Background: an optimization exercise with open tools, aiming at small area. Do not read the settings as production practice.
Function was checked by simulation only, so behaviour that the tests miss may differ from the original.
Not every run is shown, and edits may drop behaviour that the tests do not exercise.
Power and IR drop assume default switching activity.

Figure 1. Placement by cell class (run 1).
Bar = 100 µm. Fill, decap, tap and diode cells in gray.
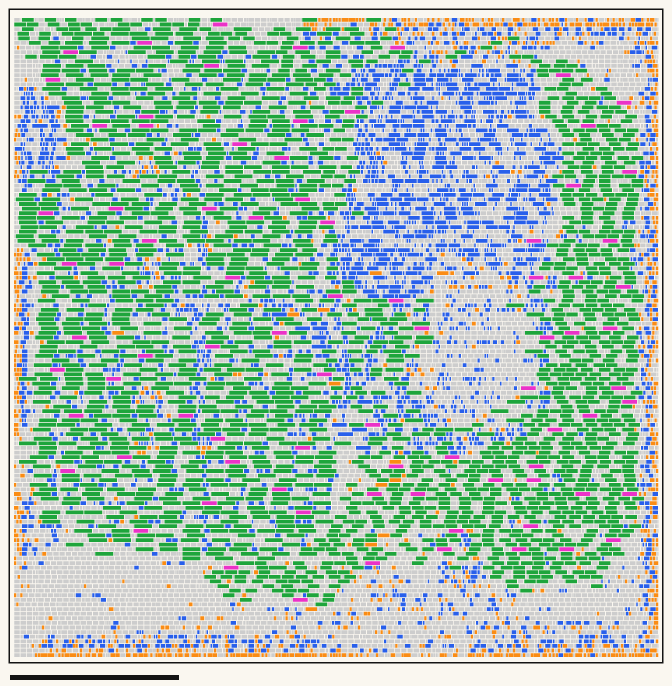
Figure 2. Clock distribution (run 1).
Bar = 100 µm.
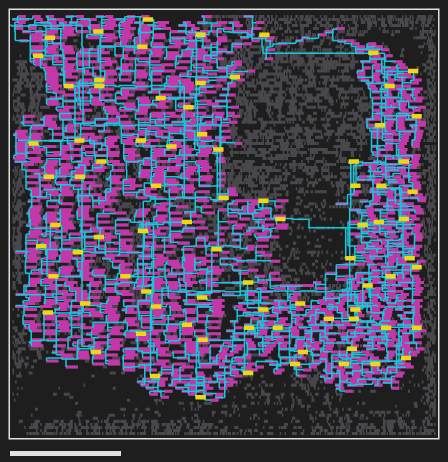
Figure 3. Signal wires by layer (run 1).
Two of the layers only.
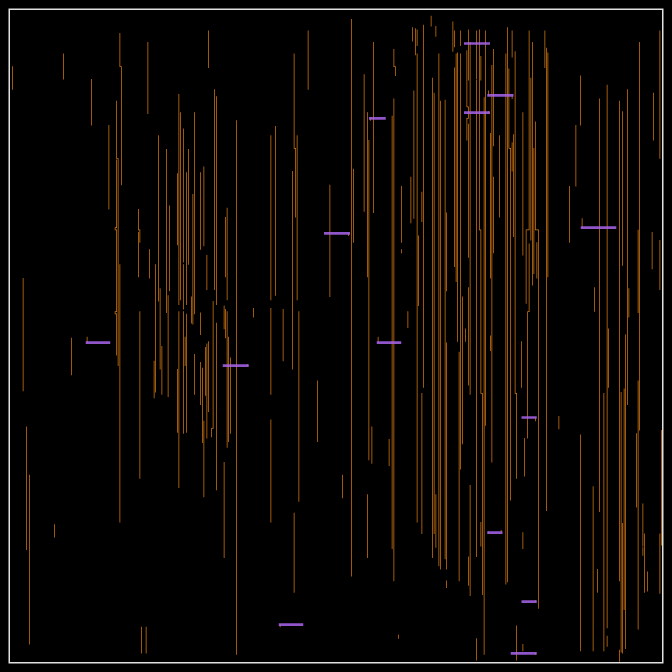
Figure 4. Full-chip view from the flow's report step (run 1).
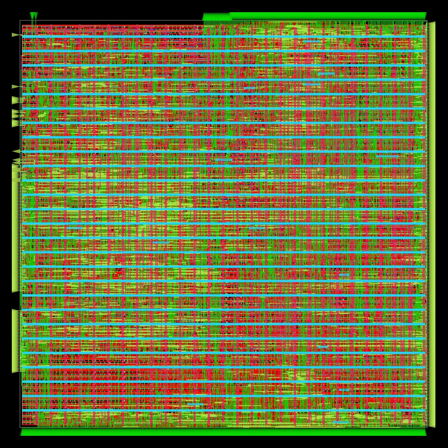
**flow/standard.sh**
```bash
#!/bin/bash
# synth_recipe.tcl (not shown) runs the flow's synth.tcl, then flattens the netlist and writes it again
# the make line also repeats each setting of config.mk as NAME=value (left out here)
make -C /OpenROAD-flow-scripts/flow DESIGN_CONFIG=/design/flow/config.mk WORK_HOME=/design/flow/orfs CLKGATE_MAP_FILE= SYNTH_SCRIPT=/design/flow/synth_recipe.tcl "${@:-finish}"
```
**flow/flow/run.sh**
```bash
#!/bin/bash
# Layout: the standard flow, with single-drive buffers on the ports, a
# clock tree of larger sink clusters without dummy loads, and ABC mapping
# with relaxed delay targets (less area).
set -euo pipefail
rm -rf scripts
cp -r "$FLOW_HOME/scripts" scripts
sed -i 's/^&nf$/\&nf -R 200/; /upsize/d' scripts/abc_speed.script
export SCRIPTS_DIR="$PWD/scripts"
export BUFFER_PORTS_ARGS="-buffer_cell sky130_fd_sc_hd__buf_1"
export CTS_ARGS="-sink_clustering_enable -repair_clock_nets -dont_use_dummy_load -sink_clustering_size 28 -sink_clustering_max_diameter 90"
bash standard.sh > standard.log 2>&1
```
**flow/design.v**
```verilog
module converter (
    input wire [15:0] fixed_in,
    output reg [13:0] code_out
);
    reg sign;
    reg [15:0] magnitude;
    reg [2:0] cls;
    reg [9:0] x;
    always @(*) begin
        sign = fixed_in[15];
        magnitude = sign ? (~fixed_in + 16'd1) : fixed_in;
        casez (magnitude[15:10])
            6'b1?????: begin cls = 3'd6; x = magnitude[14:5]; end
            6'b01????: begin cls = 3'd5; x = magnitude[13:4]; end
            6'b001???: begin cls = 3'd4; x = magnitude[12:3]; end
            6'b0001??: begin cls = 3'd3; x = magnitude[11:2]; end
            6'b00001?: begin cls = 3'd2; x = magnitude[10:1]; end
            6'b000001: begin cls = 3'd1; x = magnitude[9:0]; end
            default:   begin cls = 3'd0; x = magnitude[9:0]; end
        endcase
        code_out = {sign, cls, x};
    end
endmodule
module code_to_fp16 (
    input wire [13:0] code,
    output reg [15:0] fp16
);
    reg [2:0] cls;
    reg [9:0] x;
    reg [4:0] exponent;
    reg [9:0] mantissa;
    always @(*) begin
        cls = code[12:10];
        x = code[9:0];
        if (cls != 3'd0) begin
            exponent = 5'd24 + {2'd0, cls};
            mantissa = x;
        end else begin
            casez (x)
                10'b1?????????: begin exponent = 5'd24; mantissa = {x[8:0], 1'b0}; end
                10'b01????????: begin exponent = 5'd23; mantissa = {x[7:0], 2'b0}; end
                10'b001???????: begin exponent = 5'd22; mantissa = {x[6:0], 3'b0}; end
                10'b0001??????: begin exponent = 5'd21; mantissa = {x[5:0], 4'b0}; end
                10'b00001?????: begin exponent = 5'd20; mantissa = {x[4:0], 5'b0}; end
                10'b000001????: begin exponent = 5'd19; mantissa = {x[3:0], 6'b0}; end
                10'b0000001???: begin exponent = 5'd18; mantissa = {x[2:0], 7'b0}; end
                10'b00000001??: begin exponent = 5'd17; mantissa = {x[1:0], 8'b0}; end
                10'b000000001?: begin exponent = 5'd16; mantissa = {x[0], 9'b0}; end
                10'b0000000001: begin exponent = 5'd15; mantissa = 10'd0; end
                default:        begin exponent = 5'd0;  mantissa = 10'd0; end
            endcase
        end
        fp16 = {code[13], exponent, mantissa};
    end
endmodule
module fifo (
    input wire clk,
    input wire reset,
    input wire write_enable,
    input wire [13:0] write_data,
    input wire read_enable,
    output reg [13:0] read_data,
    output wire read_strobe,
    output wire empty_flag,
    output wire full_flag
);
    reg [13:0] memory [0:63];
    reg [6:0] write_pointer, read_pointer;
    reg wrap_w, wrap_r;
    reg [6:0] write_pointer_sync, read_pointer_sync;
    wire [6:0] write_code = write_pointer | {7{wrap_w}};
    wire [6:0] read_code  = read_pointer  | {7{wrap_r}};
    assign empty_flag = (read_code == write_pointer_sync);
    assign full_flag  = (write_code == (read_pointer_sync ^ 7'h40));
    reg [7:0] sel_lo, sel_hi;
    reg [13:0] read_word, group_word;
    integer g, k;
    always @(*) begin
        for (k = 0; k < 8; k = k + 1) begin
            sel_lo[k] = (read_pointer[2:0] == k);
            sel_hi[k] = (read_pointer[5:3] == k);
        end
        read_word = 14'd0;
        for (g = 0; g < 8; g = g + 1) begin
            group_word = 14'd0;
            for (k = 0; k < 8; k = k + 1)
                group_word = group_word | ({14{sel_lo[k]}} & memory[g*8+k]);
            read_word = read_word | ({14{sel_hi[g]}} & group_word);
        end
    end
    wire do_write = write_enable && !full_flag;
    wire do_read  = read_enable && !empty_flag;
    assign read_strobe = !reset && do_read;
    always @(posedge clk or posedge reset) begin
        if (reset) begin
            write_pointer <= 7'd0;
            wrap_w <= 1'b0;
        end else if (do_write) begin
            write_pointer <= write_pointer + 7'd1;
            wrap_w <= (write_pointer == 7'd127);
        end
    end
    always @(posedge clk) begin
        if (do_write)
            memory[write_pointer[5:0]] <= write_data;
    end
    always @(posedge clk or posedge reset) begin
        if (reset) begin
            read_pointer <= 7'd0;
            wrap_r <= 1'b0;
        end else if (do_read) begin
            read_pointer <= read_pointer + 7'd1;
            wrap_r <= (read_pointer == 7'd127);
        end
    end
    always @(posedge clk) begin
        if (read_strobe)
            read_data <= read_word;
    end
    always @(posedge clk) begin
        write_pointer_sync <= write_code;
        read_pointer_sync <= read_code;
    end
endmodule
module imem (
    input wire clk,
    input wire rst,
    input wire shift_enable,
    input wire read_strobe,
    input wire [13:0] new_value,
    input wire [5:0] tap,
    output wire [13:0] tap_code
);
    reg [13:0] ring [0:63];
    reg [13:0] last;
    reg shift_d;
    reg shifted;
    reg [5:0] valid_count;
    reg pend0, pend1;
    reg [13:0] held_value;
    integer i;
    wire use0 = pend0 && (tap == 6'd0);
    wire use1 = pend1 && (tap == 6'd1);
    wire [13:0] fill = use0 ? new_value : (use1 ? held_value : ring[0]);
    wire [13:0] head = (use0 || use1) ? fill : (shifted ? last : ring[0]);
    always @(posedge clk or posedge rst) begin
        if (rst) begin
            shift_d <= 1'b0;
            shifted <= 1'b0;
            valid_count <= 6'd0;
            pend0 <= 1'b0;
            pend1 <= 1'b0;
        end else begin
            shift_d <= shift_enable;
            if (shift_d) begin
                if (valid_count != 6'd63)
                    valid_count <= valid_count + 6'd1;
                pend0 <= 1'b1;
                pend1 <= pend0;
                shifted <= 1'b1;
            end else begin
                if (use0) pend0 <= 1'b0;
                if (use1) pend1 <= 1'b0;
                if (tap == 6'd63) shifted <= 1'b0;
            end
        end
    end
    always @(posedge clk) begin
        if (read_strobe)
            held_value <= new_value;
    end
    always @(posedge clk) begin
        for (i = 0; i < 63; i = i + 1)
            ring[i] <= ring[i+1];
        ring[63] <= last;
        last <= fill;
    end
    assign tap_code = (tap < valid_count) ? head : 14'd0;
endmodule
module alu_mac (
    input wire clk,
    input wire reset,
    input wire [15:0] d_element,
    input wire [1023:0] cmem,
    output reg [5:0] tap_index,
    output reg [31:0] out,
    output reg done
);
    reg [31:0] sum;
    reg [7:0] sel_lo, sel_hi;
    reg [15:0] cmem_element, group_word;
    integer g, k;
    always @(*) begin
        for (k = 0; k < 8; k = k + 1) begin
            sel_lo[k] = (tap_index[2:0] == k);
            sel_hi[k] = (tap_index[5:3] == k);
        end
        cmem_element = 16'd0;
        for (g = 0; g < 8; g = g + 1) begin
            group_word = 16'd0;
            for (k = 0; k < 8; k = k + 1)
                if (g*8+k != 63)
                    group_word = group_word | ({16{sel_lo[k]}} & cmem[(g*8+k)*16 +: 16]);
            cmem_element = cmem_element | ({16{sel_hi[g]}} & group_word);
        end
    end
    wire [31:0] next_sum;
    mac_tree mac_tree_inst (
        .d(d_element),
        .c(cmem_element),
        .acc((tap_index == 6'd0) ? 32'd0 : sum),
        .s(next_sum)
    );
    always @(posedge clk or posedge reset) begin
        if (reset) begin
            tap_index <= 6'd0;
            out <= 32'd0;
            done <= 1'b0;
        end else begin
            tap_index <= tap_index + 6'd1;
            done <= (tap_index == 6'd63);
            if (tap_index == 6'd63)
                out <= sum;
        end
    end
    always @(posedge clk) begin
        sum <= next_sum;
    end
endmodule
module mac_tree (input wire [15:0] d, input wire [15:0] c, input wire [31:0] acc, output wire [31:0] s);
    wire p1 = d[0] & c[0];
    wire p2 = d[0] & c[1];
    wire p3 = d[0] & c[2];
    wire p4 = d[0] & c[3];
    wire p5 = d[0] & c[4];
    wire p6 = d[0] & c[5];
    wire p7 = d[0] & c[6];
    wire p8 = d[0] & c[7];
    wire p9 = d[0] & c[8];
    wire p10 = d[0] & c[9];
    wire p11 = d[0] & c[10];
    wire p12 = d[0] & c[11];
    wire p13 = d[0] & c[12];
    wire p14 = d[0] & c[13];
    wire p15 = d[0] & c[14];
    wire p16 = d[0] & c[15];
    wire p17 = d[1] & c[0];
    wire p18 = d[1] & c[1];
    wire p19 = d[1] & c[2];
    wire p20 = d[1] & c[3];
    wire p21 = d[1] & c[4];
    wire p22 = d[1] & c[5];
    wire p23 = d[1] & c[6];
    wire p24 = d[1] & c[7];
    wire p25 = d[1] & c[8];
    wire p26 = d[1] & c[9];
    wire p27 = d[1] & c[10];
    wire p28 = d[1] & c[11];
    wire p29 = d[1] & c[12];
    wire p30 = d[1] & c[13];
    wire p31 = d[1] & c[14];
    wire p32 = d[1] & c[15];
    wire p33 = d[2] & c[0];
    wire p34 = d[2] & c[1];
    wire p35 = d[2] & c[2];
    wire p36 = d[2] & c[3];
    wire p37 = d[2] & c[4];
    wire p38 = d[2] & c[5];
    wire p39 = d[2] & c[6];
    wire p40 = d[2] & c[7];
    wire p41 = d[2] & c[8];
    wire p42 = d[2] & c[9];
    wire p43 = d[2] & c[10];
    wire p44 = d[2] & c[11];
    wire p45 = d[2] & c[12];
    wire p46 = d[2] & c[13];
    wire p47 = d[2] & c[14];
    wire p48 = d[2] & c[15];
    wire p49 = d[3] & c[0];
    wire p50 = d[3] & c[1];
    wire p51 = d[3] & c[2];
    wire p52 = d[3] & c[3];
    wire p53 = d[3] & c[4];
    wire p54 = d[3] & c[5];
    wire p55 = d[3] & c[6];
    wire p56 = d[3] & c[7];
    wire p57 = d[3] & c[8];
    wire p58 = d[3] & c[9];
    wire p59 = d[3] & c[10];
    wire p60 = d[3] & c[11];
    wire p61 = d[3] & c[12];
    wire p62 = d[3] & c[13];
    wire p63 = d[3] & c[14];
    wire p64 = d[3] & c[15];
    wire p65 = d[4] & c[0];
    wire p66 = d[4] & c[1];
    wire p67 = d[4] & c[2];
    wire p68 = d[4] & c[3];
    wire p69 = d[4] & c[4];
    wire p70 = d[4] & c[5];
    wire p71 = d[4] & c[6];
    wire p72 = d[4] & c[7];
    wire p73 = d[4] & c[8];
    wire p74 = d[4] & c[9];
    wire p75 = d[4] & c[10];
    wire p76 = d[4] & c[11];
    wire p77 = d[4] & c[12];
    wire p78 = d[4] & c[13];
    wire p79 = d[4] & c[14];
    wire p80 = d[4] & c[15];
    wire p81 = d[5] & c[0];
    wire p82 = d[5] & c[1];
    wire p83 = d[5] & c[2];
    wire p84 = d[5] & c[3];
    wire p85 = d[5] & c[4];
    wire p86 = d[5] & c[5];
    wire p87 = d[5] & c[6];
    wire p88 = d[5] & c[7];
    wire p89 = d[5] & c[8];
    wire p90 = d[5] & c[9];
    wire p91 = d[5] & c[10];
    wire p92 = d[5] & c[11];
    wire p93 = d[5] & c[12];
    wire p94 = d[5] & c[13];
    wire p95 = d[5] & c[14];
    wire p96 = d[5] & c[15];
    wire p97 = d[6] & c[0];
    wire p98 = d[6] & c[1];
    wire p99 = d[6] & c[2];
    wire p100 = d[6] & c[3];
    wire p101 = d[6] & c[4];
    wire p102 = d[6] & c[5];
    wire p103 = d[6] & c[6];
    wire p104 = d[6] & c[7];
    wire p105 = d[6] & c[8];
    wire p106 = d[6] & c[9];
    wire p107 = d[6] & c[10];
    wire p108 = d[6] & c[11];
    wire p109 = d[6] & c[12];
    wire p110 = d[6] & c[13];
    wire p111 = d[6] & c[14];
    wire p112 = d[6] & c[15];
    wire p113 = d[7] & c[0];
    wire p114 = d[7] & c[1];
    wire p115 = d[7] & c[2];
    wire p116 = d[7] & c[3];
    wire p117 = d[7] & c[4];
    wire p118 = d[7] & c[5];
    wire p119 = d[7] & c[6];
    wire p120 = d[7] & c[7];
    wire p121 = d[7] & c[8];
    wire p122 = d[7] & c[9];
    wire p123 = d[7] & c[10];
    wire p124 = d[7] & c[11];
    wire p125 = d[7] & c[12];
    wire p126 = d[7] & c[13];
    wire p127 = d[7] & c[14];
    wire p128 = d[7] & c[15];
    wire p129 = d[8] & c[0];
    wire p130 = d[8] & c[1];
    wire p131 = d[8] & c[2];
    wire p132 = d[8] & c[3];
    wire p133 = d[8] & c[4];
    wire p134 = d[8] & c[5];
    wire p135 = d[8] & c[6];
    wire p136 = d[8] & c[7];
    wire p137 = d[8] & c[8];
    wire p138 = d[8] & c[9];
    wire p139 = d[8] & c[10];
    wire p140 = d[8] & c[11];
    wire p141 = d[8] & c[12];
    wire p142 = d[8] & c[13];
    wire p143 = d[8] & c[14];
    wire p144 = d[8] & c[15];
    wire p145 = d[9] & c[0];
    wire p146 = d[9] & c[1];
    wire p147 = d[9] & c[2];
    wire p148 = d[9] & c[3];
    wire p149 = d[9] & c[4];
    wire p150 = d[9] & c[5];
    wire p151 = d[9] & c[6];
    wire p152 = d[9] & c[7];
    wire p153 = d[9] & c[8];
    wire p154 = d[9] & c[9];
    wire p155 = d[9] & c[10];
    wire p156 = d[9] & c[11];
    wire p157 = d[9] & c[12];
    wire p158 = d[9] & c[13];
    wire p159 = d[9] & c[14];
    wire p160 = d[9] & c[15];
    wire p161 = d[10] & c[0];
    wire p162 = d[10] & c[1];
    wire p163 = d[10] & c[2];
    wire p164 = d[10] & c[3];
    wire p165 = d[10] & c[4];
    wire p166 = d[10] & c[5];
    wire p167 = d[10] & c[6];
    wire p168 = d[10] & c[7];
    wire p169 = d[10] & c[8];
    wire p170 = d[10] & c[9];
    wire p171 = d[10] & c[10];
    wire p172 = d[10] & c[11];
    wire p173 = d[10] & c[12];
    wire p174 = d[10] & c[13];
    wire p175 = d[10] & c[14];
    wire p176 = d[10] & c[15];
    wire p177 = d[11] & c[0];
    wire p178 = d[11] & c[1];
    wire p179 = d[11] & c[2];
    wire p180 = d[11] & c[3];
    wire p181 = d[11] & c[4];
    wire p182 = d[11] & c[5];
    wire p183 = d[11] & c[6];
    wire p184 = d[11] & c[7];
    wire p185 = d[11] & c[8];
    wire p186 = d[11] & c[9];
    wire p187 = d[11] & c[10];
    wire p188 = d[11] & c[11];
    wire p189 = d[11] & c[12];
    wire p190 = d[11] & c[13];
    wire p191 = d[11] & c[14];
    wire p192 = d[11] & c[15];
    wire p193 = d[12] & c[0];
    wire p194 = d[12] & c[1];
    wire p195 = d[12] & c[2];
    wire p196 = d[12] & c[3];
    wire p197 = d[12] & c[4];
    wire p198 = d[12] & c[5];
    wire p199 = d[12] & c[6];
    wire p200 = d[12] & c[7];
    wire p201 = d[12] & c[8];
    wire p202 = d[12] & c[9];
    wire p203 = d[12] & c[10];
    wire p204 = d[12] & c[11];
    wire p205 = d[12] & c[12];
    wire p206 = d[12] & c[13];
    wire p207 = d[12] & c[14];
    wire p208 = d[12] & c[15];
    wire p209 = d[13] & c[0];
    wire p210 = d[13] & c[1];
    wire p211 = d[13] & c[2];
    wire p212 = d[13] & c[3];
    wire p213 = d[13] & c[4];
    wire p214 = d[13] & c[5];
    wire p215 = d[13] & c[6];
    wire p216 = d[13] & c[7];
    wire p217 = d[13] & c[8];
    wire p218 = d[13] & c[9];
    wire p219 = d[13] & c[10];
    wire p220 = d[13] & c[11];
    wire p221 = d[13] & c[12];
    wire p222 = d[13] & c[13];
    wire p223 = d[13] & c[14];
    wire p224 = d[13] & c[15];
    wire p225 = d[14] & c[0];
    wire p226 = d[14] & c[1];
    wire p227 = d[14] & c[2];
    wire p228 = d[14] & c[3];
    wire p229 = d[14] & c[4];
    wire p230 = d[14] & c[5];
    wire p231 = d[14] & c[6];
    wire p232 = d[14] & c[7];
    wire p233 = d[14] & c[8];
    wire p234 = d[14] & c[9];
    wire p235 = d[14] & c[10];
    wire p236 = d[14] & c[11];
    wire p237 = d[14] & c[12];
    wire p238 = d[14] & c[13];
    wire p239 = d[14] & c[14];
    wire p240 = d[14] & c[15];
    wire p241 = d[15] & c[0];
    wire p242 = d[15] & c[1];
    wire p243 = d[15] & c[2];
    wire p244 = d[15] & c[3];
    wire p245 = d[15] & c[4];
    wire p246 = d[15] & c[5];
    wire p247 = d[15] & c[6];
    wire p248 = d[15] & c[7];
    wire p249 = d[15] & c[8];
    wire p250 = d[15] & c[9];
    wire p251 = d[15] & c[10];
    wire p252 = d[15] & c[11];
    wire p253 = d[15] & c[12];
    wire p254 = d[15] & c[13];
    wire p255 = d[15] & c[14];
    wire p256 = d[15] & c[15];
    wire a257 = acc[0];
    wire a258 = acc[1];
    wire a259 = acc[2];
    wire a260 = acc[3];
    wire a261 = acc[4];
    wire a262 = acc[5];
    wire a263 = acc[6];
    wire a264 = acc[7];
    wire a265 = acc[8];
    wire a266 = acc[9];
    wire a267 = acc[10];
    wire a268 = acc[11];
    wire a269 = acc[12];
    wire a270 = acc[13];
    wire a271 = acc[14];
    wire a272 = acc[15];
    wire a273 = acc[16];
    wire a274 = acc[17];
    wire a275 = acc[18];
    wire a276 = acc[19];
    wire a277 = acc[20];
    wire a278 = acc[21];
    wire a279 = acc[22];
    wire a280 = acc[23];
    wire a281 = acc[24];
    wire a282 = acc[25];
    wire a283 = acc[26];
    wire a284 = acc[27];
    wire a285 = acc[28];
    wire a286 = acc[29];
    wire a287 = acc[30];
    wire a288 = acc[31];
    wire s289 = p13 ^ p28;
    wire c290 = p13 & p28;
    wire s291 = p14 ^ p29 ^ p44;
    wire c292 = (p14 & p29) | (p14 & p44) | (p29 & p44);
    wire s293 = p59 ^ p74;
    wire c294 = p59 & p74;
    wire s295 = p15 ^ p30 ^ p45;
    wire c296 = (p15 & p30) | (p15 & p45) | (p30 & p45);
    wire s297 = p60 ^ p75 ^ p90;
    wire c298 = (p60 & p75) | (p60 & p90) | (p75 & p90);
    wire s299 = p105 ^ p120;
    wire c300 = p105 & p120;
    wire s301 = p16 ^ p31 ^ p46;
    wire c302 = (p16 & p31) | (p16 & p46) | (p31 & p46);
    wire s303 = p61 ^ p76 ^ p91;
    wire c304 = (p61 & p76) | (p61 & p91) | (p76 & p91);
    wire s305 = p106 ^ p121 ^ p136;
    wire c306 = (p106 & p121) | (p106 & p136) | (p121 & p136);
    wire s307 = p151 ^ p166;
    wire c308 = p151 & p166;
    wire s309 = p32 ^ p47 ^ p62;
    wire c310 = (p32 & p47) | (p32 & p62) | (p47 & p62);
    wire s311 = p77 ^ p92 ^ p107;
    wire c312 = (p77 & p92) | (p77 & p107) | (p92 & p107);
    wire s313 = p122 ^ p137 ^ p152;
    wire c314 = (p122 & p137) | (p122 & p152) | (p137 & p152);
    wire s315 = p167 ^ p182;
    wire c316 = p167 & p182;
    wire s317 = p48 ^ p63 ^ p78;
    wire c318 = (p48 & p63) | (p48 & p78) | (p63 & p78);
    wire s319 = p93 ^ p108 ^ p123;
    wire c320 = (p93 & p108) | (p93 & p123) | (p108 & p123);
    wire s321 = p138 ^ p153 ^ p168;
    wire c322 = (p138 & p153) | (p138 & p168) | (p153 & p168);
    wire s323 = p64 ^ p79 ^ p94;
    wire c324 = (p64 & p79) | (p64 & p94) | (p79 & p94);
    wire s325 = p109 ^ p124 ^ p139;
    wire c326 = (p109 & p124) | (p109 & p139) | (p124 & p139);
    wire s327 = p80 ^ p95 ^ p110;
    wire c328 = (p80 & p95) | (p80 & p110) | (p95 & p110);
    wire s329 = p9 ^ p24;
    wire c330 = p9 & p24;
    wire s331 = p10 ^ p25 ^ p40;
    wire c332 = (p10 & p25) | (p10 & p40) | (p25 & p40);
    wire s333 = p55 ^ p70;
    wire c334 = p55 & p70;
    wire s335 = p11 ^ p26 ^ p41;
    wire c336 = (p11 & p26) | (p11 & p41) | (p26 & p41);
    wire s337 = p56 ^ p71 ^ p86;
    wire c338 = (p56 & p71) | (p56 & p86) | (p71 & p86);
    wire s339 = p101 ^ p116;
    wire c340 = p101 & p116;
    wire s341 = p12 ^ p27 ^ p42;
    wire c342 = (p12 & p27) | (p12 & p42) | (p27 & p42);
    wire s343 = p57 ^ p72 ^ p87;
    wire c344 = (p57 & p72) | (p57 & p87) | (p72 & p87);
    wire s345 = p102 ^ p117 ^ p132;
    wire c346 = (p102 & p117) | (p102 & p132) | (p117 & p132);
    wire s347 = p147 ^ p162;
    wire c348 = p147 & p162;
    wire s349 = s289 ^ p43 ^ p58;
    wire c350 = (s289 & p43) | (s289 & p58) | (p43 & p58);
    wire s351 = p73 ^ p88 ^ p103;
    wire c352 = (p73 & p88) | (p73 & p103) | (p88 & p103);
    wire s353 = p118 ^ p133 ^ p148;
    wire c354 = (p118 & p133) | (p118 & p148) | (p133 & p148);
    wire s355 = p163 ^ p178 ^ p193;
    wire c356 = (p163 & p178) | (p163 & p193) | (p178 & p193);
    wire s357 = s291 ^ s293 ^ p89;
    wire c358 = (s291 & s293) | (s291 & p89) | (s293 & p89);
    wire s359 = p104 ^ p119 ^ p134;
    wire c360 = (p104 & p119) | (p104 & p134) | (p119 & p134);
    wire s361 = p149 ^ p164 ^ p179;
    wire c362 = (p149 & p164) | (p149 & p179) | (p164 & p179);
    wire s363 = p194 ^ p209 ^ a270;
    wire c364 = (p194 & p209) | (p194 & a270) | (p209 & a270);
    wire s365 = s295 ^ s297 ^ s299;
    wire c366 = (s295 & s297) | (s295 & s299) | (s297 & s299);
    wire s367 = p135 ^ p150 ^ p165;
    wire c368 = (p135 & p150) | (p135 & p165) | (p150 & p165);
    wire s369 = p180 ^ p195 ^ p210;
    wire c370 = (p180 & p195) | (p180 & p210) | (p195 & p210);
    wire s371 = p225 ^ a271 ^ c292;
    wire c372 = (p225 & a271) | (p225 & c292) | (a271 & c292);
    wire s373 = s301 ^ s303 ^ s305;
    wire c374 = (s301 & s303) | (s301 & s305) | (s303 & s305);
    wire s375 = s307 ^ p181 ^ p196;
    wire c376 = (s307 & p181) | (s307 & p196) | (p181 & p196);
    wire s377 = p211 ^ p226 ^ p241;
    wire c378 = (p211 & p226) | (p211 & p241) | (p226 & p241);
    wire s379 = a272 ^ c296 ^ c298;
    wire c380 = (a272 & c296) | (a272 & c298) | (c296 & c298);
    wire s381 = s309 ^ s311 ^ s313;
    wire c382 = (s309 & s311) | (s309 & s313) | (s311 & s313);
    wire s383 = s315 ^ p197 ^ p212;
    wire c384 = (s315 & p197) | (s315 & p212) | (p197 & p212);
    wire s385 = p227 ^ p242 ^ a273;
    wire c386 = (p227 & p242) | (p227 & a273) | (p242 & a273);
    wire s387 = c302 ^ c304 ^ c306;
    wire c388 = (c302 & c304) | (c302 & c306) | (c304 & c306);
    wire s389 = s317 ^ s319 ^ s321;
    wire c390 = (s317 & s319) | (s317 & s321) | (s319 & s321);
    wire s391 = p183 ^ p198 ^ p213;
    wire c392 = (p183 & p198) | (p183 & p213) | (p198 & p213);
    wire s393 = p228 ^ p243 ^ a274;
    wire c394 = (p228 & p243) | (p228 & a274) | (p243 & a274);
    wire s395 = c310 ^ c312 ^ c314;
    wire c396 = (c310 & c312) | (c310 & c314) | (c312 & c314);
    wire s397 = s323 ^ s325 ^ p154;
    wire c398 = (s323 & s325) | (s323 & p154) | (s325 & p154);
    wire s399 = p169 ^ p184 ^ p199;
    wire c400 = (p169 & p184) | (p169 & p199) | (p184 & p199);
    wire s401 = p214 ^ p229 ^ p244;
    wire c402 = (p214 & p229) | (p214 & p244) | (p229 & p244);
    wire s403 = a275 ^ c318 ^ c320;
    wire c404 = (a275 & c318) | (a275 & c320) | (c318 & c320);
    wire s405 = s327 ^ p125 ^ p140;
    wire c406 = (s327 & p125) | (s327 & p140) | (p125 & p140);
    wire s407 = p155 ^ p170 ^ p185;
    wire c408 = (p155 & p170) | (p155 & p185) | (p170 & p185);
    wire s409 = p200 ^ p215 ^ p230;
    wire c410 = (p200 & p215) | (p200 & p230) | (p215 & p230);
    wire s411 = p245 ^ a276 ^ c324;
    wire c412 = (p245 & a276) | (p245 & c324) | (a276 & c324);
    wire s413 = p96 ^ p111 ^ p126;
    wire c414 = (p96 & p111) | (p96 & p126) | (p111 & p126);
    wire s415 = p141 ^ p156 ^ p171;
    wire c416 = (p141 & p156) | (p141 & p171) | (p156 & p171);
    wire s417 = p186 ^ p201 ^ p216;
    wire c418 = (p186 & p201) | (p186 & p216) | (p201 & p216);
    wire s419 = p231 ^ p246 ^ a277;
    wire c420 = (p231 & p246) | (p231 & a277) | (p246 & a277);
    wire s421 = p112 ^ p127 ^ p142;
    wire c422 = (p112 & p127) | (p112 & p142) | (p127 & p142);
    wire s423 = p157 ^ p172 ^ p187;
    wire c424 = (p157 & p172) | (p157 & p187) | (p172 & p187);
    wire s425 = p202 ^ p217 ^ p232;
    wire c426 = (p202 & p217) | (p202 & p232) | (p217 & p232);
    wire s427 = p128 ^ p143 ^ p158;
    wire c428 = (p128 & p143) | (p128 & p158) | (p143 & p158);
    wire s429 = p173 ^ p188 ^ p203;
    wire c430 = (p173 & p188) | (p173 & p203) | (p188 & p203);
    wire s431 = p144 ^ p159 ^ p174;
    wire c432 = (p144 & p159) | (p144 & p174) | (p159 & p174);
    wire s433 = p6 ^ p21;
    wire c434 = p6 & p21;
    wire s435 = p7 ^ p22 ^ p37;
    wire c436 = (p7 & p22) | (p7 & p37) | (p22 & p37);
    wire s437 = p52 ^ p67;
    wire c438 = p52 & p67;
    wire s439 = p8 ^ p23 ^ p38;
    wire c440 = (p8 & p23) | (p8 & p38) | (p23 & p38);
    wire s441 = p53 ^ p68 ^ p83;
    wire c442 = (p53 & p68) | (p53 & p83) | (p68 & p83);
    wire s443 = p98 ^ p113;
    wire c444 = p98 & p113;
    wire s445 = s329 ^ p39 ^ p54;
    wire c446 = (s329 & p39) | (s329 & p54) | (p39 & p54);
    wire s447 = p69 ^ p84 ^ p99;
    wire c448 = (p69 & p84) | (p69 & p99) | (p84 & p99);
    wire s449 = p114 ^ p129 ^ a265;
    wire c450 = (p114 & p129) | (p114 & a265) | (p129 & a265);
    wire s451 = s331 ^ s333 ^ p85;
    wire c452 = (s331 & s333) | (s331 & p85) | (s333 & p85);
    wire s453 = p100 ^ p115 ^ p130;
    wire c454 = (p100 & p115) | (p100 & p130) | (p115 & p130);
    wire s455 = p145 ^ a266 ^ c330;
    wire c456 = (p145 & a266) | (p145 & c330) | (a266 & c330);
    wire s457 = s335 ^ s337 ^ s339;
    wire c458 = (s335 & s337) | (s335 & s339) | (s337 & s339);
    wire s459 = p131 ^ p146 ^ p161;
    wire c460 = (p131 & p146) | (p131 & p161) | (p146 & p161);
    wire s461 = a267 ^ c332 ^ c334;
    wire c462 = (a267 & c332) | (a267 & c334) | (c332 & c334);
    wire s463 = s341 ^ s343 ^ s345;
    wire c464 = (s341 & s343) | (s341 & s345) | (s343 & s345);
    wire s465 = s347 ^ p177 ^ a268;
    wire c466 = (s347 & p177) | (s347 & a268) | (p177 & a268);
    wire s467 = c336 ^ c338 ^ c340;
    wire c468 = (c336 & c338) | (c336 & c340) | (c338 & c340);
    wire s469 = s349 ^ s351 ^ s353;
    wire c470 = (s349 & s351) | (s349 & s353) | (s351 & s353);
    wire s471 = s355 ^ a269 ^ c342;
    wire c472 = (s355 & a269) | (s355 & c342) | (a269 & c342);
    wire s473 = c344 ^ c346 ^ c348;
    wire c474 = (c344 & c346) | (c344 & c348) | (c346 & c348);
    wire s475 = s357 ^ s359 ^ s361;
    wire c476 = (s357 & s359) | (s357 & s361) | (s359 & s361);
    wire s477 = s363 ^ c290 ^ c350;
    wire c478 = (s363 & c290) | (s363 & c350) | (c290 & c350);
    wire s479 = c352 ^ c354 ^ c356;
    wire c480 = (c352 & c354) | (c352 & c356) | (c354 & c356);
    wire s481 = s365 ^ s367 ^ s369;
    wire c482 = (s365 & s367) | (s365 & s369) | (s367 & s369);
    wire s483 = s371 ^ c294 ^ c358;
    wire c484 = (s371 & c294) | (s371 & c358) | (c294 & c358);
    wire s485 = c360 ^ c362 ^ c364;
    wire c486 = (c360 & c362) | (c360 & c364) | (c362 & c364);
    wire s487 = s373 ^ s375 ^ s377;
    wire c488 = (s373 & s375) | (s373 & s377) | (s375 & s377);
    wire s489 = s379 ^ c300 ^ c366;
    wire c490 = (s379 & c300) | (s379 & c366) | (c300 & c366);
    wire s491 = c368 ^ c370 ^ c372;
    wire c492 = (c368 & c370) | (c368 & c372) | (c370 & c372);
    wire s493 = s381 ^ s383 ^ s385;
    wire c494 = (s381 & s383) | (s381 & s385) | (s383 & s385);
    wire s495 = s387 ^ c308 ^ c374;
    wire c496 = (s387 & c308) | (s387 & c374) | (c308 & c374);
    wire s497 = c376 ^ c378 ^ c380;
    wire c498 = (c376 & c378) | (c376 & c380) | (c378 & c380);
    wire s499 = s389 ^ s391 ^ s393;
    wire c500 = (s389 & s391) | (s389 & s393) | (s391 & s393);
    wire s501 = s395 ^ c316 ^ c382;
    wire c502 = (s395 & c316) | (s395 & c382) | (c316 & c382);
    wire s503 = c384 ^ c386 ^ c388;
    wire c504 = (c384 & c386) | (c384 & c388) | (c386 & c388);
    wire s505 = s397 ^ s399 ^ s401;
    wire c506 = (s397 & s399) | (s397 & s401) | (s399 & s401);
    wire s507 = s403 ^ c322 ^ c390;
    wire c508 = (s403 & c322) | (s403 & c390) | (c322 & c390);
    wire s509 = c392 ^ c394 ^ c396;
    wire c510 = (c392 & c394) | (c392 & c396) | (c394 & c396);
    wire s511 = s405 ^ s407 ^ s409;
    wire c512 = (s405 & s407) | (s405 & s409) | (s407 & s409);
    wire s513 = s411 ^ c326 ^ c398;
    wire c514 = (s411 & c326) | (s411 & c398) | (c326 & c398);
    wire s515 = c400 ^ c402 ^ c404;
    wire c516 = (c400 & c402) | (c400 & c404) | (c402 & c404);
    wire s517 = s413 ^ s415 ^ s417;
    wire c518 = (s413 & s415) | (s413 & s417) | (s415 & s417);
    wire s519 = s419 ^ c328 ^ c406;
    wire c520 = (s419 & c328) | (s419 & c406) | (c328 & c406);
    wire s521 = c408 ^ c410 ^ c412;
    wire c522 = (c408 & c410) | (c408 & c412) | (c410 & c412);
    wire s523 = s421 ^ s423 ^ s425;
    wire c524 = (s421 & s423) | (s421 & s425) | (s423 & s425);
    wire s525 = p247 ^ a278 ^ c414;
    wire c526 = (p247 & a278) | (p247 & c414) | (a278 & c414);
    wire s527 = c416 ^ c418 ^ c420;
    wire c528 = (c416 & c418) | (c416 & c420) | (c418 & c420);
    wire s529 = s427 ^ s429 ^ p218;
    wire c530 = (s427 & s429) | (s427 & p218) | (s429 & p218);
    wire s531 = p233 ^ p248 ^ a279;
    wire c532 = (p233 & p248) | (p233 & a279) | (p248 & a279);
    wire s533 = c422 ^ c424 ^ c426;
    wire c534 = (c422 & c424) | (c422 & c426) | (c424 & c426);
    wire s535 = s431 ^ p189 ^ p204;
    wire c536 = (s431 & p189) | (s431 & p204) | (p189 & p204);
    wire s537 = p219 ^ p234 ^ p249;
    wire c538 = (p219 & p234) | (p219 & p249) | (p234 & p249);
    wire s539 = a280 ^ c428 ^ c430;
    wire c540 = (a280 & c428) | (a280 & c430) | (c428 & c430);
    wire s541 = p160 ^ p175 ^ p190;
    wire c542 = (p160 & p175) | (p160 & p190) | (p175 & p190);
    wire s543 = p205 ^ p220 ^ p235;
    wire c544 = (p205 & p220) | (p205 & p235) | (p220 & p235);
    wire s545 = p250 ^ a281 ^ c432;
    wire c546 = (p250 & a281) | (p250 & c432) | (a281 & c432);
    wire s547 = p176 ^ p191 ^ p206;
    wire c548 = (p176 & p191) | (p176 & p206) | (p191 & p206);
    wire s549 = p221 ^ p236 ^ p251;
    wire c550 = (p221 & p236) | (p221 & p251) | (p236 & p251);
    wire s551 = p192 ^ p207 ^ p222;
    wire c552 = (p192 & p207) | (p192 & p222) | (p207 & p222);
    wire s553 = p4 ^ p19;
    wire c554 = p4 & p19;
    wire s555 = p5 ^ p20 ^ p35;
    wire c556 = (p5 & p20) | (p5 & p35) | (p20 & p35);
    wire s557 = p50 ^ p65;
    wire c558 = p50 & p65;
    wire s559 = s433 ^ p36 ^ p51;
    wire c560 = (s433 & p36) | (s433 & p51) | (p36 & p51);
    wire s561 = p66 ^ p81 ^ a262;
    wire c562 = (p66 & p81) | (p66 & a262) | (p81 & a262);
    wire s563 = s435 ^ s437 ^ p82;
    wire c564 = (s435 & s437) | (s435 & p82) | (s437 & p82);
    wire s565 = p97 ^ a263 ^ c434;
    wire c566 = (p97 & a263) | (p97 & c434) | (a263 & c434);
    wire s567 = s439 ^ s441 ^ s443;
    wire c568 = (s439 & s441) | (s439 & s443) | (s441 & s443);
    wire s569 = a264 ^ c436 ^ c438;
    wire c570 = (a264 & c436) | (a264 & c438) | (c436 & c438);
    wire s571 = s445 ^ s447 ^ s449;
    wire c572 = (s445 & s447) | (s445 & s449) | (s447 & s449);
    wire s573 = c440 ^ c442 ^ c444;
    wire c574 = (c440 & c442) | (c440 & c444) | (c442 & c444);
    wire s575 = s451 ^ s453 ^ s455;
    wire c576 = (s451 & s453) | (s451 & s455) | (s453 & s455);
    wire s577 = c446 ^ c448 ^ c450;
    wire c578 = (c446 & c448) | (c446 & c450) | (c448 & c450);
    wire s579 = s457 ^ s459 ^ s461;
    wire c580 = (s457 & s459) | (s457 & s461) | (s459 & s461);
    wire s581 = c452 ^ c454 ^ c456;
    wire c582 = (c452 & c454) | (c452 & c456) | (c454 & c456);
    wire s583 = s463 ^ s465 ^ s467;
    wire c584 = (s463 & s465) | (s463 & s467) | (s465 & s467);
    wire s585 = c458 ^ c460 ^ c462;
    wire c586 = (c458 & c460) | (c458 & c462) | (c460 & c462);
    wire s587 = s469 ^ s471 ^ s473;
    wire c588 = (s469 & s471) | (s469 & s473) | (s471 & s473);
    wire s589 = c464 ^ c466 ^ c468;
    wire c590 = (c464 & c466) | (c464 & c468) | (c466 & c468);
    wire s591 = s475 ^ s477 ^ s479;
    wire c592 = (s475 & s477) | (s475 & s479) | (s477 & s479);
    wire s593 = c470 ^ c472 ^ c474;
    wire c594 = (c470 & c472) | (c470 & c474) | (c472 & c474);
    wire s595 = s481 ^ s483 ^ s485;
    wire c596 = (s481 & s483) | (s481 & s485) | (s483 & s485);
    wire s597 = c476 ^ c478 ^ c480;
    wire c598 = (c476 & c478) | (c476 & c480) | (c478 & c480);
    wire s599 = s487 ^ s489 ^ s491;
    wire c600 = (s487 & s489) | (s487 & s491) | (s489 & s491);
    wire s601 = c482 ^ c484 ^ c486;
    wire c602 = (c482 & c484) | (c482 & c486) | (c484 & c486);
    wire s603 = s493 ^ s495 ^ s497;
    wire c604 = (s493 & s495) | (s493 & s497) | (s495 & s497);
    wire s605 = c488 ^ c490 ^ c492;
    wire c606 = (c488 & c490) | (c488 & c492) | (c490 & c492);
    wire s607 = s499 ^ s501 ^ s503;
    wire c608 = (s499 & s501) | (s499 & s503) | (s501 & s503);
    wire s609 = c494 ^ c496 ^ c498;
    wire c610 = (c494 & c496) | (c494 & c498) | (c496 & c498);
    wire s611 = s505 ^ s507 ^ s509;
    wire c612 = (s505 & s507) | (s505 & s509) | (s507 & s509);
    wire s613 = c500 ^ c502 ^ c504;
    wire c614 = (c500 & c502) | (c500 & c504) | (c502 & c504);
    wire s615 = s511 ^ s513 ^ s515;
    wire c616 = (s511 & s513) | (s511 & s515) | (s513 & s515);
    wire s617 = c506 ^ c508 ^ c510;
    wire c618 = (c506 & c508) | (c506 & c510) | (c508 & c510);
    wire s619 = s517 ^ s519 ^ s521;
    wire c620 = (s517 & s519) | (s517 & s521) | (s519 & s521);
    wire s621 = c512 ^ c514 ^ c516;
    wire c622 = (c512 & c514) | (c512 & c516) | (c514 & c516);
    wire s623 = s523 ^ s525 ^ s527;
    wire c624 = (s523 & s525) | (s523 & s527) | (s525 & s527);
    wire s625 = c518 ^ c520 ^ c522;
    wire c626 = (c518 & c520) | (c518 & c522) | (c520 & c522);
    wire s627 = s529 ^ s531 ^ s533;
    wire c628 = (s529 & s531) | (s529 & s533) | (s531 & s533);
    wire s629 = c524 ^ c526 ^ c528;
    wire c630 = (c524 & c526) | (c524 & c528) | (c526 & c528);
    wire s631 = s535 ^ s537 ^ s539;
    wire c632 = (s535 & s537) | (s535 & s539) | (s537 & s539);
    wire s633 = c530 ^ c532 ^ c534;
    wire c634 = (c530 & c532) | (c530 & c534) | (c532 & c534);
    wire s635 = s541 ^ s543 ^ s545;
    wire c636 = (s541 & s543) | (s541 & s545) | (s543 & s545);
    wire s637 = c536 ^ c538 ^ c540;
    wire c638 = (c536 & c538) | (c536 & c540) | (c538 & c540);
    wire s639 = s547 ^ s549 ^ a282;
    wire c640 = (s547 & s549) | (s547 & a282) | (s549 & a282);
    wire s641 = c542 ^ c544 ^ c546;
    wire c642 = (c542 & c544) | (c542 & c546) | (c544 & c546);
    wire s643 = s551 ^ p237 ^ p252;
    wire c644 = (s551 & p237) | (s551 & p252) | (p237 & p252);
    wire s645 = a283 ^ c548 ^ c550;
    wire c646 = (a283 & c548) | (a283 & c550) | (c548 & c550);
    wire s647 = p208 ^ p223 ^ p238;
    wire c648 = (p208 & p223) | (p208 & p238) | (p223 & p238);
    wire s649 = p253 ^ a284 ^ c552;
    wire c650 = (p253 & a284) | (p253 & c552) | (a284 & c552);
    wire s651 = p224 ^ p239 ^ p254;
    wire c652 = (p224 & p239) | (p224 & p254) | (p239 & p254);
    wire s653 = p3 ^ p18;
    wire c654 = p3 & p18;
    wire s655 = s553 ^ p34 ^ p49;
    wire c656 = (s553 & p34) | (s553 & p49) | (p34 & p49);
    wire s657 = s555 ^ s557 ^ a261;
    wire c658 = (s555 & s557) | (s555 & a261) | (s557 & a261);
    wire s659 = s559 ^ s561 ^ c556;
    wire c660 = (s559 & s561) | (s559 & c556) | (s561 & c556);
    wire s661 = s563 ^ s565 ^ c560;
    wire c662 = (s563 & s565) | (s563 & c560) | (s565 & c560);
    wire s663 = s567 ^ s569 ^ c564;
    wire c664 = (s567 & s569) | (s567 & c564) | (s569 & c564);
    wire s665 = s571 ^ s573 ^ c568;
    wire c666 = (s571 & s573) | (s571 & c568) | (s573 & c568);
    wire s667 = s575 ^ s577 ^ c572;
    wire c668 = (s575 & s577) | (s575 & c572) | (s577 & c572);
    wire s669 = s579 ^ s581 ^ c576;
    wire c670 = (s579 & s581) | (s579 & c576) | (s581 & c576);
    wire s671 = s583 ^ s585 ^ c580;
    wire c672 = (s583 & s585) | (s583 & c580) | (s585 & c580);
    wire s673 = s587 ^ s589 ^ c584;
    wire c674 = (s587 & s589) | (s587 & c584) | (s589 & c584);
    wire s675 = s591 ^ s593 ^ c588;
    wire c676 = (s591 & s593) | (s591 & c588) | (s593 & c588);
    wire s677 = s595 ^ s597 ^ c592;
    wire c678 = (s595 & s597) | (s595 & c592) | (s597 & c592);
    wire s679 = s599 ^ s601 ^ c596;
    wire c680 = (s599 & s601) | (s599 & c596) | (s601 & c596);
    wire s681 = s603 ^ s605 ^ c600;
    wire c682 = (s603 & s605) | (s603 & c600) | (s605 & c600);
    wire s683 = s607 ^ s609 ^ c604;
    wire c684 = (s607 & s609) | (s607 & c604) | (s609 & c604);
    wire s685 = s611 ^ s613 ^ c608;
    wire c686 = (s611 & s613) | (s611 & c608) | (s613 & c608);
    wire s687 = s615 ^ s617 ^ c612;
    wire c688 = (s615 & s617) | (s615 & c612) | (s617 & c612);
    wire s689 = s619 ^ s621 ^ c616;
    wire c690 = (s619 & s621) | (s619 & c616) | (s621 & c616);
    wire s691 = s623 ^ s625 ^ c620;
    wire c692 = (s623 & s625) | (s623 & c620) | (s625 & c620);
    wire s693 = s627 ^ s629 ^ c624;
    wire c694 = (s627 & s629) | (s627 & c624) | (s629 & c624);
    wire s695 = s631 ^ s633 ^ c628;
    wire c696 = (s631 & s633) | (s631 & c628) | (s633 & c628);
    wire s697 = s635 ^ s637 ^ c632;
    wire c698 = (s635 & s637) | (s635 & c632) | (s637 & c632);
    wire s699 = s639 ^ s641 ^ c636;
    wire c700 = (s639 & s641) | (s639 & c636) | (s641 & c636);
    wire s701 = s643 ^ s645 ^ c640;
    wire c702 = (s643 & s645) | (s643 & c640) | (s645 & c640);
    wire s703 = s647 ^ s649 ^ c644;
    wire c704 = (s647 & s649) | (s647 & c644) | (s649 & c644);
    wire s705 = s651 ^ a285 ^ c648;
    wire c706 = (s651 & a285) | (s651 & c648) | (a285 & c648);
    wire s707 = p240 ^ p255 ^ a286;
    wire c708 = (p240 & p255) | (p240 & a286) | (p255 & a286);
    wire s709 = p2 ^ p17;
    wire c710 = p2 & p17;
    wire s711 = s653 ^ p33 ^ a259;
    wire c712 = (s653 & p33) | (s653 & a259) | (p33 & a259);
    wire s713 = s655 ^ a260 ^ c654;
    wire c714 = (s655 & a260) | (s655 & c654) | (a260 & c654);
    wire s715 = s657 ^ c554 ^ c656;
    wire c716 = (s657 & c554) | (s657 & c656) | (c554 & c656);
    wire s717 = s659 ^ c558 ^ c658;
    wire c718 = (s659 & c558) | (s659 & c658) | (c558 & c658);
    wire s719 = s661 ^ c562 ^ c660;
    wire c720 = (s661 & c562) | (s661 & c660) | (c562 & c660);
    wire s721 = s663 ^ c566 ^ c662;
    wire c722 = (s663 & c566) | (s663 & c662) | (c566 & c662);
    wire s723 = s665 ^ c570 ^ c664;
    wire c724 = (s665 & c570) | (s665 & c664) | (c570 & c664);
    wire s725 = s667 ^ c574 ^ c666;
    wire c726 = (s667 & c574) | (s667 & c666) | (c574 & c666);
    wire s727 = s669 ^ c578 ^ c668;
    wire c728 = (s669 & c578) | (s669 & c668) | (c578 & c668);
    wire s729 = s671 ^ c582 ^ c670;
    wire c730 = (s671 & c582) | (s671 & c670) | (c582 & c670);
    wire s731 = s673 ^ c586 ^ c672;
    wire c732 = (s673 & c586) | (s673 & c672) | (c586 & c672);
    wire s733 = s675 ^ c590 ^ c674;
    wire c734 = (s675 & c590) | (s675 & c674) | (c590 & c674);
    wire s735 = s677 ^ c594 ^ c676;
    wire c736 = (s677 & c594) | (s677 & c676) | (c594 & c676);
    wire s737 = s679 ^ c598 ^ c678;
    wire c738 = (s679 & c598) | (s679 & c678) | (c598 & c678);
    wire s739 = s681 ^ c602 ^ c680;
    wire c740 = (s681 & c602) | (s681 & c680) | (c602 & c680);
    wire s741 = s683 ^ c606 ^ c682;
    wire c742 = (s683 & c606) | (s683 & c682) | (c606 & c682);
    wire s743 = s685 ^ c610 ^ c684;
    wire c744 = (s685 & c610) | (s685 & c684) | (c610 & c684);
    wire s745 = s687 ^ c614 ^ c686;
    wire c746 = (s687 & c614) | (s687 & c686) | (c614 & c686);
    wire s747 = s689 ^ c618 ^ c688;
    wire c748 = (s689 & c618) | (s689 & c688) | (c618 & c688);
    wire s749 = s691 ^ c622 ^ c690;
    wire c750 = (s691 & c622) | (s691 & c690) | (c622 & c690);
    wire s751 = s693 ^ c626 ^ c692;
    wire c752 = (s693 & c626) | (s693 & c692) | (c626 & c692);
    wire s753 = s695 ^ c630 ^ c694;
    wire c754 = (s695 & c630) | (s695 & c694) | (c630 & c694);
    wire s755 = s697 ^ c634 ^ c696;
    wire c756 = (s697 & c634) | (s697 & c696) | (c634 & c696);
    wire s757 = s699 ^ c638 ^ c698;
    wire c758 = (s699 & c638) | (s699 & c698) | (c638 & c698);
    wire s759 = s701 ^ c642 ^ c700;
    wire c760 = (s701 & c642) | (s701 & c700) | (c642 & c700);
    wire s761 = s703 ^ c646 ^ c702;
    wire c762 = (s703 & c646) | (s703 & c702) | (c646 & c702);
    wire s763 = s705 ^ c650 ^ c704;
    wire c764 = (s705 & c650) | (s705 & c704) | (c650 & c704);
    wire s765 = s707 ^ c652 ^ c706;
    wire c766 = (s707 & c652) | (s707 & c706) | (c652 & c706);
    wire s767 = p256 ^ a287 ^ c708;
    wire c768 = (p256 & a287) | (p256 & c708) | (a287 & c708);
    assign s = {a288, s767, s765, s763, s761, s759, s757, s755, s753, s751, s749, s747, s745, s743, s741, s739, s737, s735, s733, s731, s729, s727, s725, s723, s721, s719, s717, s715, s713, s711, s709, p1} + {c768, c766, c764, c762, c760, c758, c756, c754, c752, c750, c748, c746, c744, c742, c740, c738, c736, c734, c732, c730, c728, c726, c724, c722, c720, c718, c716, c714, c712, c710, a258, a257};
endmodule
module control (
    input wire clk,
    input wire reset,
    input wire fifo_full,
    input wire fifo_empty,
    input wire mac_done,
    output reg write_enable,
    output reg read_enable,
    output reg shift_enable,
    output reg done
);
    reg reset_sync1, reset_sync2;
    always @(posedge clk) begin
        reset_sync1 <= reset;
        reset_sync2 <= reset_sync1;
    end
    localparam [2:0] READ_IDLE  = 3'd0,
                     FIFO_READ  = 3'd1,
                     IMEM_SHIFT = 3'd2,
                     START_MAC  = 3'd3,
                     WAIT_DONE  = 3'd4;
    reg write_state;
    reg [2:0] read_state;
    reg [2:0] next_read_state;
    always @(*) begin
        case (read_state)
            READ_IDLE:  next_read_state = fifo_empty ? READ_IDLE : FIFO_READ;
            FIFO_READ:  next_read_state = IMEM_SHIFT;
            IMEM_SHIFT: next_read_state = START_MAC;
            START_MAC:  next_read_state = WAIT_DONE;
            WAIT_DONE:  next_read_state = mac_done ? READ_IDLE : WAIT_DONE;
            default:    next_read_state = READ_IDLE;
        endcase
    end
    always @(posedge clk or posedge reset_sync2) begin
        if (reset_sync2) begin
            write_state <= 1'b0;
            write_enable <= 1'b0;
            read_state <= READ_IDLE;
            read_enable <= 1'b0;
            shift_enable <= 1'b0;
            done <= 1'b0;
        end else begin
            write_state <= !fifo_full;
            write_enable <= write_state;
            read_state <= next_read_state;
            read_enable <= (read_state == FIFO_READ);
            shift_enable <= (read_state == IMEM_SHIFT);
            done <= (read_state == WAIT_DONE) && mac_done;
        end
    end
endmodule
module datapath (
    input wire clk,
    input wire reset,
    input wire write_enable,
    input wire read_enable,
    input wire shift_enable,
    input wire [15:0] input_data,
    input wire [1023:0] cmem_data_in,
    output wire [31:0] result,
    output wire fifo_empty,
    output wire fifo_full,
    output wire done
);
    wire [13:0] in_code;
    wire [13:0] fifo_out;
    wire [13:0] tap_code;
    wire [15:0] tap_value;
    wire [5:0]  tap;
    wire        read_strobe;
    converter converter_inst (
        .fixed_in(input_data),
        .code_out(in_code)
    );
    fifo fifo_inst (
        .clk(clk),
        .reset(reset),
        .write_enable(write_enable),
        .write_data(in_code),
        .read_enable(read_enable),
        .read_data(fifo_out),
        .read_strobe(read_strobe),
        .empty_flag(fifo_empty),
        .full_flag(fifo_full)
    );
    imem imem_inst (
        .clk(clk),
        .rst(reset),
        .shift_enable(shift_enable),
        .read_strobe(read_strobe),
        .new_value(fifo_out),
        .tap(tap),
        .tap_code(tap_code)
    );
    code_to_fp16 decode_inst (
        .code(tap_code),
        .fp16(tap_value)
    );
    alu_mac alu_mac_inst (
        .clk(clk),
        .reset(reset),
        .d_element(tap_value),
        .cmem(cmem_data_in),
        .tap_index(tap),
        .out(result),
        .done(done)
    );
endmodule
module top_module (
    input wire clk,                 
    input wire reset,               
    input wire [15:0] input_data,   
    input wire [1023:0] cmem_data_in,  
    output wire [31:0] result,      
    output wire done                
);
    wire write_enable;
    wire read_enable;
    wire shift_enable;
    wire fifo_empty;
    wire fifo_full;
    wire mac_done;
    control control_inst (
        .clk(clk),
        .reset(reset),
        .fifo_full(fifo_full),
        .fifo_empty(fifo_empty),
        .mac_done(mac_done),
        .write_enable(write_enable),
        .read_enable(read_enable),
        .shift_enable(shift_enable),
        .done(done)
    );
    datapath datapath_inst (
        .clk(clk),
        .reset(reset),
        .write_enable(write_enable),
        .read_enable(read_enable),
        .shift_enable(shift_enable),
        .input_data(input_data),
        .cmem_data_in(cmem_data_in),
        .result(result),
        .fifo_empty(fifo_empty),
        .fifo_full(fifo_full),
        .done(mac_done)
    );
endmodule
```
**flow/config.mk**
```make
export PLATFORM = sky130hd
export DESIGN_NAME = top_module
export DESIGN_NICKNAME = top_module
export VERILOG_FILES = /design/flow/design.v
export SDC_FILE = /design/flow/constraint.sdc
export NUM_CORES = 4
export LEC_CHECK = 0
export CAP_MARGIN = 20
export CORE_MARGIN = 2
export CORE_UTILIZATION = 50
export PLACE_DENSITY = 0.65
export SLEW_MARGIN = 20
```
**flow/constraint.sdc**
```tcl
create_clock -name core_clock -period 12.0 [get_ports {clk}]
set_input_delay 2.4000 -clock core_clock [delete_from_list [all_inputs] [get_ports {clk}]]
set_output_delay 2.4000 -clock core_clock [all_outputs]
set_load 0.01 [all_outputs]
```
==> impl_metrics.env, run 1 <==
export IMPL_status="timing/DRC/antenna clean"
export IMPL_cp_end_kind="register"
export IMPL_use_met2_pct=54.9
export IMPL_grt_max_degree=136
export IMPL_final_nets=7626
export IMPL_cp_common_cell="fa_1"
export IMPL_cts_num_sinks=1955
export IMPL_swShare_pct=21.5
export IMPL_pg_seq_mw=7.11
export IMPL_synthCells=5266
export IMPL_multi_input_area_um2=22100
export IMPL_taps=1903
export IMPL_synth_top_family_by_area="compound AO/OA/AOI/OAI gates"
export IMPL_antenna_found_initial=51
export IMPL_netlist_area_um2=72700
export IMPL_arrival_ns=11.63
export IMPL_startpoint="datapath_inst.alu_mac_inst.tap_index[3]"
export IMPL_wl_met1_mm=108
export IMPL_place_gp_congestion=0.985
export IMPL_max_freq_ghz=0.0910
export IMPL_bufAreaShareNonClock_pct=7.08
export IMPL_fillers=11900
export IMPL_synth_compound_area_share_pct=14.3
export IMPL_cts_setup_buffers=0
export IMPL_cts_tree="done"
export IMPL_cp_required_ns=12.64
export IMPL_layout_setup_ws_ns=1.01
export IMPL_path_clk_slew_ns=0.11
export IMPL_drtIter0Drc=8069
export IMPL_r2r_start="datapath_inst.alu_mac_inst.tap_index[3]"
export IMPL_dp_hpwl_mm=204
export IMPL_initial_core_util_pct=50.5
export IMPL_cellPowerDensity_nw_per_um2=132
export IMPL_critPathCapture="datapath_inst.alu_mac_inst.sum[29]"
export IMPL_startpoint_type="register"
export IMPL_highest_layer="met5"
export IMPL_worst_pin_slew_ns=1.41
export IMPL_worstHoldPathType="register to async pin"
export IMPL_fin_tns_setup_ns=0
export IMPL_rsz0062_at_grt="false"
export IMPL_place_port_buffers=1058
export IMPL_synthMuxAreaShare_pct=1.04
export IMPL_path_max_fanout=17
export IMPL_slowest_stage="nor3_2"
export IMPL_num_multi_input_gates=2716
export IMPL_power_mw=10.8
export IMPL_ir_drop_v=0.000121
export IMPL_cts_resized=0
export IMPL_drv_slew=0
export IMPL_power_frac_seq_pct=65.7
export IMPL_rr_worst_depth=37
export IMPL_area_growth_pct=13.0
export IMPL_synth_xor_area_share_pct=0.904
export IMPL_setup_worst_path_class="register to register"
export IMPL_h_tree_depth=3
export IMPL_critPathMaxStageDelay_ns=0.84
export IMPL_mostFrequentLayoutCells="buf_1 (1,057), dfxtp_1 (958), edfxtp_1 (924)"
export IMPL_insertion_delay_ns=0.75
export IMPL_yosys_most_used_dff="dfxtp_1"
export IMPL_pwr_share_comb_pct=5.3
export IMPL_seq_area_frac_synth_pct=67.1
export IMPL_gr_max_usage_layer="met2"
export IMPL_dp_slack_ns=0.619
export IMPL_clockBufferDepth=3
export IMPL_seqCellArea_um2=48800
export IMPL_synth_top_area_share_pct=38.2
export IMPL_drive_gt1_share_pct=7.69
export IMPL_yosysTopAreaCell="edfxtp_1"
export IMPL_reg2reg_slack_ns=1.01
export IMPL_synth_area_leaders="edfxtp_1 (38%), dfxtp_1 (26%), a222oi_1 (6.7%), fa_1 (6.2%), dfrtp_1 (2.5%)"
export IMPL_n_all_inverters=253
export IMPL_antenna_cells=42
export IMPL_firstDrtPassIters=14
export IMPL_synthAdderAreaFrac_pct=7.35
export IMPL_ys_types=61
export IMPL_route_met2_wl_mm=123
export IMPL_grt_pass1_vias=48900
export IMPL_place_area_um2=80000
## Picture notes: Figure 1
legend:
  blue:
    class: remaining logic cells
    cells: 2,969
    share_of_their_area: 29%
  magenta:
    class: clock-net drivers
    cells: 82
    share_of_their_area: 2.6%
  green:
    class: registers
    cells: 1,955
    share_of_their_area: 61%
  orange:
    class: remaining buffers and delay cells
    cells: 1,284
    share_of_their_area: 7.3%
fraction of area in registers: 59.3%
core region area: 144,000 µm²
final core utilization: 57.1%
Post-Layout Inst Area: 82,200 µm²
Rows: 139

## Picture notes: Figure 2
legend:
  cyan:
    item: clock wires
    length: 17,600 µm
  yellow:
    item: clock-net drivers
    count: 82
  magenta:
    item: flip-flops
    count: 1,955
flops lie: spread over the die
routed clock nets: 83
clock network power share: 29.0%
Clock Skews: 0.106 ns
Power Clock: 3.14 mW

## Picture notes: Figure 3
legend:
  purple:
    layer: M5
    wire_length: 171 µm
  orange:
    layer: M4
    wire_length: 18,000 µm
WL/cell: 34.0 µm
final WL: 280 mm
Vias: 51,700
total track usage: 36.8%

## Picture notes: Figure 4
Final Non-Filler Cells: 8,235
die area: 148,000 µm²
Die Width: 385 µm
Die Y: 385 µm
# IOs: 1,075

run 1: synthesized netlist by cell type (23+ instances only):
| master | n |
|---|---|
| a21o_1 | 54 |
| a21oi_1 | 185 |
| a221o_1 | 30 |
| a221oi_1 | 150 |
| a222oi_1 | 484 |
| a22o_1 | 33 |
| a22oi_1 | 34 |
| a31oi_1 | 27 |
| and2_1 | 69 |
| buf_1 | 74 |
| clkbuf_1 | 267 |
| dfrtp_1 | 73 |
| dfxtp_1 | 958 |
| edfxtp_1 | 924 |
| fa_1 | 225 |
| ha_1 | 67 |
| inv_1 | 253 |
| mux2_2 | 47 |
| mux2i_1 | 23 |
| nand2_1 | 330 |
| nand2b_1 | 46 |
| nand3_1 | 40 |
| nor2_1 | 269 |
| nor2b_1 | 33 |
| nor3_1 | 25 |
| o21ai_0 | 173 |
| o22ai_1 | 45 |
| or2_2 | 55 |
| xnor2_1 | 46 |
| xor2_1 | 29 |
run 1: critical path: cells and delay by family (launching register included):
family	cells	cell delay (ns)
AOI/OAI and AO/OA	15	3.40
DFF	1	0.64
and+or+nand+nor	9	2.54
buffers and inverters	5	0.62
xor gates and xnor gates	1	0.14
adders and majority gates	7	3.52
run 1: worst min path at each step:
stage	from	endpoint	slack, ns	depth (start not counted)
after floorplan	control_inst.reset_sync2	control_inst.done	0.1	1
after global placement	control_inst.reset_sync2	control_inst.done	0.14	1
after detailed placement	control_inst.reset_sync2	control_inst.done	0.13	1
after CTS	control_inst.reset_sync2	control_inst.read_enable	0.1	1
after global routing	control_inst.reset_sync2	control_inst.read_enable	0.14	1
final	control_inst.reset_sync2	control_inst.read_enable	0.1	1
run 1: stage by stage:
| step | hold slack, ns | util, % | cells |
|---|---|---|---|
| after floorplan | 0.0978 | - | 5266 |
| after global placement | 0.139 | 55.6 | 8109 |
| after detailed placement | 0.133 | 55.6 | 8110 |
| after CTS | 0.0966 | 57.0 | 8192 |
| after global routing | 0.136 | 57.0 | 8218 |
| final | 0.0974 | 57.1 | 8235 |
run 1: registers in the layout, summed over array words and instances, names as in the netlist, 14 cells and up:
name	count
datapath_inst.alu_mac_inst.sum	32
datapath_inst.fifo_inst.memory	896
datapath_inst.fifo_inst.read_data	14
datapath_inst.imem_inst.last	14
datapath_inst.alu_mac_inst.out	32
datapath_inst.imem_inst.ring	896
datapath_inst.imem_inst.held_value	14
Figure 5. Clock routing (run 1).
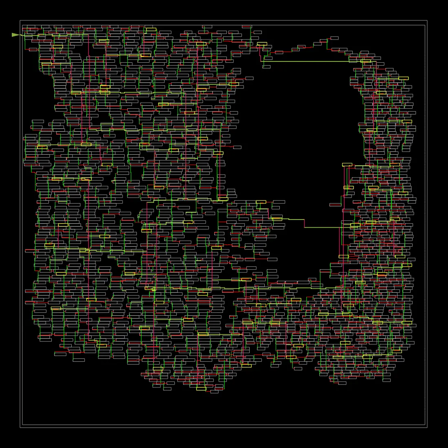

==> run 2, diff against run 1 <==
--- a/flow/design.v
+++ b/flow/design.v
@@ -73,19 +73,10 @@
     assign empty_flag = (read_code == write_pointer_sync);
     assign full_flag  = (write_code == (read_pointer_sync ^ 7'h40));
-    reg [7:0] sel_lo, sel_hi;
-    reg [13:0] read_word, group_word;
-    integer g, k;
+    reg [13:0] read_word;
+    integer k;
     always @(*) begin
-        for (k = 0; k < 8; k = k + 1) begin
-            sel_lo[k] = (read_pointer[2:0] == k);
-            sel_hi[k] = (read_pointer[5:3] == k);
-        end
         read_word = 14'd0;
-        for (g = 0; g < 8; g = g + 1) begin
-            group_word = 14'd0;
-            for (k = 0; k < 8; k = k + 1)
-                group_word = group_word | ({14{sel_lo[k]}} & memory[g*8+k]);
-            read_word = read_word | ({14{sel_hi[g]}} & group_word);
-        end
+        for (k = 0; k < 64; k = k + 1)
+            read_word = read_word | ({14{read_pointer[5:0] == k}} & memory[k]);
     end
     wire do_write = write_enable && !full_flag;
@@ -188,20 +179,10 @@
 );
     reg [31:0] sum;
-    reg [7:0] sel_lo, sel_hi;
-    reg [15:0] cmem_element, group_word;
-    integer g, k;
+    reg [15:0] cmem_element;
+    integer k;
     always @(*) begin
-        for (k = 0; k < 8; k = k + 1) begin
-            sel_lo[k] = (tap_index[2:0] == k);
-            sel_hi[k] = (tap_index[5:3] == k);
-        end
         cmem_element = 16'd0;
-        for (g = 0; g < 8; g = g + 1) begin
-            group_word = 16'd0;
-            for (k = 0; k < 8; k = k + 1)
-                if (g*8+k != 63)
-                    group_word = group_word | ({16{sel_lo[k]}} & cmem[(g*8+k)*16 +: 16]);
-            cmem_element = cmem_element | ({16{sel_hi[g]}} & group_word);
-        end
+        for (k = 0; k < 63; k = k + 1)
+            cmem_element = cmem_element | ({16{tap_index == k}} & cmem[k*16 +: 16]);
     end
     wire [31:0] next_sum;
--- a/flow/flow/run.sh
+++ b/flow/flow/run.sh
@@ -9,4 +9,4 @@
 export SCRIPTS_DIR="$PWD/scripts"
 export BUFFER_PORTS_ARGS="-buffer_cell sky130_fd_sc_hd__buf_1"
-export CTS_ARGS="-sink_clustering_enable -repair_clock_nets -dont_use_dummy_load -sink_clustering_size 28 -sink_clustering_max_diameter 90"
+export CTS_ARGS="-sink_clustering_enable -repair_clock_nets -dont_use_dummy_load -sink_clustering_size 24 -sink_clustering_max_diameter 110"
 bash standard.sh > standard.log 2>&1
--- a/flow/config.mk
+++ b/flow/config.mk
@@ -8,5 +8,5 @@
 export CAP_MARGIN = 20
 export CORE_MARGIN = 2
-export CORE_UTILIZATION = 50
-export PLACE_DENSITY = 0.65
+export CORE_UTILIZATION = 40
+export PLACE_DENSITY = 0.6
 export SLEW_MARGIN = 20
Figure 6. Clock routing (run 2).
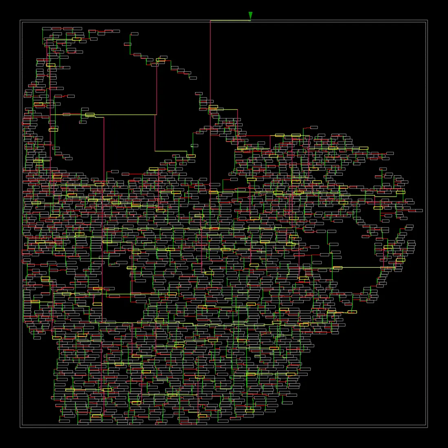
Clock Skews: 0.102 ns
clock tree sinks: 1,955

Figure 7. Clock distribution (run 2).
Bar = 100 µm.
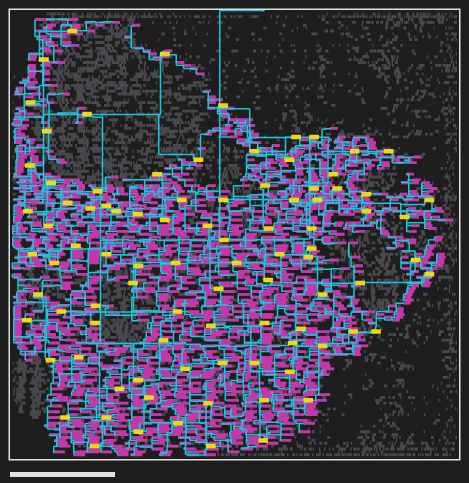
legend:
  cyan:
    item: clock wires
    length: 18,600 µm
  magenta:
    item: flip-flops
    count: 1,955
  yellow:
    item: clock-net drivers
    count: 92
routed clock nets: 93

==> impl_metrics.env, run 2 <==
export IMPL_cts_resized=0
export IMPL_cts_tree="done"
export IMPL_ios=1075
export IMPL_final_util_pct=47.1
export IMPL_wirelength_mm=461
export IMPL_fin_cells=8819
export IMPL_intPower_mw=8.59
export IMPL_yosysTopAreaCell="edfxtp_1"
export IMPL_dp_hpwl_mm=356
export IMPL_initial_core_util_pct=40.1
export IMPL_synth_edf_count=924
export IMPL_cellPowerDensity_nw_per_um2=134
export IMPL_max_freq_ghz=0.0873
export IMPL_synth_top_area_share_pct=38.8
export IMPL_die_w_um=427
export IMPL_crit_family="adder cells"
export IMPL_vias=59200
export IMPL_mostFrequentLayoutCells="buf_1 (1,051), dfxtp_1 (958), edfxtp_1 (924)"
export IMPL_path_max_fanout=33
export IMPL_critPathMaxStageDelay_ns=0.86
export IMPL_worstHoldPathType="register to async pin"
export IMPL_cp_end_kind="register"
export IMPL_track_usage_pct=50.0
export IMPL_pwr_share_comb_pct=6.3
export IMPL_drv_slew=0
export IMPL_dieArea_um2=182000
export IMPL_setup_worst_path_class="register to register"
export IMPL_slowest_stage="o21ai_1"
export IMPL_place_gp_congestion=1.25
export IMPL_firstDrtPassIters=10
export IMPL_synthMuxAreaShare_pct=0.876
export IMPL_crit_buf_inv=6
export IMPL_area_growth_pct=17.4
export IMPL_drive_gt1_share_pct=11.0
export IMPL_power_frac_seq_pct=63.4
export IMPL_p_leak_nw=29.8
export IMPL_cts_setup_buffers=0
export IMPL_dp_slack_ns=0.571
export IMPL_ys_types=58
export IMPL_startpoint_type="register"
export IMPL_yosysMostFrequentCell="dfxtp_1"
export IMPL_clkPwrFrac_pct=30.3
export IMPL_arrival_ns=12.14
export IMPL_ir_drop_v=0.000136
export IMPL_place_port_buffers=1058
export IMPL_synth_area_leaders="edfxtp_1 (39%), dfxtp_1 (27%), fa_1 (6.3%), a221oi_1 (4.2%), a22o_1 (4.2%)"
export IMPL_rows=155
export IMPL_worst_pin_slew_ns=1.37
export IMPL_netlist_area_um2=71400
export IMPL_fin_tns_setup_ns=0
export IMPL_dp_cells=8555
export IMPL_status="timing/DRC/antenna clean"
export IMPL_grt_max_degree=75
export IMPL_cap_violations=0
export IMPL_antenna_found_initial=237
export IMPL_finalSetupViolCount=0
export IMPL_h_tree_depth=3
export IMPL_seq_area_frac_synth_pct=68.3
export IMPL_cp_required_ns=12.68
export IMPL_layout_setup_ws_ns=0.539
export IMPL_core_um2=178000
export IMPL_synthAdderAreaFrac_pct=7.42
export IMPL_swShare_pct=23.4
export IMPL_clockBufferDepth=3
export IMPL_synth_compound_area_share_pct=13.3
export IMPL_routedWlPerCell_um=52.2
export IMPL_hold_worst_slack_ns=0.0850
export IMPL_ys_top_cells_by_count="dfxtp_1 (958), edfxtp_1 (924), a221oi_1 (346), a22o_1 (343), nor2_1 (341)"
export IMPL_rsz0062_at_grt="false"
export IMPL_grt_pass1_vias=51800
export IMPL_path_clk_slew_ns=0.10
export IMPL_insertion_delay_ns=0.80
export IMPL_synth_xor_area_share_pct=0.969
export IMPL_yosys_most_used_dff="dfxtp_1"
export IMPL_final_nets=7633
export IMPL_dieHeight_um=427
export IMPL_drtIter0Drc=10600
-- run 2: layer usage --
| layer | vias up | wire [µm] | share of wire, % | track usage (%) |
|---|---|---|---|---|
| li1 | 21700 | - | - | - |
| met3 | 1710 | 66200 | 14 | 25.8 |
| met4 | 70 | 52400 | 11 | 46.5 |
| met5 | - | 1090 | 0.24 | 1.40 |
| met2 | 6020 | 184000 | 40 | 66.7 |
| met1 | 29700 | 157000 | 34 | 57.1 |
-- run 2: final cells by class --
| type | count | area, µm² |
|---|---|---|
| multi-input cells | 2624 | 22100 |
| repair buffers | 1366 | 6360 |
| flip-flops and latches | 1955 | 48800 |
| inverters | 264 | 992 |
| fillers | 16000 | 94100 |
| diodes | 163 | 408 |
| clock buffers | 92 | 2300 |
| well taps | 2355 | 2950 |
-- run 2: final timing paths --
| check | startpoint | endpoint | slack [ns] | cells past startpoint |
|---|---|---|---|---|
| worst max-delay path | datapath_inst.alu_mac_inst.tap_index[0] | datapath_inst.alu_mac_inst.sum[28] | 0.54 | 41 |
| worst min-delay path | control_inst.reset_sync2 | control_inst.write_enable | 0.08 | 1 |
| worst max register to register | datapath_inst.alu_mac_inst.tap_index[0] | datapath_inst.alu_mac_inst.sum[28] | 0.54 | 41 |
| worst min register to register | control_inst.reset_sync2 | control_inst.write_enable | 0.08 | 1 |
| max in group asynchronous | reset | datapath_inst.imem_inst.valid_count[4] | 9.19 | 3 |
| min in group core_clock | datapath_inst.imem_inst.ring[49][6] | datapath_inst.imem_inst.ring[48][6] | 0.27 | 0 |
-- run 2: cell families (layout without fill, tap and decap cells) --
family / after synthesis / count (layout)
buffers and inverters: 469 / 1722
multiplexers: 57 / 57
adder cells (fa/ha/maj): 289 / 289
flip-flops: 1955 / 1955
AO/OA/AOI/OAI: 1199 / 1199
AND/OR/NAND/NOR: 1000 / 1000
other: 0 / 163
XOR/XNOR: 79 / 79
-- run 2: metrics by stage --
stage	instance area [µm²]	power [mW]
final	83900	11.2
after global routing	83600	11.4
after CTS	83300	11.1
after detailed placement	81000	7.89
after global placement	81000	7.88
after floorplan	71400	7.40
-- run 2: power groups by stage --
stage               Combinational, mW  Clock, mW  Sequential, mW
floorplan                       0.122          0            7.28
global placement                0.618          0            7.26
detailed placement              0.632          0            7.26
CTS                             0.634       3.38            7.11
global route                    0.670       3.61            7.11
finish                          0.701       3.40            7.11
Figure 8. Placement by cell class (run 2).
Bar = 100 µm. Fill, decap, tap and diode cells in gray.
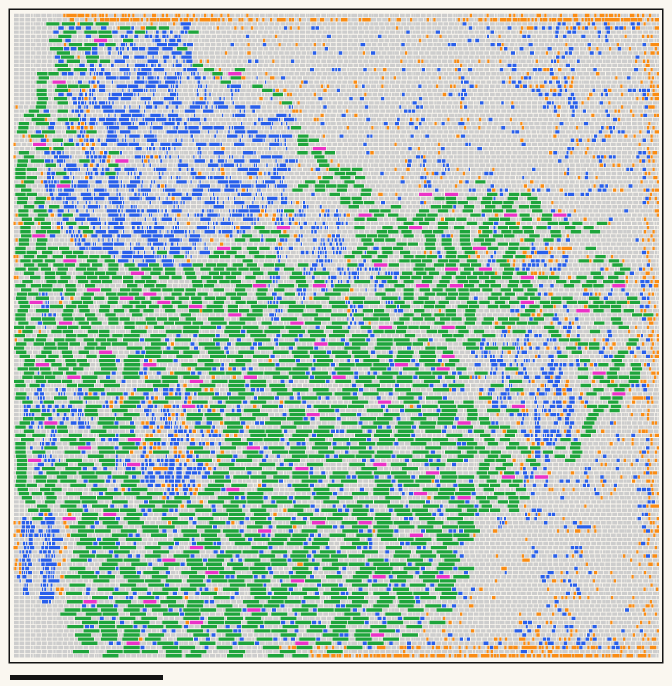

==> run 3, diff against run 2 <==
--- a/flow/flow/run.sh
+++ b/flow/flow/run.sh
@@ -2,9 +2,9 @@
 # Layout: the standard flow, with single-drive buffers on the ports, a
 # clock tree of larger sink clusters without dummy loads, and ABC mapping
-# with relaxed delay targets (less area).
+# with a mildly relaxed delay target (less area).
 set -euo pipefail
 rm -rf scripts
 cp -r "$FLOW_HOME/scripts" scripts
-sed -i 's/^&nf$/\&nf -R 200/; /upsize/d' scripts/abc_speed.script
+sed -i 's/^&nf$/\&nf -R 50/' scripts/abc_speed.script
 export SCRIPTS_DIR="$PWD/scripts"
 export BUFFER_PORTS_ARGS="-buffer_cell sky130_fd_sc_hd__buf_1"
--- a/flow/config.mk
+++ b/flow/config.mk
@@ -8,5 +8,5 @@
 export CAP_MARGIN = 20
 export CORE_MARGIN = 2
-export CORE_UTILIZATION = 40
-export PLACE_DENSITY = 0.6
+export CORE_UTILIZATION = 50
+export PLACE_DENSITY = 0.65
 export SLEW_MARGIN = 20
Figure 9. Placement by cell class (run 3).
Bar = 100 µm. Fill, decap, tap and diode cells in gray.
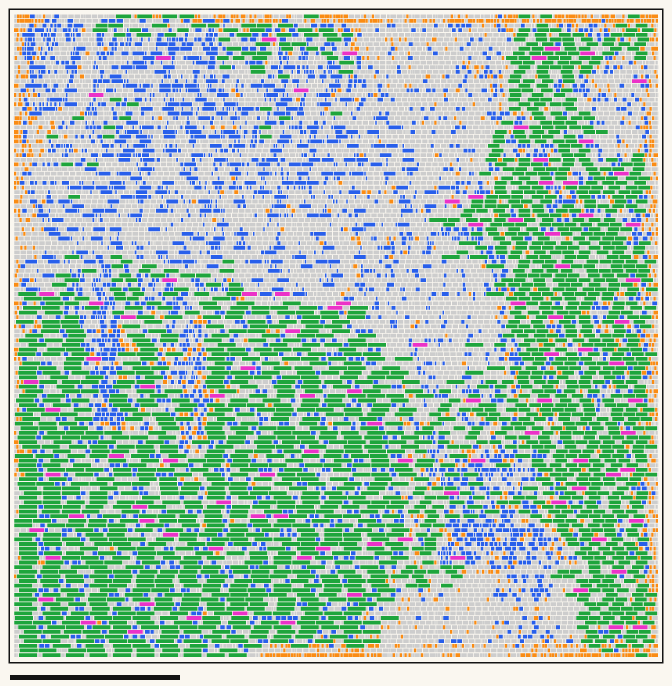
legend:
  orange:
    class: remaining buffers and delay cells
    cells: 1,319
    share_of_their_area: 7.4%
  magenta:
    class: clock-net drivers
    cells: 96
    share_of_their_area: 3.0%
  blue:
    class: remaining logic cells
    cells: 2,907
    share_of_their_area: 29%
  green:
    class: registers
    cells: 1,955
    share_of_their_area: 61%

==> impl_metrics.env, run 3 <==
export IMPL_dieHeight_um=383
export IMPL_ir_drop_v=0.000176
export IMPL_path_depth=31
export IMPL_arrival_ns=11.60
export IMPL_synth_top_area_share_pct=38.6
export IMPL_cts_root_buf="clkbuf_16"
export IMPL_use_met1_pct=66.5
export IMPL_drc=0
export IMPL_crit_buf_inv=6
export IMPL_yosys_most_used_dff="dfxtp_1"
export IMPL_fin_tns_setup_ns=0
export IMPL_route_met2_wl_mm=165
export IMPL_crit_family="adder cells"
export IMPL_core_um2=143000
export IMPL_use_met3_pct=44.3
export IMPL_cap_violations=0
export IMPL_period_minus_slack_ns=11.00
export IMPL_r2r_start="datapath_inst.alu_mac_inst.tap_index[2]"
export IMPL_relSlewSlack_pct=-0.730
export IMPL_initial_core_util_pct=50.2
export IMPL_worstHoldPathType="register to async pin"
export IMPL_syn_nets=6396
export IMPL_clockBufferDepth=3
export IMPL_drive_gt1_share_pct=10.8
export IMPL_use_met2_pct=75.5
export IMPL_synth_edf_count=924
export IMPL_cts_hold_buf=0
export IMPL_wl_met1_mm=142
export IMPL_track_usage_pct=60.4
export IMPL_startpoint_type="register"
export IMPL_cp_common_cell="fa_1"
export IMPL_cts_tree="done"
export IMPL_final_util_pct=58.2
export IMPL_final_nets=7609
export IMPL_ios=1075
export IMPL_seq_area_frac_synth_pct=67.8
export IMPL_reg2reg_slack_ns=1.0
export IMPL_finClkSkew_ns=0.0719
export IMPL_path_clk_slew_ns=0.10
export IMPL_gr_max_usage_layer="met2"
export IMPL_r2r_end="datapath_inst.alu_mac_inst.sum[29]"
export IMPL_highest_layer="met5"
export IMPL_synthCells=5066
export IMPL_rsz0062_at_grt="false"
export IMPL_dp_cells=8081
export IMPL_gr_total_overflow=0
export IMPL_dieArea_um2=147000
export IMPL_cts_made_buffers=96
export IMPL_status="complete, but fails checks"
export IMPL_place_port_buffers=1058
export IMPL_vias=61700
export IMPL_synth_area_leaders="edfxtp_1 (39%), dfxtp_1 (27%), fa_1 (6.3%), a221oi_1 (4.2%), a22o_1 (4.2%)"
export IMPL_hold_violations=0
export IMPL_slowest_stage="dfrtp_1"
export IMPL_final_common_cell="buf_1"
export IMPL_worst_pin_slew_ns=1.51
export IMPL_startpoint="datapath_inst.alu_mac_inst.tap_index[2]"
export IMPL_setup_worst_path_class="register to register"
export IMPL_ys_warn_count=7
export IMPL_ys_types=78
export IMPL_so_faults="max-slew violations"
export IMPL_avgSynthCellArea_um2=14.2
export IMPL_ys_top_cells_by_count="dfxtp_1 (958), edfxtp_1 (924), a221oi_1 (347), a22o_1 (342), nor2_1 (335)"
export IMPL_mostFrequentLayoutCells="buf_1 (1,054), dfxtp_1 (958), edfxtp_1 (924)"
export IMPL_max_freq_ghz=0.0909
export IMPL_firstDrtPassIters=10
export IMPL_netlist_area_um2=71900
export IMPL_cts_setup_buffers=0
export IMPL_wirelength_mm=452
export IMPL_cp_end_kind="register"
export IMPL_insertion_delay_ns=0.77
export IMPL_multi_input_area_um2=22400
export IMPL_cellPowerDensity_nw_per_um2=136
export IMPL_drtIter0Drc=12000
export IMPL_seqCellArea_um2=48800
export IMPL_area_growth_pct=15.9
export IMPL_critPathMaxStageDelay_ns=0.87
export IMPL_h_tree_depth=3
export IMPL_cts_resized=0
export IMPL_ys_ff_latch=1955
export IMPL_path_max_fanout=21
export IMPL_fillers=11600
export IMPL_cp_required_ns=12.59
export IMPL_rows=139
export IMPL_yosysMostFrequentCell="dfxtp_1"
export IMPL_grt_max_degree=75
export IMPL_cts_num_sinks=1955
export IMPL_antenna_found_initial=194
export IMPL_p_leak_nw=29.6
export IMPL_critPathCapture="datapath_inst.alu_mac_inst.sum[29]"
export IMPL_viasPerCell=7.38
export IMPL_rr_worst_depth=31
export IMPL_dp_hpwl_mm=347
export IMPL_ant_nets=0
export IMPL_drv_slew=2
export IMPL_met3_length_mm=93.1
export IMPL_die_w_um=383
export IMPL_fin_cells=8352
export IMPL_grt_pass1_vias=53200
export IMPL_place_gp_congestion=1.17
export IMPL_finalSetupViolCount=0
export IMPL_routedWlPerCell_um=54.2
export IMPL_yosysTopAreaCell="edfxtp_1"
Figure 10. Clock distribution (run 3).
Bar = 100 µm.
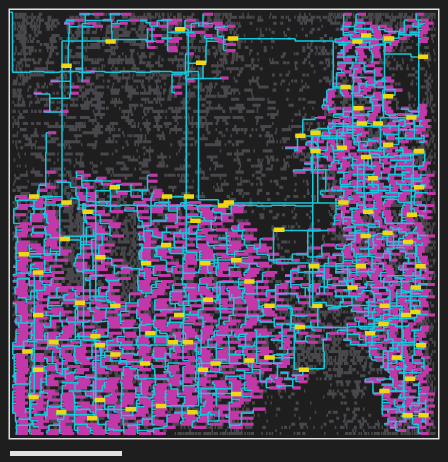
legend:
  magenta:
    item: flip-flops
    count: 1,955
  yellow:
    item: clock-net drivers
    count: 96
  cyan:
    item: clock wires
    length: 18,000 µm
routed clock nets: 97

==> run 3: changes by cell type in the layout (fill, tap and decap cells not counted), moves of 6 or more <==
| cell | previous run | this run |
|---|---|---|
| a21o_1 | 20 | 11 |
| nor3_1 | 53 | 43 |
| mux2i_1 | 13 | 22 |
| diode_2 | 163 | 172 |
| o21ai_1 | 8 | 14 |
| buf_4 | 297 | 259 |
| and3_1 | 18 | 25 |
| or2_1 | 0 | 6 |
| inv_2 | 0 | 7 |
| o21ai_0 | 67 | 58 |
| nor2_2 | 100 | 106 |
==> run 3: per-stage QoR <==
step / worst slack (ns) / power, mW / cell area, µm² / hold slack (ns)
final: 0.998 / 11.3 / 83300 / 0.173
after global routing: 0.896 / 11.4 / 83100 / 0.181
after CTS: 1.50 / 11.2 / 82900 / 0.160
after detailed placement: 1.00 / 7.90 / 80500 / 0.188
after global placement: 0.998 / 7.89 / 80500 / 0.170
after floorplan: 2.71 / 7.40 / 71900 / 0.0978
==> run 3: layout make-up <==
cell class	count	area share [%]
flip-flops and latches	1955	58.5
multi-input cells	2640	26.9
repair buffers	1319	7.13
clock buffers	96	2.88
well taps	1903	2.86
inverters	267	1.20
diodes	172	0.517
==> run 3: report_power, final <==
part           switching (mW)  internal [mW]
combinational           0.613          0.116
sequential            0.00223           7.11
clock                    2.07           1.42
==> run 3: cell families (layout without fill, tap and decap cells) <==
family | Yosys count | count (layout) | share of synthesized area (%)
DFF | 1955 | 1955 | 67.8
AOI/OAI and AO/OA | 1203 | 1203 | 13.3
and+or+nand+nor | 1007 | 1007 | 6.98
buffers and inverters | 471 | 1682 | 2.59
adders and majority gates | 289 | 289 | 7.38
xor gates and xnor gates | 76 | 76 | 0.926
muxes | 65 | 65 | 0.980
other | 0 | 172 | 0
==> run 3: worst min-delay path by stage <==
stage / start / to / slack (ns) / depth (start not counted)
4_1_cts: control_inst.reset_sync2 / control_inst.read_state[2] / 0.16 / 1
2_1_floorplan: control_inst.reset_sync2 / control_inst.done / 0.1 / 1
3_5_place_dp: control_inst.reset_sync2 / control_inst.done / 0.19 / 1
3_3_place_gp: control_inst.reset_sync2 / control_inst.done / 0.17 / 1
6_report: control_inst.reset_sync2 / control_inst.write_state / 0.17 / 1
5_1_grt: control_inst.reset_sync2 / control_inst.read_state[2] / 0.18 / 1
Figure 11. Clock routing (run 3).
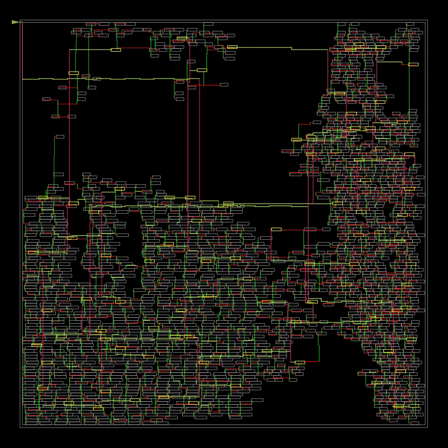

==> run 4, diff against run 3 <==
==> flow/flow/run.sh (replaced) <==
#!/bin/bash
# Layout: the standard flow, with single-drive buffers on the ports and
# a clock tree of larger sink clusters, without dummy loads.
set -euo pipefail
export BUFFER_PORTS_ARGS="-buffer_cell sky130_fd_sc_hd__buf_1"
export CTS_ARGS="-sink_clustering_enable -repair_clock_nets -dont_use_dummy_load -sink_clustering_size 24 -sink_clustering_max_diameter 110"
bash standard.sh > standard.log 2>&1
--- a/flow/config.mk
+++ b/flow/config.mk
@@ -8,5 +8,5 @@
 export CAP_MARGIN = 20
 export CORE_MARGIN = 2
-export CORE_UTILIZATION = 50
-export PLACE_DENSITY = 0.65
+export CORE_UTILIZATION = 40
+export PLACE_DENSITY = 0.6
 export SLEW_MARGIN = 20
Figure 12. Clock routing (run 4).
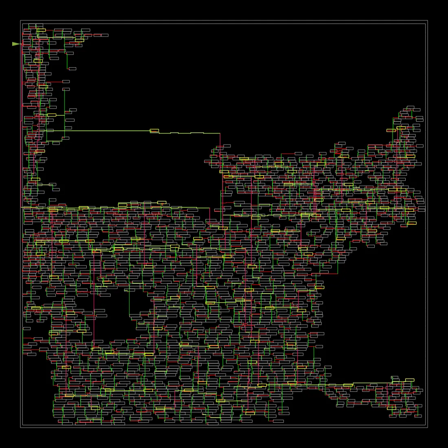
Clock Skews: 0.128 ns
Power Clock: 3.38 mW
seq_cells: 1,955
clock latency on the worst-skew pair: 0.81 ns
clock buf count: 93

Figure 13. Full-chip view from the flow's report step (run 4).
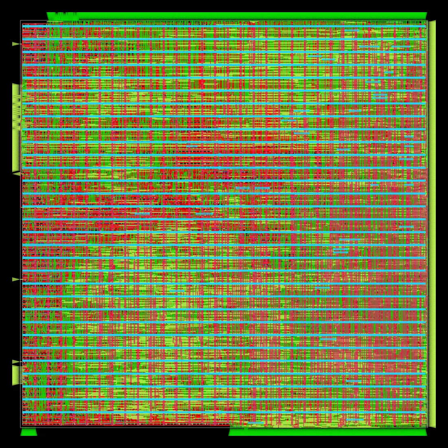
Post-Layout Inst Area: 84,600 µm²
Die Y: 431 µm
final WL: 456 mm
die area: 185,000 µm²
final core utilization: 46.8%

==> impl_metrics.env, run 4 <==
export IMPL_status="timing/DRC/antenna clean"
export IMPL_drtIter0Drc=9987
export IMPL_p_switching_mw=2.56
export IMPL_initial_core_util_pct=40.3
export IMPL_yosys_most_used_dff="dfxtp_1"
export IMPL_setup_worst_path_class="register to register"
export IMPL_finalSetupViolCount=0
export IMPL_crit_family="adder cells"
export IMPL_ys_types=91
export IMPL_max_freq_ghz=0.0958
export IMPL_cts_num_sinks=1955
export IMPL_mostFrequentLayoutCells="buf_1 (1,049), dfxtp_1 (958), edfxtp_1 (924)"
export IMPL_final_common_cell="buf_1"
export IMPL_ant_nets=0
export IMPL_fillers=16500
export IMPL_die_w_um=431
export IMPL_ios=1075
export IMPL_synthArstFlopShare_pct=3.73
export IMPL_fin_crit_sh_pct=87.0
export IMPL_place_gp_congestion=1.11
export IMPL_grt_pass1_wl_mm=573
export IMPL_antenna_found_initial=228
export IMPL_slowest_stage="nor2_2"
export IMPL_track_usage_pct=48.7
export IMPL_cp_end_kind="register"
export IMPL_intPower_mw=8.61
export IMPL_drv_slew=0
export IMPL_grt_pass1_vias=52600
export IMPL_synth_edf_count=924
export IMPL_syn_nets=6594
export IMPL_critPathMaxStageDelay_ns=0.77
export IMPL_rr_worst_depth=27
export IMPL_yosysMostFrequentCell="dfxtp_1"
export IMPL_r2r_start="datapath_inst.alu_mac_inst.tap_index[4]"
export IMPL_startpoint_type="register"
export IMPL_hold_violations=0
export IMPL_period_minus_slack_ns=10.44
export IMPL_drive_gt1_share_pct=10.7
export IMPL_yosysTopAreaCell="edfxtp_1"
export IMPL_cts_tree="done"
export IMPL_dp_hpwl_mm=350
export IMPL_cp_common_cell="fa_1"
export IMPL_cts_root_buf="clkbuf_16"
export IMPL_relSlewSlack_pct=10.6
export IMPL_viasPerCell=6.59
export IMPL_area_growth_pct=16.3
export IMPL_grt_max_degree=74
export IMPL_seq_area_frac_synth_pct=67.0
export IMPL_arrival_ns=11.11
export IMPL_routedWlPerCell_um=50.9
export IMPL_vias=59000
export IMPL_fin_tns_setup_ns=0
export IMPL_cellPowerDensity_nw_per_um2=132
export IMPL_seqCellArea_um2=48800
export IMPL_r2r_end="datapath_inst.alu_mac_inst.sum[27]"
export IMPL_reg2reg_slack_ns=1.56
export IMPL_multi_input_area_um2=23200
export IMPL_hold_worst_slack_ns=0.109
export IMPL_worst_pin_slew_ns=1.34
export IMPL_worstHoldPathType="register to async pin"
export IMPL_avgSynthCellArea_um2=13.8
export IMPL_pwr_share_comb_pct=6.1
export IMPL_cp_required_ns=12.68
export IMPL_ys_ff_latch=1955
export IMPL_cts_resized=0
export IMPL_ir_drop_v=0.000136
export IMPL_power_frac_seq_pct=63.7
export IMPL_cts_hold_buf=0
export IMPL_firstDrtPassIters=7
export IMPL_swShare_pct=22.9
export IMPL_synth_top_area_share_pct=38.1
export IMPL_h_tree_depth=3
export IMPL_final_nets=7780
export IMPL_rows=156
export IMPL_synthCells=5264
export IMPL_clockBufferDepth=3
export IMPL_cap_violations=0
export IMPL_place_port_buffers=1058
export IMPL_crit_buf_inv=7
export IMPL_path_clk_slew_ns=0.09
export IMPL_cts_made_buffers=93
export IMPL_cts_setup_buffers=0
export IMPL_ys_warn_count=7
export IMPL_p_leak_nw=30.1
export IMPL_core_um2=181000
export IMPL_gr_total_overflow=0
export IMPL_drc=0
export IMPL_synth_area_leaders="edfxtp_1 (38%), dfxtp_1 (26%), fa_1 (6.2%), a22oi_1 (4.7%), a221oi_1 (2.9%)"
export IMPL_netlist_area_um2=72800
export IMPL_ys_top_cells_by_count="dfxtp_1 (958), edfxtp_1 (924), a22oi_1 (456), nor2_1 (316), inv_1 (266)"
export IMPL_path_max_fanout=11
export IMPL_clkPwrFrac_pct=30.3
export IMPL_rsz0062_at_grt="false"
run 4: layer usage:
metal / global-route usage, % / vias up / wire (µm)
li1: - / 22200 / -
met1: 60.7 / 30100 / 169000
met2: 65.1 / 5368 / 183000
met3: 24.0 / 1271 / 65400
met4: 34.8 / 68 / 37900
met5: 0 / - / 447
run 4: area by class of cell:
cell class	instances	area share, %
repair buffers	1321	7.11
flip-flops and latches	1955	57.6
inverters	269	1.19
multi-input cells	2810	27.4
well taps	2370	3.50
diodes	137	0.405
clock buffers	93	2.75
run 4: logic make-up after synthesis:
family,share of synthesized area (%)
AO/OA/AOI/OAI,13.3
XOR/XNOR,0.842
adder cells (fa/ha/maj),7.29
buffers and inverters,2.70
flip-flops,67.0
multiplexers,0.803
AND/OR/NAND/NOR,8.07
run 4: through the flow:
step,instance area [µm²],power (mW),std cells,setup slack [ns]
finish,84600,11.2,8955,1.56
global route,84400,11.4,8866,1.19
CTS,84100,11.1,8807,1.85
detailed placement,81800,7.88,8714,1.15
global placement,81700,7.87,8713,1.23
floorplan,72800,7.40,5264,2.83
run 4: worst max-delay path by stage:
stage | start | end | slack (ns) | cells past startpoint
after global routing | datapath_inst.alu_mac_inst.tap_index[0] | datapath_inst.alu_mac_inst.sum[27] | 1.19 | 27
final | datapath_inst.alu_mac_inst.tap_index[4] | datapath_inst.alu_mac_inst.sum[27] | 1.56 | 27
after detailed placement | cmem_data_in[14] | datapath_inst.alu_mac_inst.sum[27] | 1.15 | 24
after global placement | cmem_data_in[14] | datapath_inst.alu_mac_inst.sum[27] | 1.23 | 24
after floorplan | cmem_data_in[8] | datapath_inst.alu_mac_inst.sum[29] | 2.83 | 26
after CTS | datapath_inst.alu_mac_inst.tap_index[0] | datapath_inst.alu_mac_inst.sum[31] | 1.85 | 30
run 4: power groups by stage:
stage	clock network (mW)	logic (mW)	registers, mW
2_1_floorplan	0	0.125	7.28
3_3_place_gp	0	0.608	7.26
3_5_place_dp	0	0.618	7.26
4_1_cts	3.37	0.620	7.11
5_1_grt	3.59	0.662	7.11
6_report	3.38	0.679	7.11
Figure 14. Clock distribution (run 4).
Bar = 100 µm.
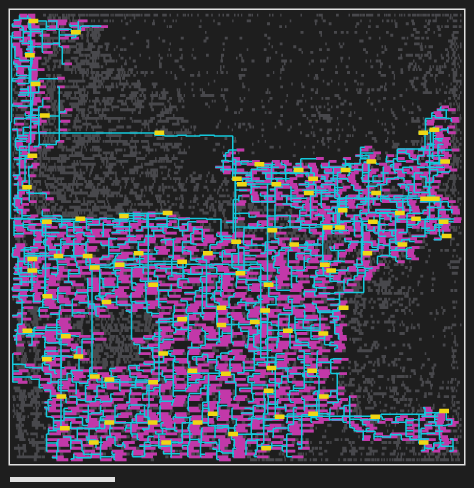

==> run 5, diff against run 4 <==
==> flow/flow/run.sh (replaced) <==
#!/bin/bash
# Layout: the standard flow, with single-drive buffers on the ports and
# a clock tree of larger sink clusters, without dummy loads.
set -euo pipefail
export BUFFER_PORTS_ARGS="-buffer_cell sky130_fd_sc_hd__buf_1"
export CTS_ARGS="-sink_clustering_enable -repair_clock_nets -dont_use_dummy_load -sink_clustering_size 28 -sink_clustering_max_diameter 90"
bash standard.sh > standard.log 2>&1
--- a/flow/config.mk
+++ b/flow/config.mk
@@ -8,5 +8,5 @@
 export CAP_MARGIN = 20
 export CORE_MARGIN = 2
-export CORE_UTILIZATION = 40
-export PLACE_DENSITY = 0.6
+export CORE_UTILIZATION = 50
+export PLACE_DENSITY = 0.65
 export SLEW_MARGIN = 20
Figure 15. Clock distribution (run 5).
Bar = 100 µm.
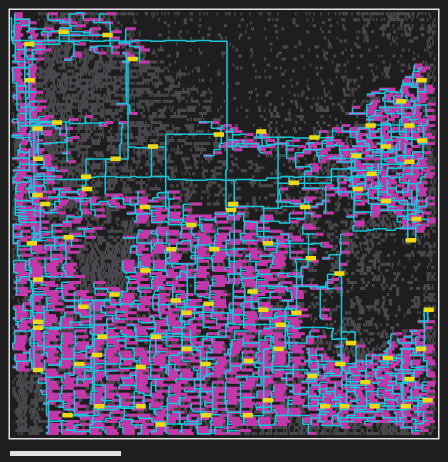
legend:
  cyan:
    item: clock wires
    length: 17,500 µm
  magenta:
    item: flip-flops
    count: 1,955
  yellow:
    item: clock-net drivers
    count: 86
flops lie: spread over the die
routed clock nets: 87
clock latency on the worst-skew pair: 0.79 ns
Power Clock: 3.29 mW
Clock Skews: 0.129 ns
clock network power share: 29.6%

Figure 16. Signal wires by layer (run 5).
Two of the layers only.
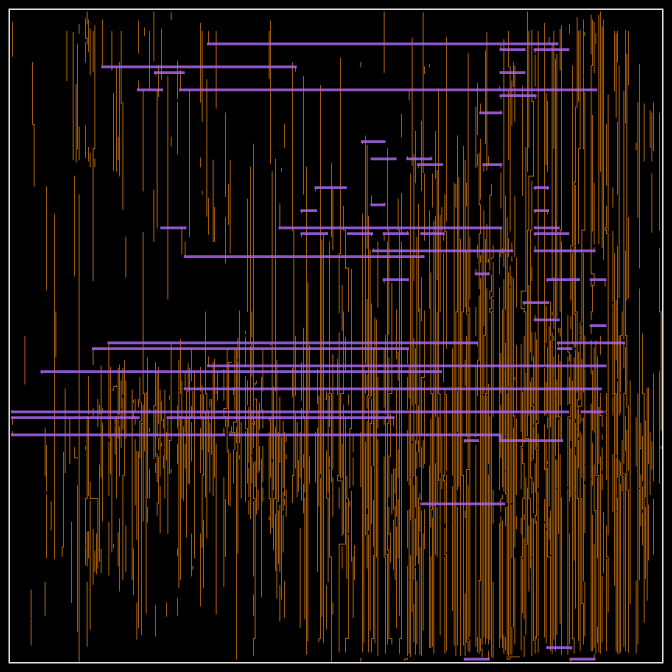
legend:
  purple:
    layer: M5
    wire_length: 3,500 µm
  orange:
    layer: M4
    wire_length: 46.3 mm

==> impl_metrics.env, run 5 <==
export IMPL_status="timing/DRC/antenna clean"
export IMPL_cp_required_ns=12.64
export IMPL_fillers=11700
export IMPL_track_usage_pct=60.3
export IMPL_clockBufferDepth=3
export IMPL_routedWlPerCell_um=52.7
export IMPL_drtIter0Drc=12500
export IMPL_final_common_cell="buf_1"
export IMPL_ys_types=91
export IMPL_place_gp_congestion=1.13
export IMPL_seq_area_frac_synth_pct=67.0
export IMPL_initial_core_util_pct=50.2
export IMPL_cts_root_buf="clkbuf_16"
export IMPL_synth_top_area_share_pct=38.1
export IMPL_ys_warn_count=7
export IMPL_path_clk_slew_ns=0.10
export IMPL_fin_crit_sh_pct=90.1
export IMPL_p_leak_nw=30.1
export IMPL_rsz0062_at_grt="false"
export IMPL_viasPerCell=7.28
export IMPL_dp_cells=8267
export IMPL_dieArea_um2=149000
export IMPL_worst_pin_slew_ns=1.41
export IMPL_cts_resized=0
export IMPL_arrival_ns=11.46
export IMPL_drv_slew=0
export IMPL_h_tree_depth=3
export IMPL_startpoint_type="register"
export IMPL_cap_violations=0
export IMPL_firstDrtPassIters=12
export IMPL_syn_nets=6594
export IMPL_relSlewSlack_pct=5.97
export IMPL_slowest_stage="or3b_1"
export IMPL_yosysMostFrequentCell="dfxtp_1"
export IMPL_netlist_area_um2=72800
export IMPL_antenna_found_initial=196
export IMPL_grt_max_degree=74
export IMPL_place_port_buffers=1058
export IMPL_period_minus_slack_ns=10.82
export IMPL_grt_pass1_vias=54000
export IMPL_drc=0
export IMPL_cts_hold_buf=0
export IMPL_path_max_fanout=19
export IMPL_ir_drop_v=0.000217
export IMPL_finalSetupViolCount=0
export IMPL_ys_top_cells_by_count="dfxtp_1 (958), edfxtp_1 (924), a22oi_1 (456), nor2_1 (316), inv_1 (266)"
export IMPL_synthArstFlopShare_pct=3.73
export IMPL_critPathMaxStageDelay_ns=0.85
export IMPL_cp_common_cell="fa_1"
export IMPL_synth_area_leaders="edfxtp_1 (38%), dfxtp_1 (26%), fa_1 (6.2%), a22oi_1 (4.7%), a221oi_1 (2.9%)"
export IMPL_cts_made_buffers=86
export IMPL_gr_total_overflow=0
export IMPL_ios=1075
export IMPL_grt_pass1_wl_mm=563
export IMPL_synthCells=5264
export IMPL_dp_hpwl_mm=343
export IMPL_worstHoldPathType="register to async pin"
export IMPL_core_um2=145000
export IMPL_vias=62500
export IMPL_fin_area_um2=84200
export IMPL_final_nets=7797
export IMPL_yosysTopAreaCell="edfxtp_1"
export IMPL_drive_gt1_share_pct=10.9
export IMPL_rows=140
export IMPL_wirelength_mm=453
export IMPL_setup_worst_path_class="register to register"
export IMPL_dieHeight_um=386
export IMPL_fin_cells=8587
export IMPL_mostFrequentLayoutCells="buf_1 (1,052), dfxtp_1 (958), edfxtp_1 (924)"
export IMPL_cts_tree="done"
export IMPL_place_area_um2=81100
export IMPL_avgSynthCellArea_um2=13.8
export IMPL_max_freq_ghz=0.0925
export IMPL_die_w_um=386
export IMPL_cts_setup_buffers=0
export IMPL_area_growth_pct=15.7
export IMPL_fin_tns_setup_ns=0
export IMPL_cp_end_kind="register"
export IMPL_ant_nets=0
export IMPL_hold_violations=0
export IMPL_cts_num_sinks=1955
export IMPL_ys_ff_latch=1955
export IMPL_hold_worst_slack_ns=0.146
export IMPL_cellPowerDensity_nw_per_um2=132
export IMPL_synth_edf_count=924
export IMPL_yosys_most_used_dff="dfxtp_1"
[run 5: path summary, 6_finish.rpt]
| path | from | to | slack (ns) | cells after the start |
|---|---|---|---|---|
| setup / recovery | datapath_inst.alu_mac_inst.tap_index[1] | datapath_inst.alu_mac_inst.sum[28] | 1.18 | 29 |
| max in group asynchronous | reset | datapath_inst.alu_mac_inst.tap_index[5] | 8.75 | 3 |
| min in group core_clock | datapath_inst.imem_inst.ring[14][11] | datapath_inst.imem_inst.ring[13][11] | 0.26 | 0 |
| hold / removal | control_inst.reset_sync2 | control_inst.write_enable | 0.15 | 1 |
| hold reg to reg | control_inst.reset_sync2 | control_inst.write_enable | 0.15 | 1 |
| setup reg to reg | datapath_inst.alu_mac_inst.tap_index[1] | datapath_inst.alu_mac_inst.sum[28] | 1.18 | 29 |
[run 5: routing by layer]
layer  share of wire, %  up-vias  global-route usage (%)
met1                 32    30700                    67.6
li1                   -    22300                       -
met2                 36     7375                    72.3
met3                 21     1950                    47.7
met5               0.77        -                    22.3
met4                 10      112                    45.9
[run 5: where the power goes]
group / switching, mW / total, mW / internal, mW
Sequential: 0.00264 / 7.11 / 7.11
Combinational: 0.611 / 0.727 / 0.116
Clock: 2.01 / 3.29 / 1.28
[run 5: final cells by class]
type	count	area (µm²)	share of cell area, %
inverter	269	1010	1.20
antenna	205	513	0.609
sequential	1955	48800	57.9
timing repair buffer	1345	6260	7.43
clock buffer	86	2150	2.56
multi-input combinational	2810	23100	27.5
tap	1917	2400	2.85
[run 5: logic make-up after synthesis]
group / Yosys count / synth area share, %
adders and majority gates: 289 / 7.29
and+or+nand+nor: 1160 / 8.07
buffers and inverters: 499 / 2.70
AOI/OAI and AO/OA: 1237 / 13.3
DFF: 1955 / 67.0
muxes: 54 / 0.803
xor gates and xnor gates: 70 / 0.842
[run 5: per-stage QoR]
step	total power, mW	utilization [%]	setup WS, ns
floorplan	7.40	-	2.83
global placement	7.87	55.9	0.946
detailed placement	7.88	55.9	0.949
CTS	11.0	57.4	1.62
global route	11.2	57.9	1.12
finish	11.1	58.1	1.18
[run 5: worst max-delay path: cells and delay by family, from the launching register on]
kind	cells	cell delay (ns)
adder cells (fa/ha/maj)	8	3.95
buffers and inverters	5	0.50
flip-flops	1	0.44
XOR/XNOR	1	0.14
AND/OR/NAND/NOR	5	2.19
AO/OA/AOI/OAI	10	3.45
Figure 17. Placement by cell class (run 5).
Bar = 100 µm. Fill, decap, tap and diode cells in gray.
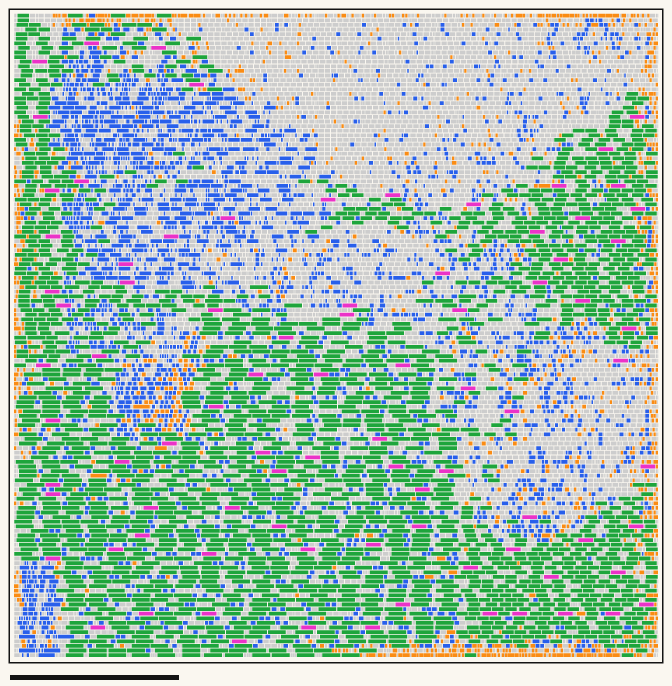

==> run 6, diff against run 5 <==
==> flow/flow/run.sh (replaced) <==
#!/bin/bash
# Layout: the standard flow, with single-drive buffers on the ports, a
# clock tree of larger sink clusters without dummy loads, and ABC mapping
# with relaxed delay targets (less area).
set -euo pipefail
rm -rf scripts
cp -r "$FLOW_HOME/scripts" scripts
sed -i 's/^&nf$/\&nf -R 200/; /upsize/d' scripts/abc_speed.script
export SCRIPTS_DIR="$PWD/scripts"
export BUFFER_PORTS_ARGS="-buffer_cell sky130_fd_sc_hd__buf_1"
export CTS_ARGS="-sink_clustering_enable -repair_clock_nets -dont_use_dummy_load -sink_clustering_size 28 -sink_clustering_max_diameter 90"
bash standard.sh > standard.log 2>&1
Figure 18. Placement by cell class (run 6).
Bar = 100 µm. Fill, decap, tap and diode cells in gray.
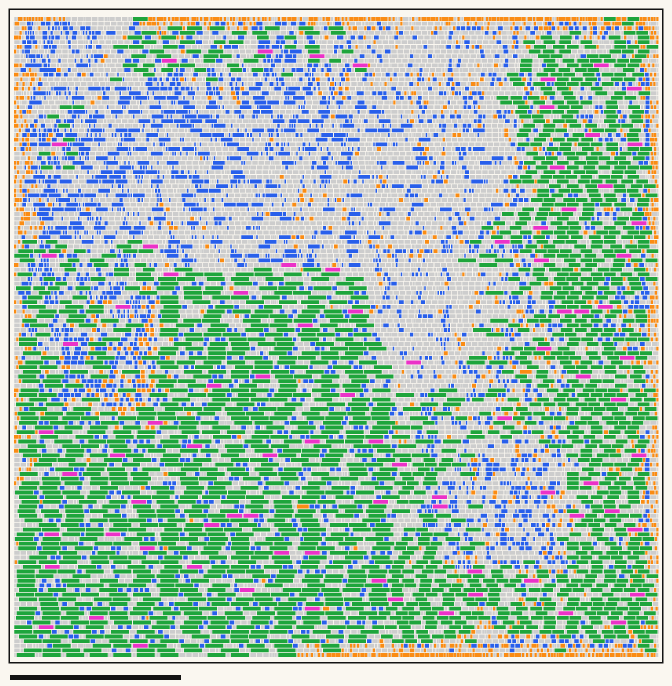
legend:
  green:
    class: registers
    cells: 1,955
    share_of_their_area: 61%
  magenta:
    class: clock-net drivers
    cells: 84
    share_of_their_area: 2.6%
  blue:
    class: remaining logic cells
    cells: 2,888
    share_of_their_area: 29%
  orange:
    class: remaining buffers and delay cells
    cells: 1,397
    share_of_their_area: 8.1%

Figure 19. Signal wires by layer (run 6).
Two of the layers only.
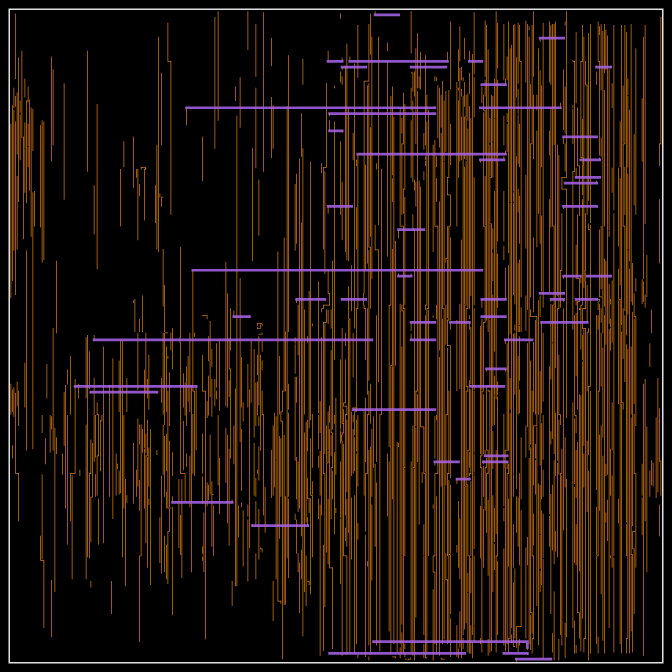
legend:
  orange:
    layer: M4
    wire_length: 50.9 mm
  purple:
    layer: M5
    wire_length: 1,680 µm

==> impl_metrics.env, run 6 <==
export IMPL_antenna_found_initial=189
export IMPL_critPathMaxStageDelay_ns=0.73
export IMPL_worstHoldPathType="register to async pin"
export IMPL_dp_slack_ns=0.911
export IMPL_area_growth_pct=16.4
export IMPL_cp_required_ns=12.61
export IMPL_viasPerCell=7.32
export IMPL_ios=1075
export IMPL_arrival_ns=11.84
export IMPL_cts_hold_buf=0
export IMPL_final_nets=7656
export IMPL_rsz0062_at_grt="false"
export IMPL_gr_total_overflow=0
export IMPL_final_common_cell="buf_1"
export IMPL_path_clk_slew_ns=0.10
export IMPL_fillers=11600
export IMPL_drc=0
export IMPL_insertion_delay_ns=0.78
export IMPL_drtIter0Drc=12400
export IMPL_ys_top_cells_by_count="dfxtp_1 (958), edfxtp_1 (924), a221oi_1 (346), a22o_1 (343), nor2_1 (341)"
export IMPL_period_minus_slack_ns=11.24
export IMPL_finalSetupViolCount=0
export IMPL_layout_setup_ws_ns=0.761
export IMPL_netlist_area_um2=71400
export IMPL_ys_ff_latch=1955
export IMPL_dieHeight_um=382
export IMPL_cts_resized=0
export IMPL_dieArea_um2=146000
export IMPL_ys_warn_count=7
export IMPL_path_max_fanout=12
export IMPL_hold_violations=0
export IMPL_core_um2=142000
export IMPL_p_leak_nw=29.8
export IMPL_firstDrtPassIters=13
export IMPL_max_freq_ghz=0.0890
export IMPL_mostFrequentLayoutCells="buf_1 (1,056), dfxtp_1 (958), edfxtp_1 (924)"
export IMPL_vias=61100
export IMPL_avgSynthCellArea_um2=14.2
export IMPL_h_tree_depth=3
export IMPL_cp_common_cell="fa_1"
export IMPL_grt_pass1_wl_mm=554
export IMPL_track_usage_pct=60.2
export IMPL_cp_end_kind="register"
export IMPL_ys_types=58
export IMPL_yosys_most_used_dff="dfxtp_1"
export IMPL_cts_tree="done"
export IMPL_crit_family="adder cells"
export IMPL_synthCells=5048
export IMPL_yosysTopAreaCell="edfxtp_1"
export IMPL_fin_crit_sh_pct=93.7
export IMPL_synth_area_leaders="edfxtp_1 (39%), dfxtp_1 (27%), fa_1 (6.3%), a221oi_1 (4.2%), a22o_1 (4.2%)"
export IMPL_crit_buf_inv=7
export IMPL_cts_setup_buffers=0
export IMPL_cts_made_buffers=84
export IMPL_syn_nets=6378
export IMPL_worst_pin_slew_ns=1.40
export IMPL_finClkSkew_ns=0.112
export IMPL_synth_edf_count=924
export IMPL_ant_nets=0
export IMPL_grt_max_degree=75
export IMPL_dp_hpwl_mm=346
export IMPL_fin_tns_setup_ns=0
export IMPL_cap_violations=0
export IMPL_relSlewSlack_pct=6.49
export IMPL_routedWlPerCell_um=53.8
export IMPL_cts_root_buf="clkbuf_16"
export IMPL_slowest_stage="nor2_1"
export IMPL_hold_worst_slack_ns=0.165
export IMPL_cts_num_sinks=1955
export IMPL_die_w_um=382
export IMPL_place_port_buffers=1058
export IMPL_synth_top_area_share_pct=38.8
export IMPL_drive_gt1_share_pct=11.2
export IMPL_yosysMostFrequentCell="dfxtp_1"
export IMPL_startpoint_type="register"
export IMPL_synthArstFlopShare_pct=3.73
export IMPL_drv_slew=0
export IMPL_ir_drop_v=0.000154
export IMPL_wirelength_mm=449
export IMPL_rows=138
export IMPL_seq_area_frac_synth_pct=68.3
export IMPL_initial_core_util_pct=50.4
export IMPL_place_gp_congestion=1.19
export IMPL_status="timing/DRC/antenna clean"
export IMPL_cellPowerDensity_nw_per_um2=134
export IMPL_clockBufferDepth=3
export IMPL_grt_pass1_vias=52700
export IMPL_setup_worst_path_class="register to register"
-- run 6: layout make-up --
type                            instances  area, µm²  area share, %
Inverter                              264        991           1.19
Clock buffer                           84       2100           2.53
Timing Repair Buffer                 1397       6550           7.88
Multi-Input combinational cell       2624      22000           26.5
Sequential cell                      1955      48800           58.7
Tap cell                             1890       2360           2.85
Antenna cell                          142        355          0.428
-- run 6: routing by layer --
layer  global-route usage [%]  vias to the layer above  share of wire (%)
met5                     12.7                        -               0.37
met4                     49.2                      110                 11
met3                     42.4                     2016                 20
met2                     76.2                     7063                 37
met1                     66.8                    30300                 32
li1                         -                    21700                  -
-- run 6: logic make-up after synthesis --
logic type | count (synthesis) | synth area share [%]
xor+xnor | 79 | 0.969
fa+ha+maj | 289 | 7.42
compound gates | 1199 | 13.3
buf+inv | 469 | 2.47
simple gates | 1000 | 6.74
flops | 1955 | 68.3
mux | 57 | 0.876
-- run 6: stage by stage --
step	cells	power, mW	area, µm²	util [%]
2_1_floorplan	5048	7.40	71400	-
3_3_place_gp	8124	7.89	80600	56.8
3_5_place_dp	8124	7.90	80600	56.8
4_1_cts	8208	11.0	82700	58.3
5_1_grt	8273	11.2	82900	58.5
6_report	8356	11.1	83100	58.6
-- run 6: path summary, 6_finish.rpt --
check                                                             start                                       to  slack [ns]  cells past startpoint
min in group core_clock             datapath_inst.imem_inst.ring[58][6]      datapath_inst.imem_inst.ring[57][6]        0.27                      0
worst max-delay path            datapath_inst.alu_mac_inst.tap_index[1]       datapath_inst.alu_mac_inst.sum[28]        0.76                     43
worst min register to register                 control_inst.reset_sync2                control_inst.shift_enable        0.16                      1
max in group asynchronous                                         reset  datapath_inst.alu_mac_inst.tap_index[5]        8.86                      3
worst min-delay path                           control_inst.reset_sync2                control_inst.shift_enable        0.16                      1
worst max register to register  datapath_inst.alu_mac_inst.tap_index[1]       datapath_inst.alu_mac_inst.sum[28]        0.76                     43
-- run 6: power breakdown --
group | switching, mW | leakage [nW] | internal (mW)
Clock | 2.03 | 1.04 | 1.26
Combinational | 0.611 | 11.8 | 0.117
Sequential | 0.00250 | 16.9 | 7.11

==> layout pictures side by side <==
Full-chip view from the flow's report step.
(a)
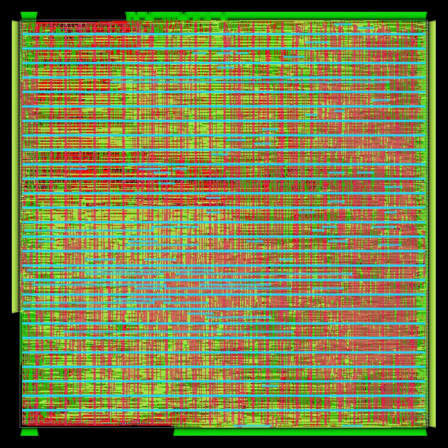
(b)
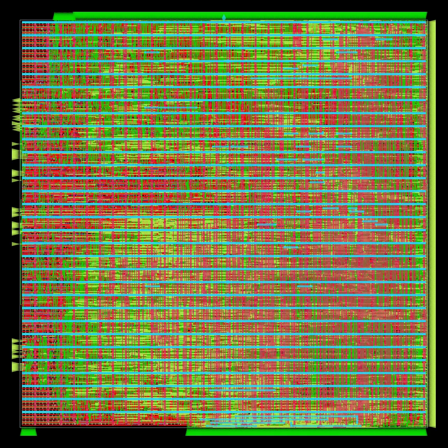
Of these, highest utilization: (a)
Of these, largest die: (b)
run 2 -> (b)
run 3 -> (a)


==> screenshots <==
Signal wires by layer.
Two of the layers only.
image #1
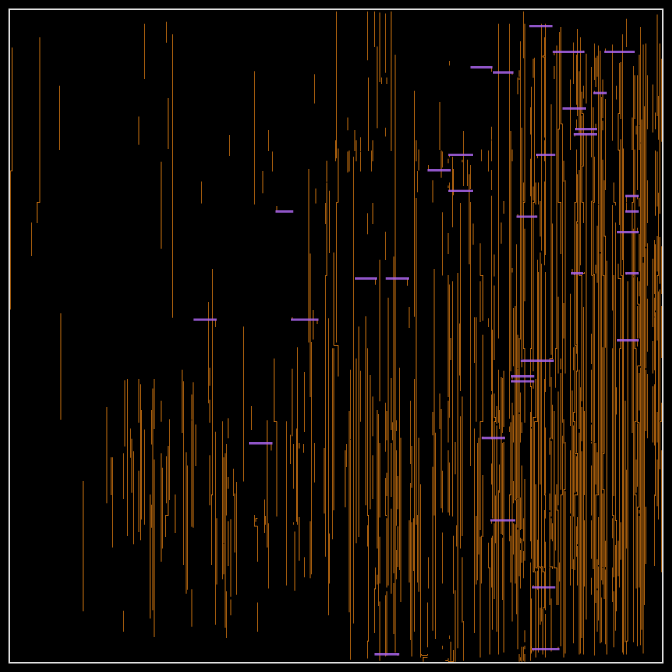
image #2
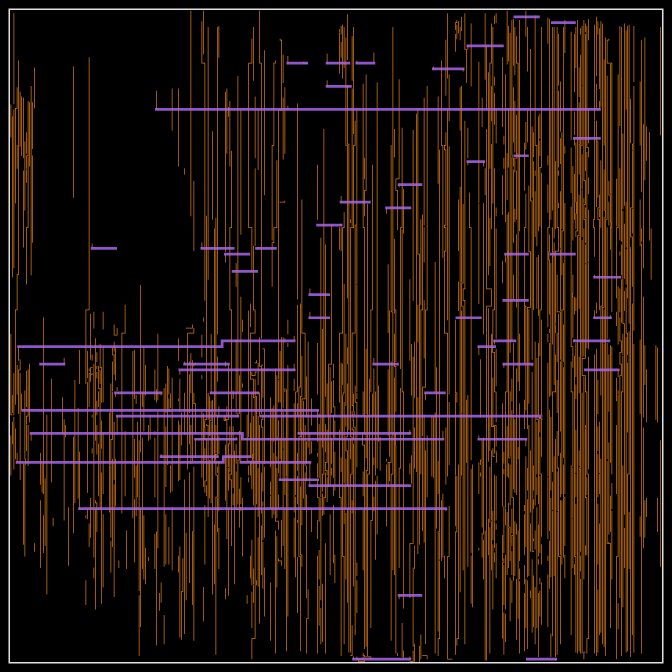
image #3
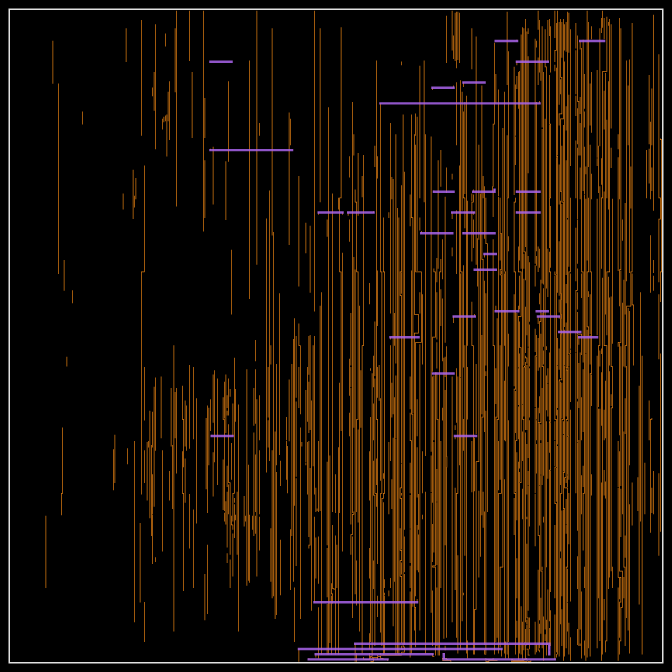
run 3 -> image #2
run 4 -> image #1
run 2 -> image #3

## static timing again, ports no longer ideal
No port has a modelled driver above. Below, the same layouts with a new extraction and two added sets of constraints.
Step 1: set_driving_cell puts a clkbuf_16 on clk and a buf_2 on each other input, an assumption about the parent block.
Step 2 also shifts input and output timing later by t, the mid clock arrival at the registers, as if the neighbouring blocks saw the same clock.
Three values: no drivers, after step 1, after step 2; two values: the first two.
run	shift t [ns]	slack for setup (ns)	worst hold slack (ns)
run 1	0.774	1.008 / 1.008 / 0.455	0.097 / 0.097 / 0.097
run 2	0.814	0.539 / 0.539 / 0.112	0.085 / 0.085 / 0.085
run 3	0.832	0.998 / 0.998 / 0.427	0.173 / 0.173 / 0.173
run 4	0.819	1.565 / 1.565 / 0.855	0.109 / 0.109 / 0.109
run 5	0.819	1.183 / 1.183 / 0.493	0.146 / 0.146 / 0.146
run 6	0.820	0.761 / 0.761 / 0.191	0.165 / 0.165 / 0.165
For run 4, which loses most, drivers alone change the setup slack by 0.000 ns; drivers and shift together by -0.710 ns.
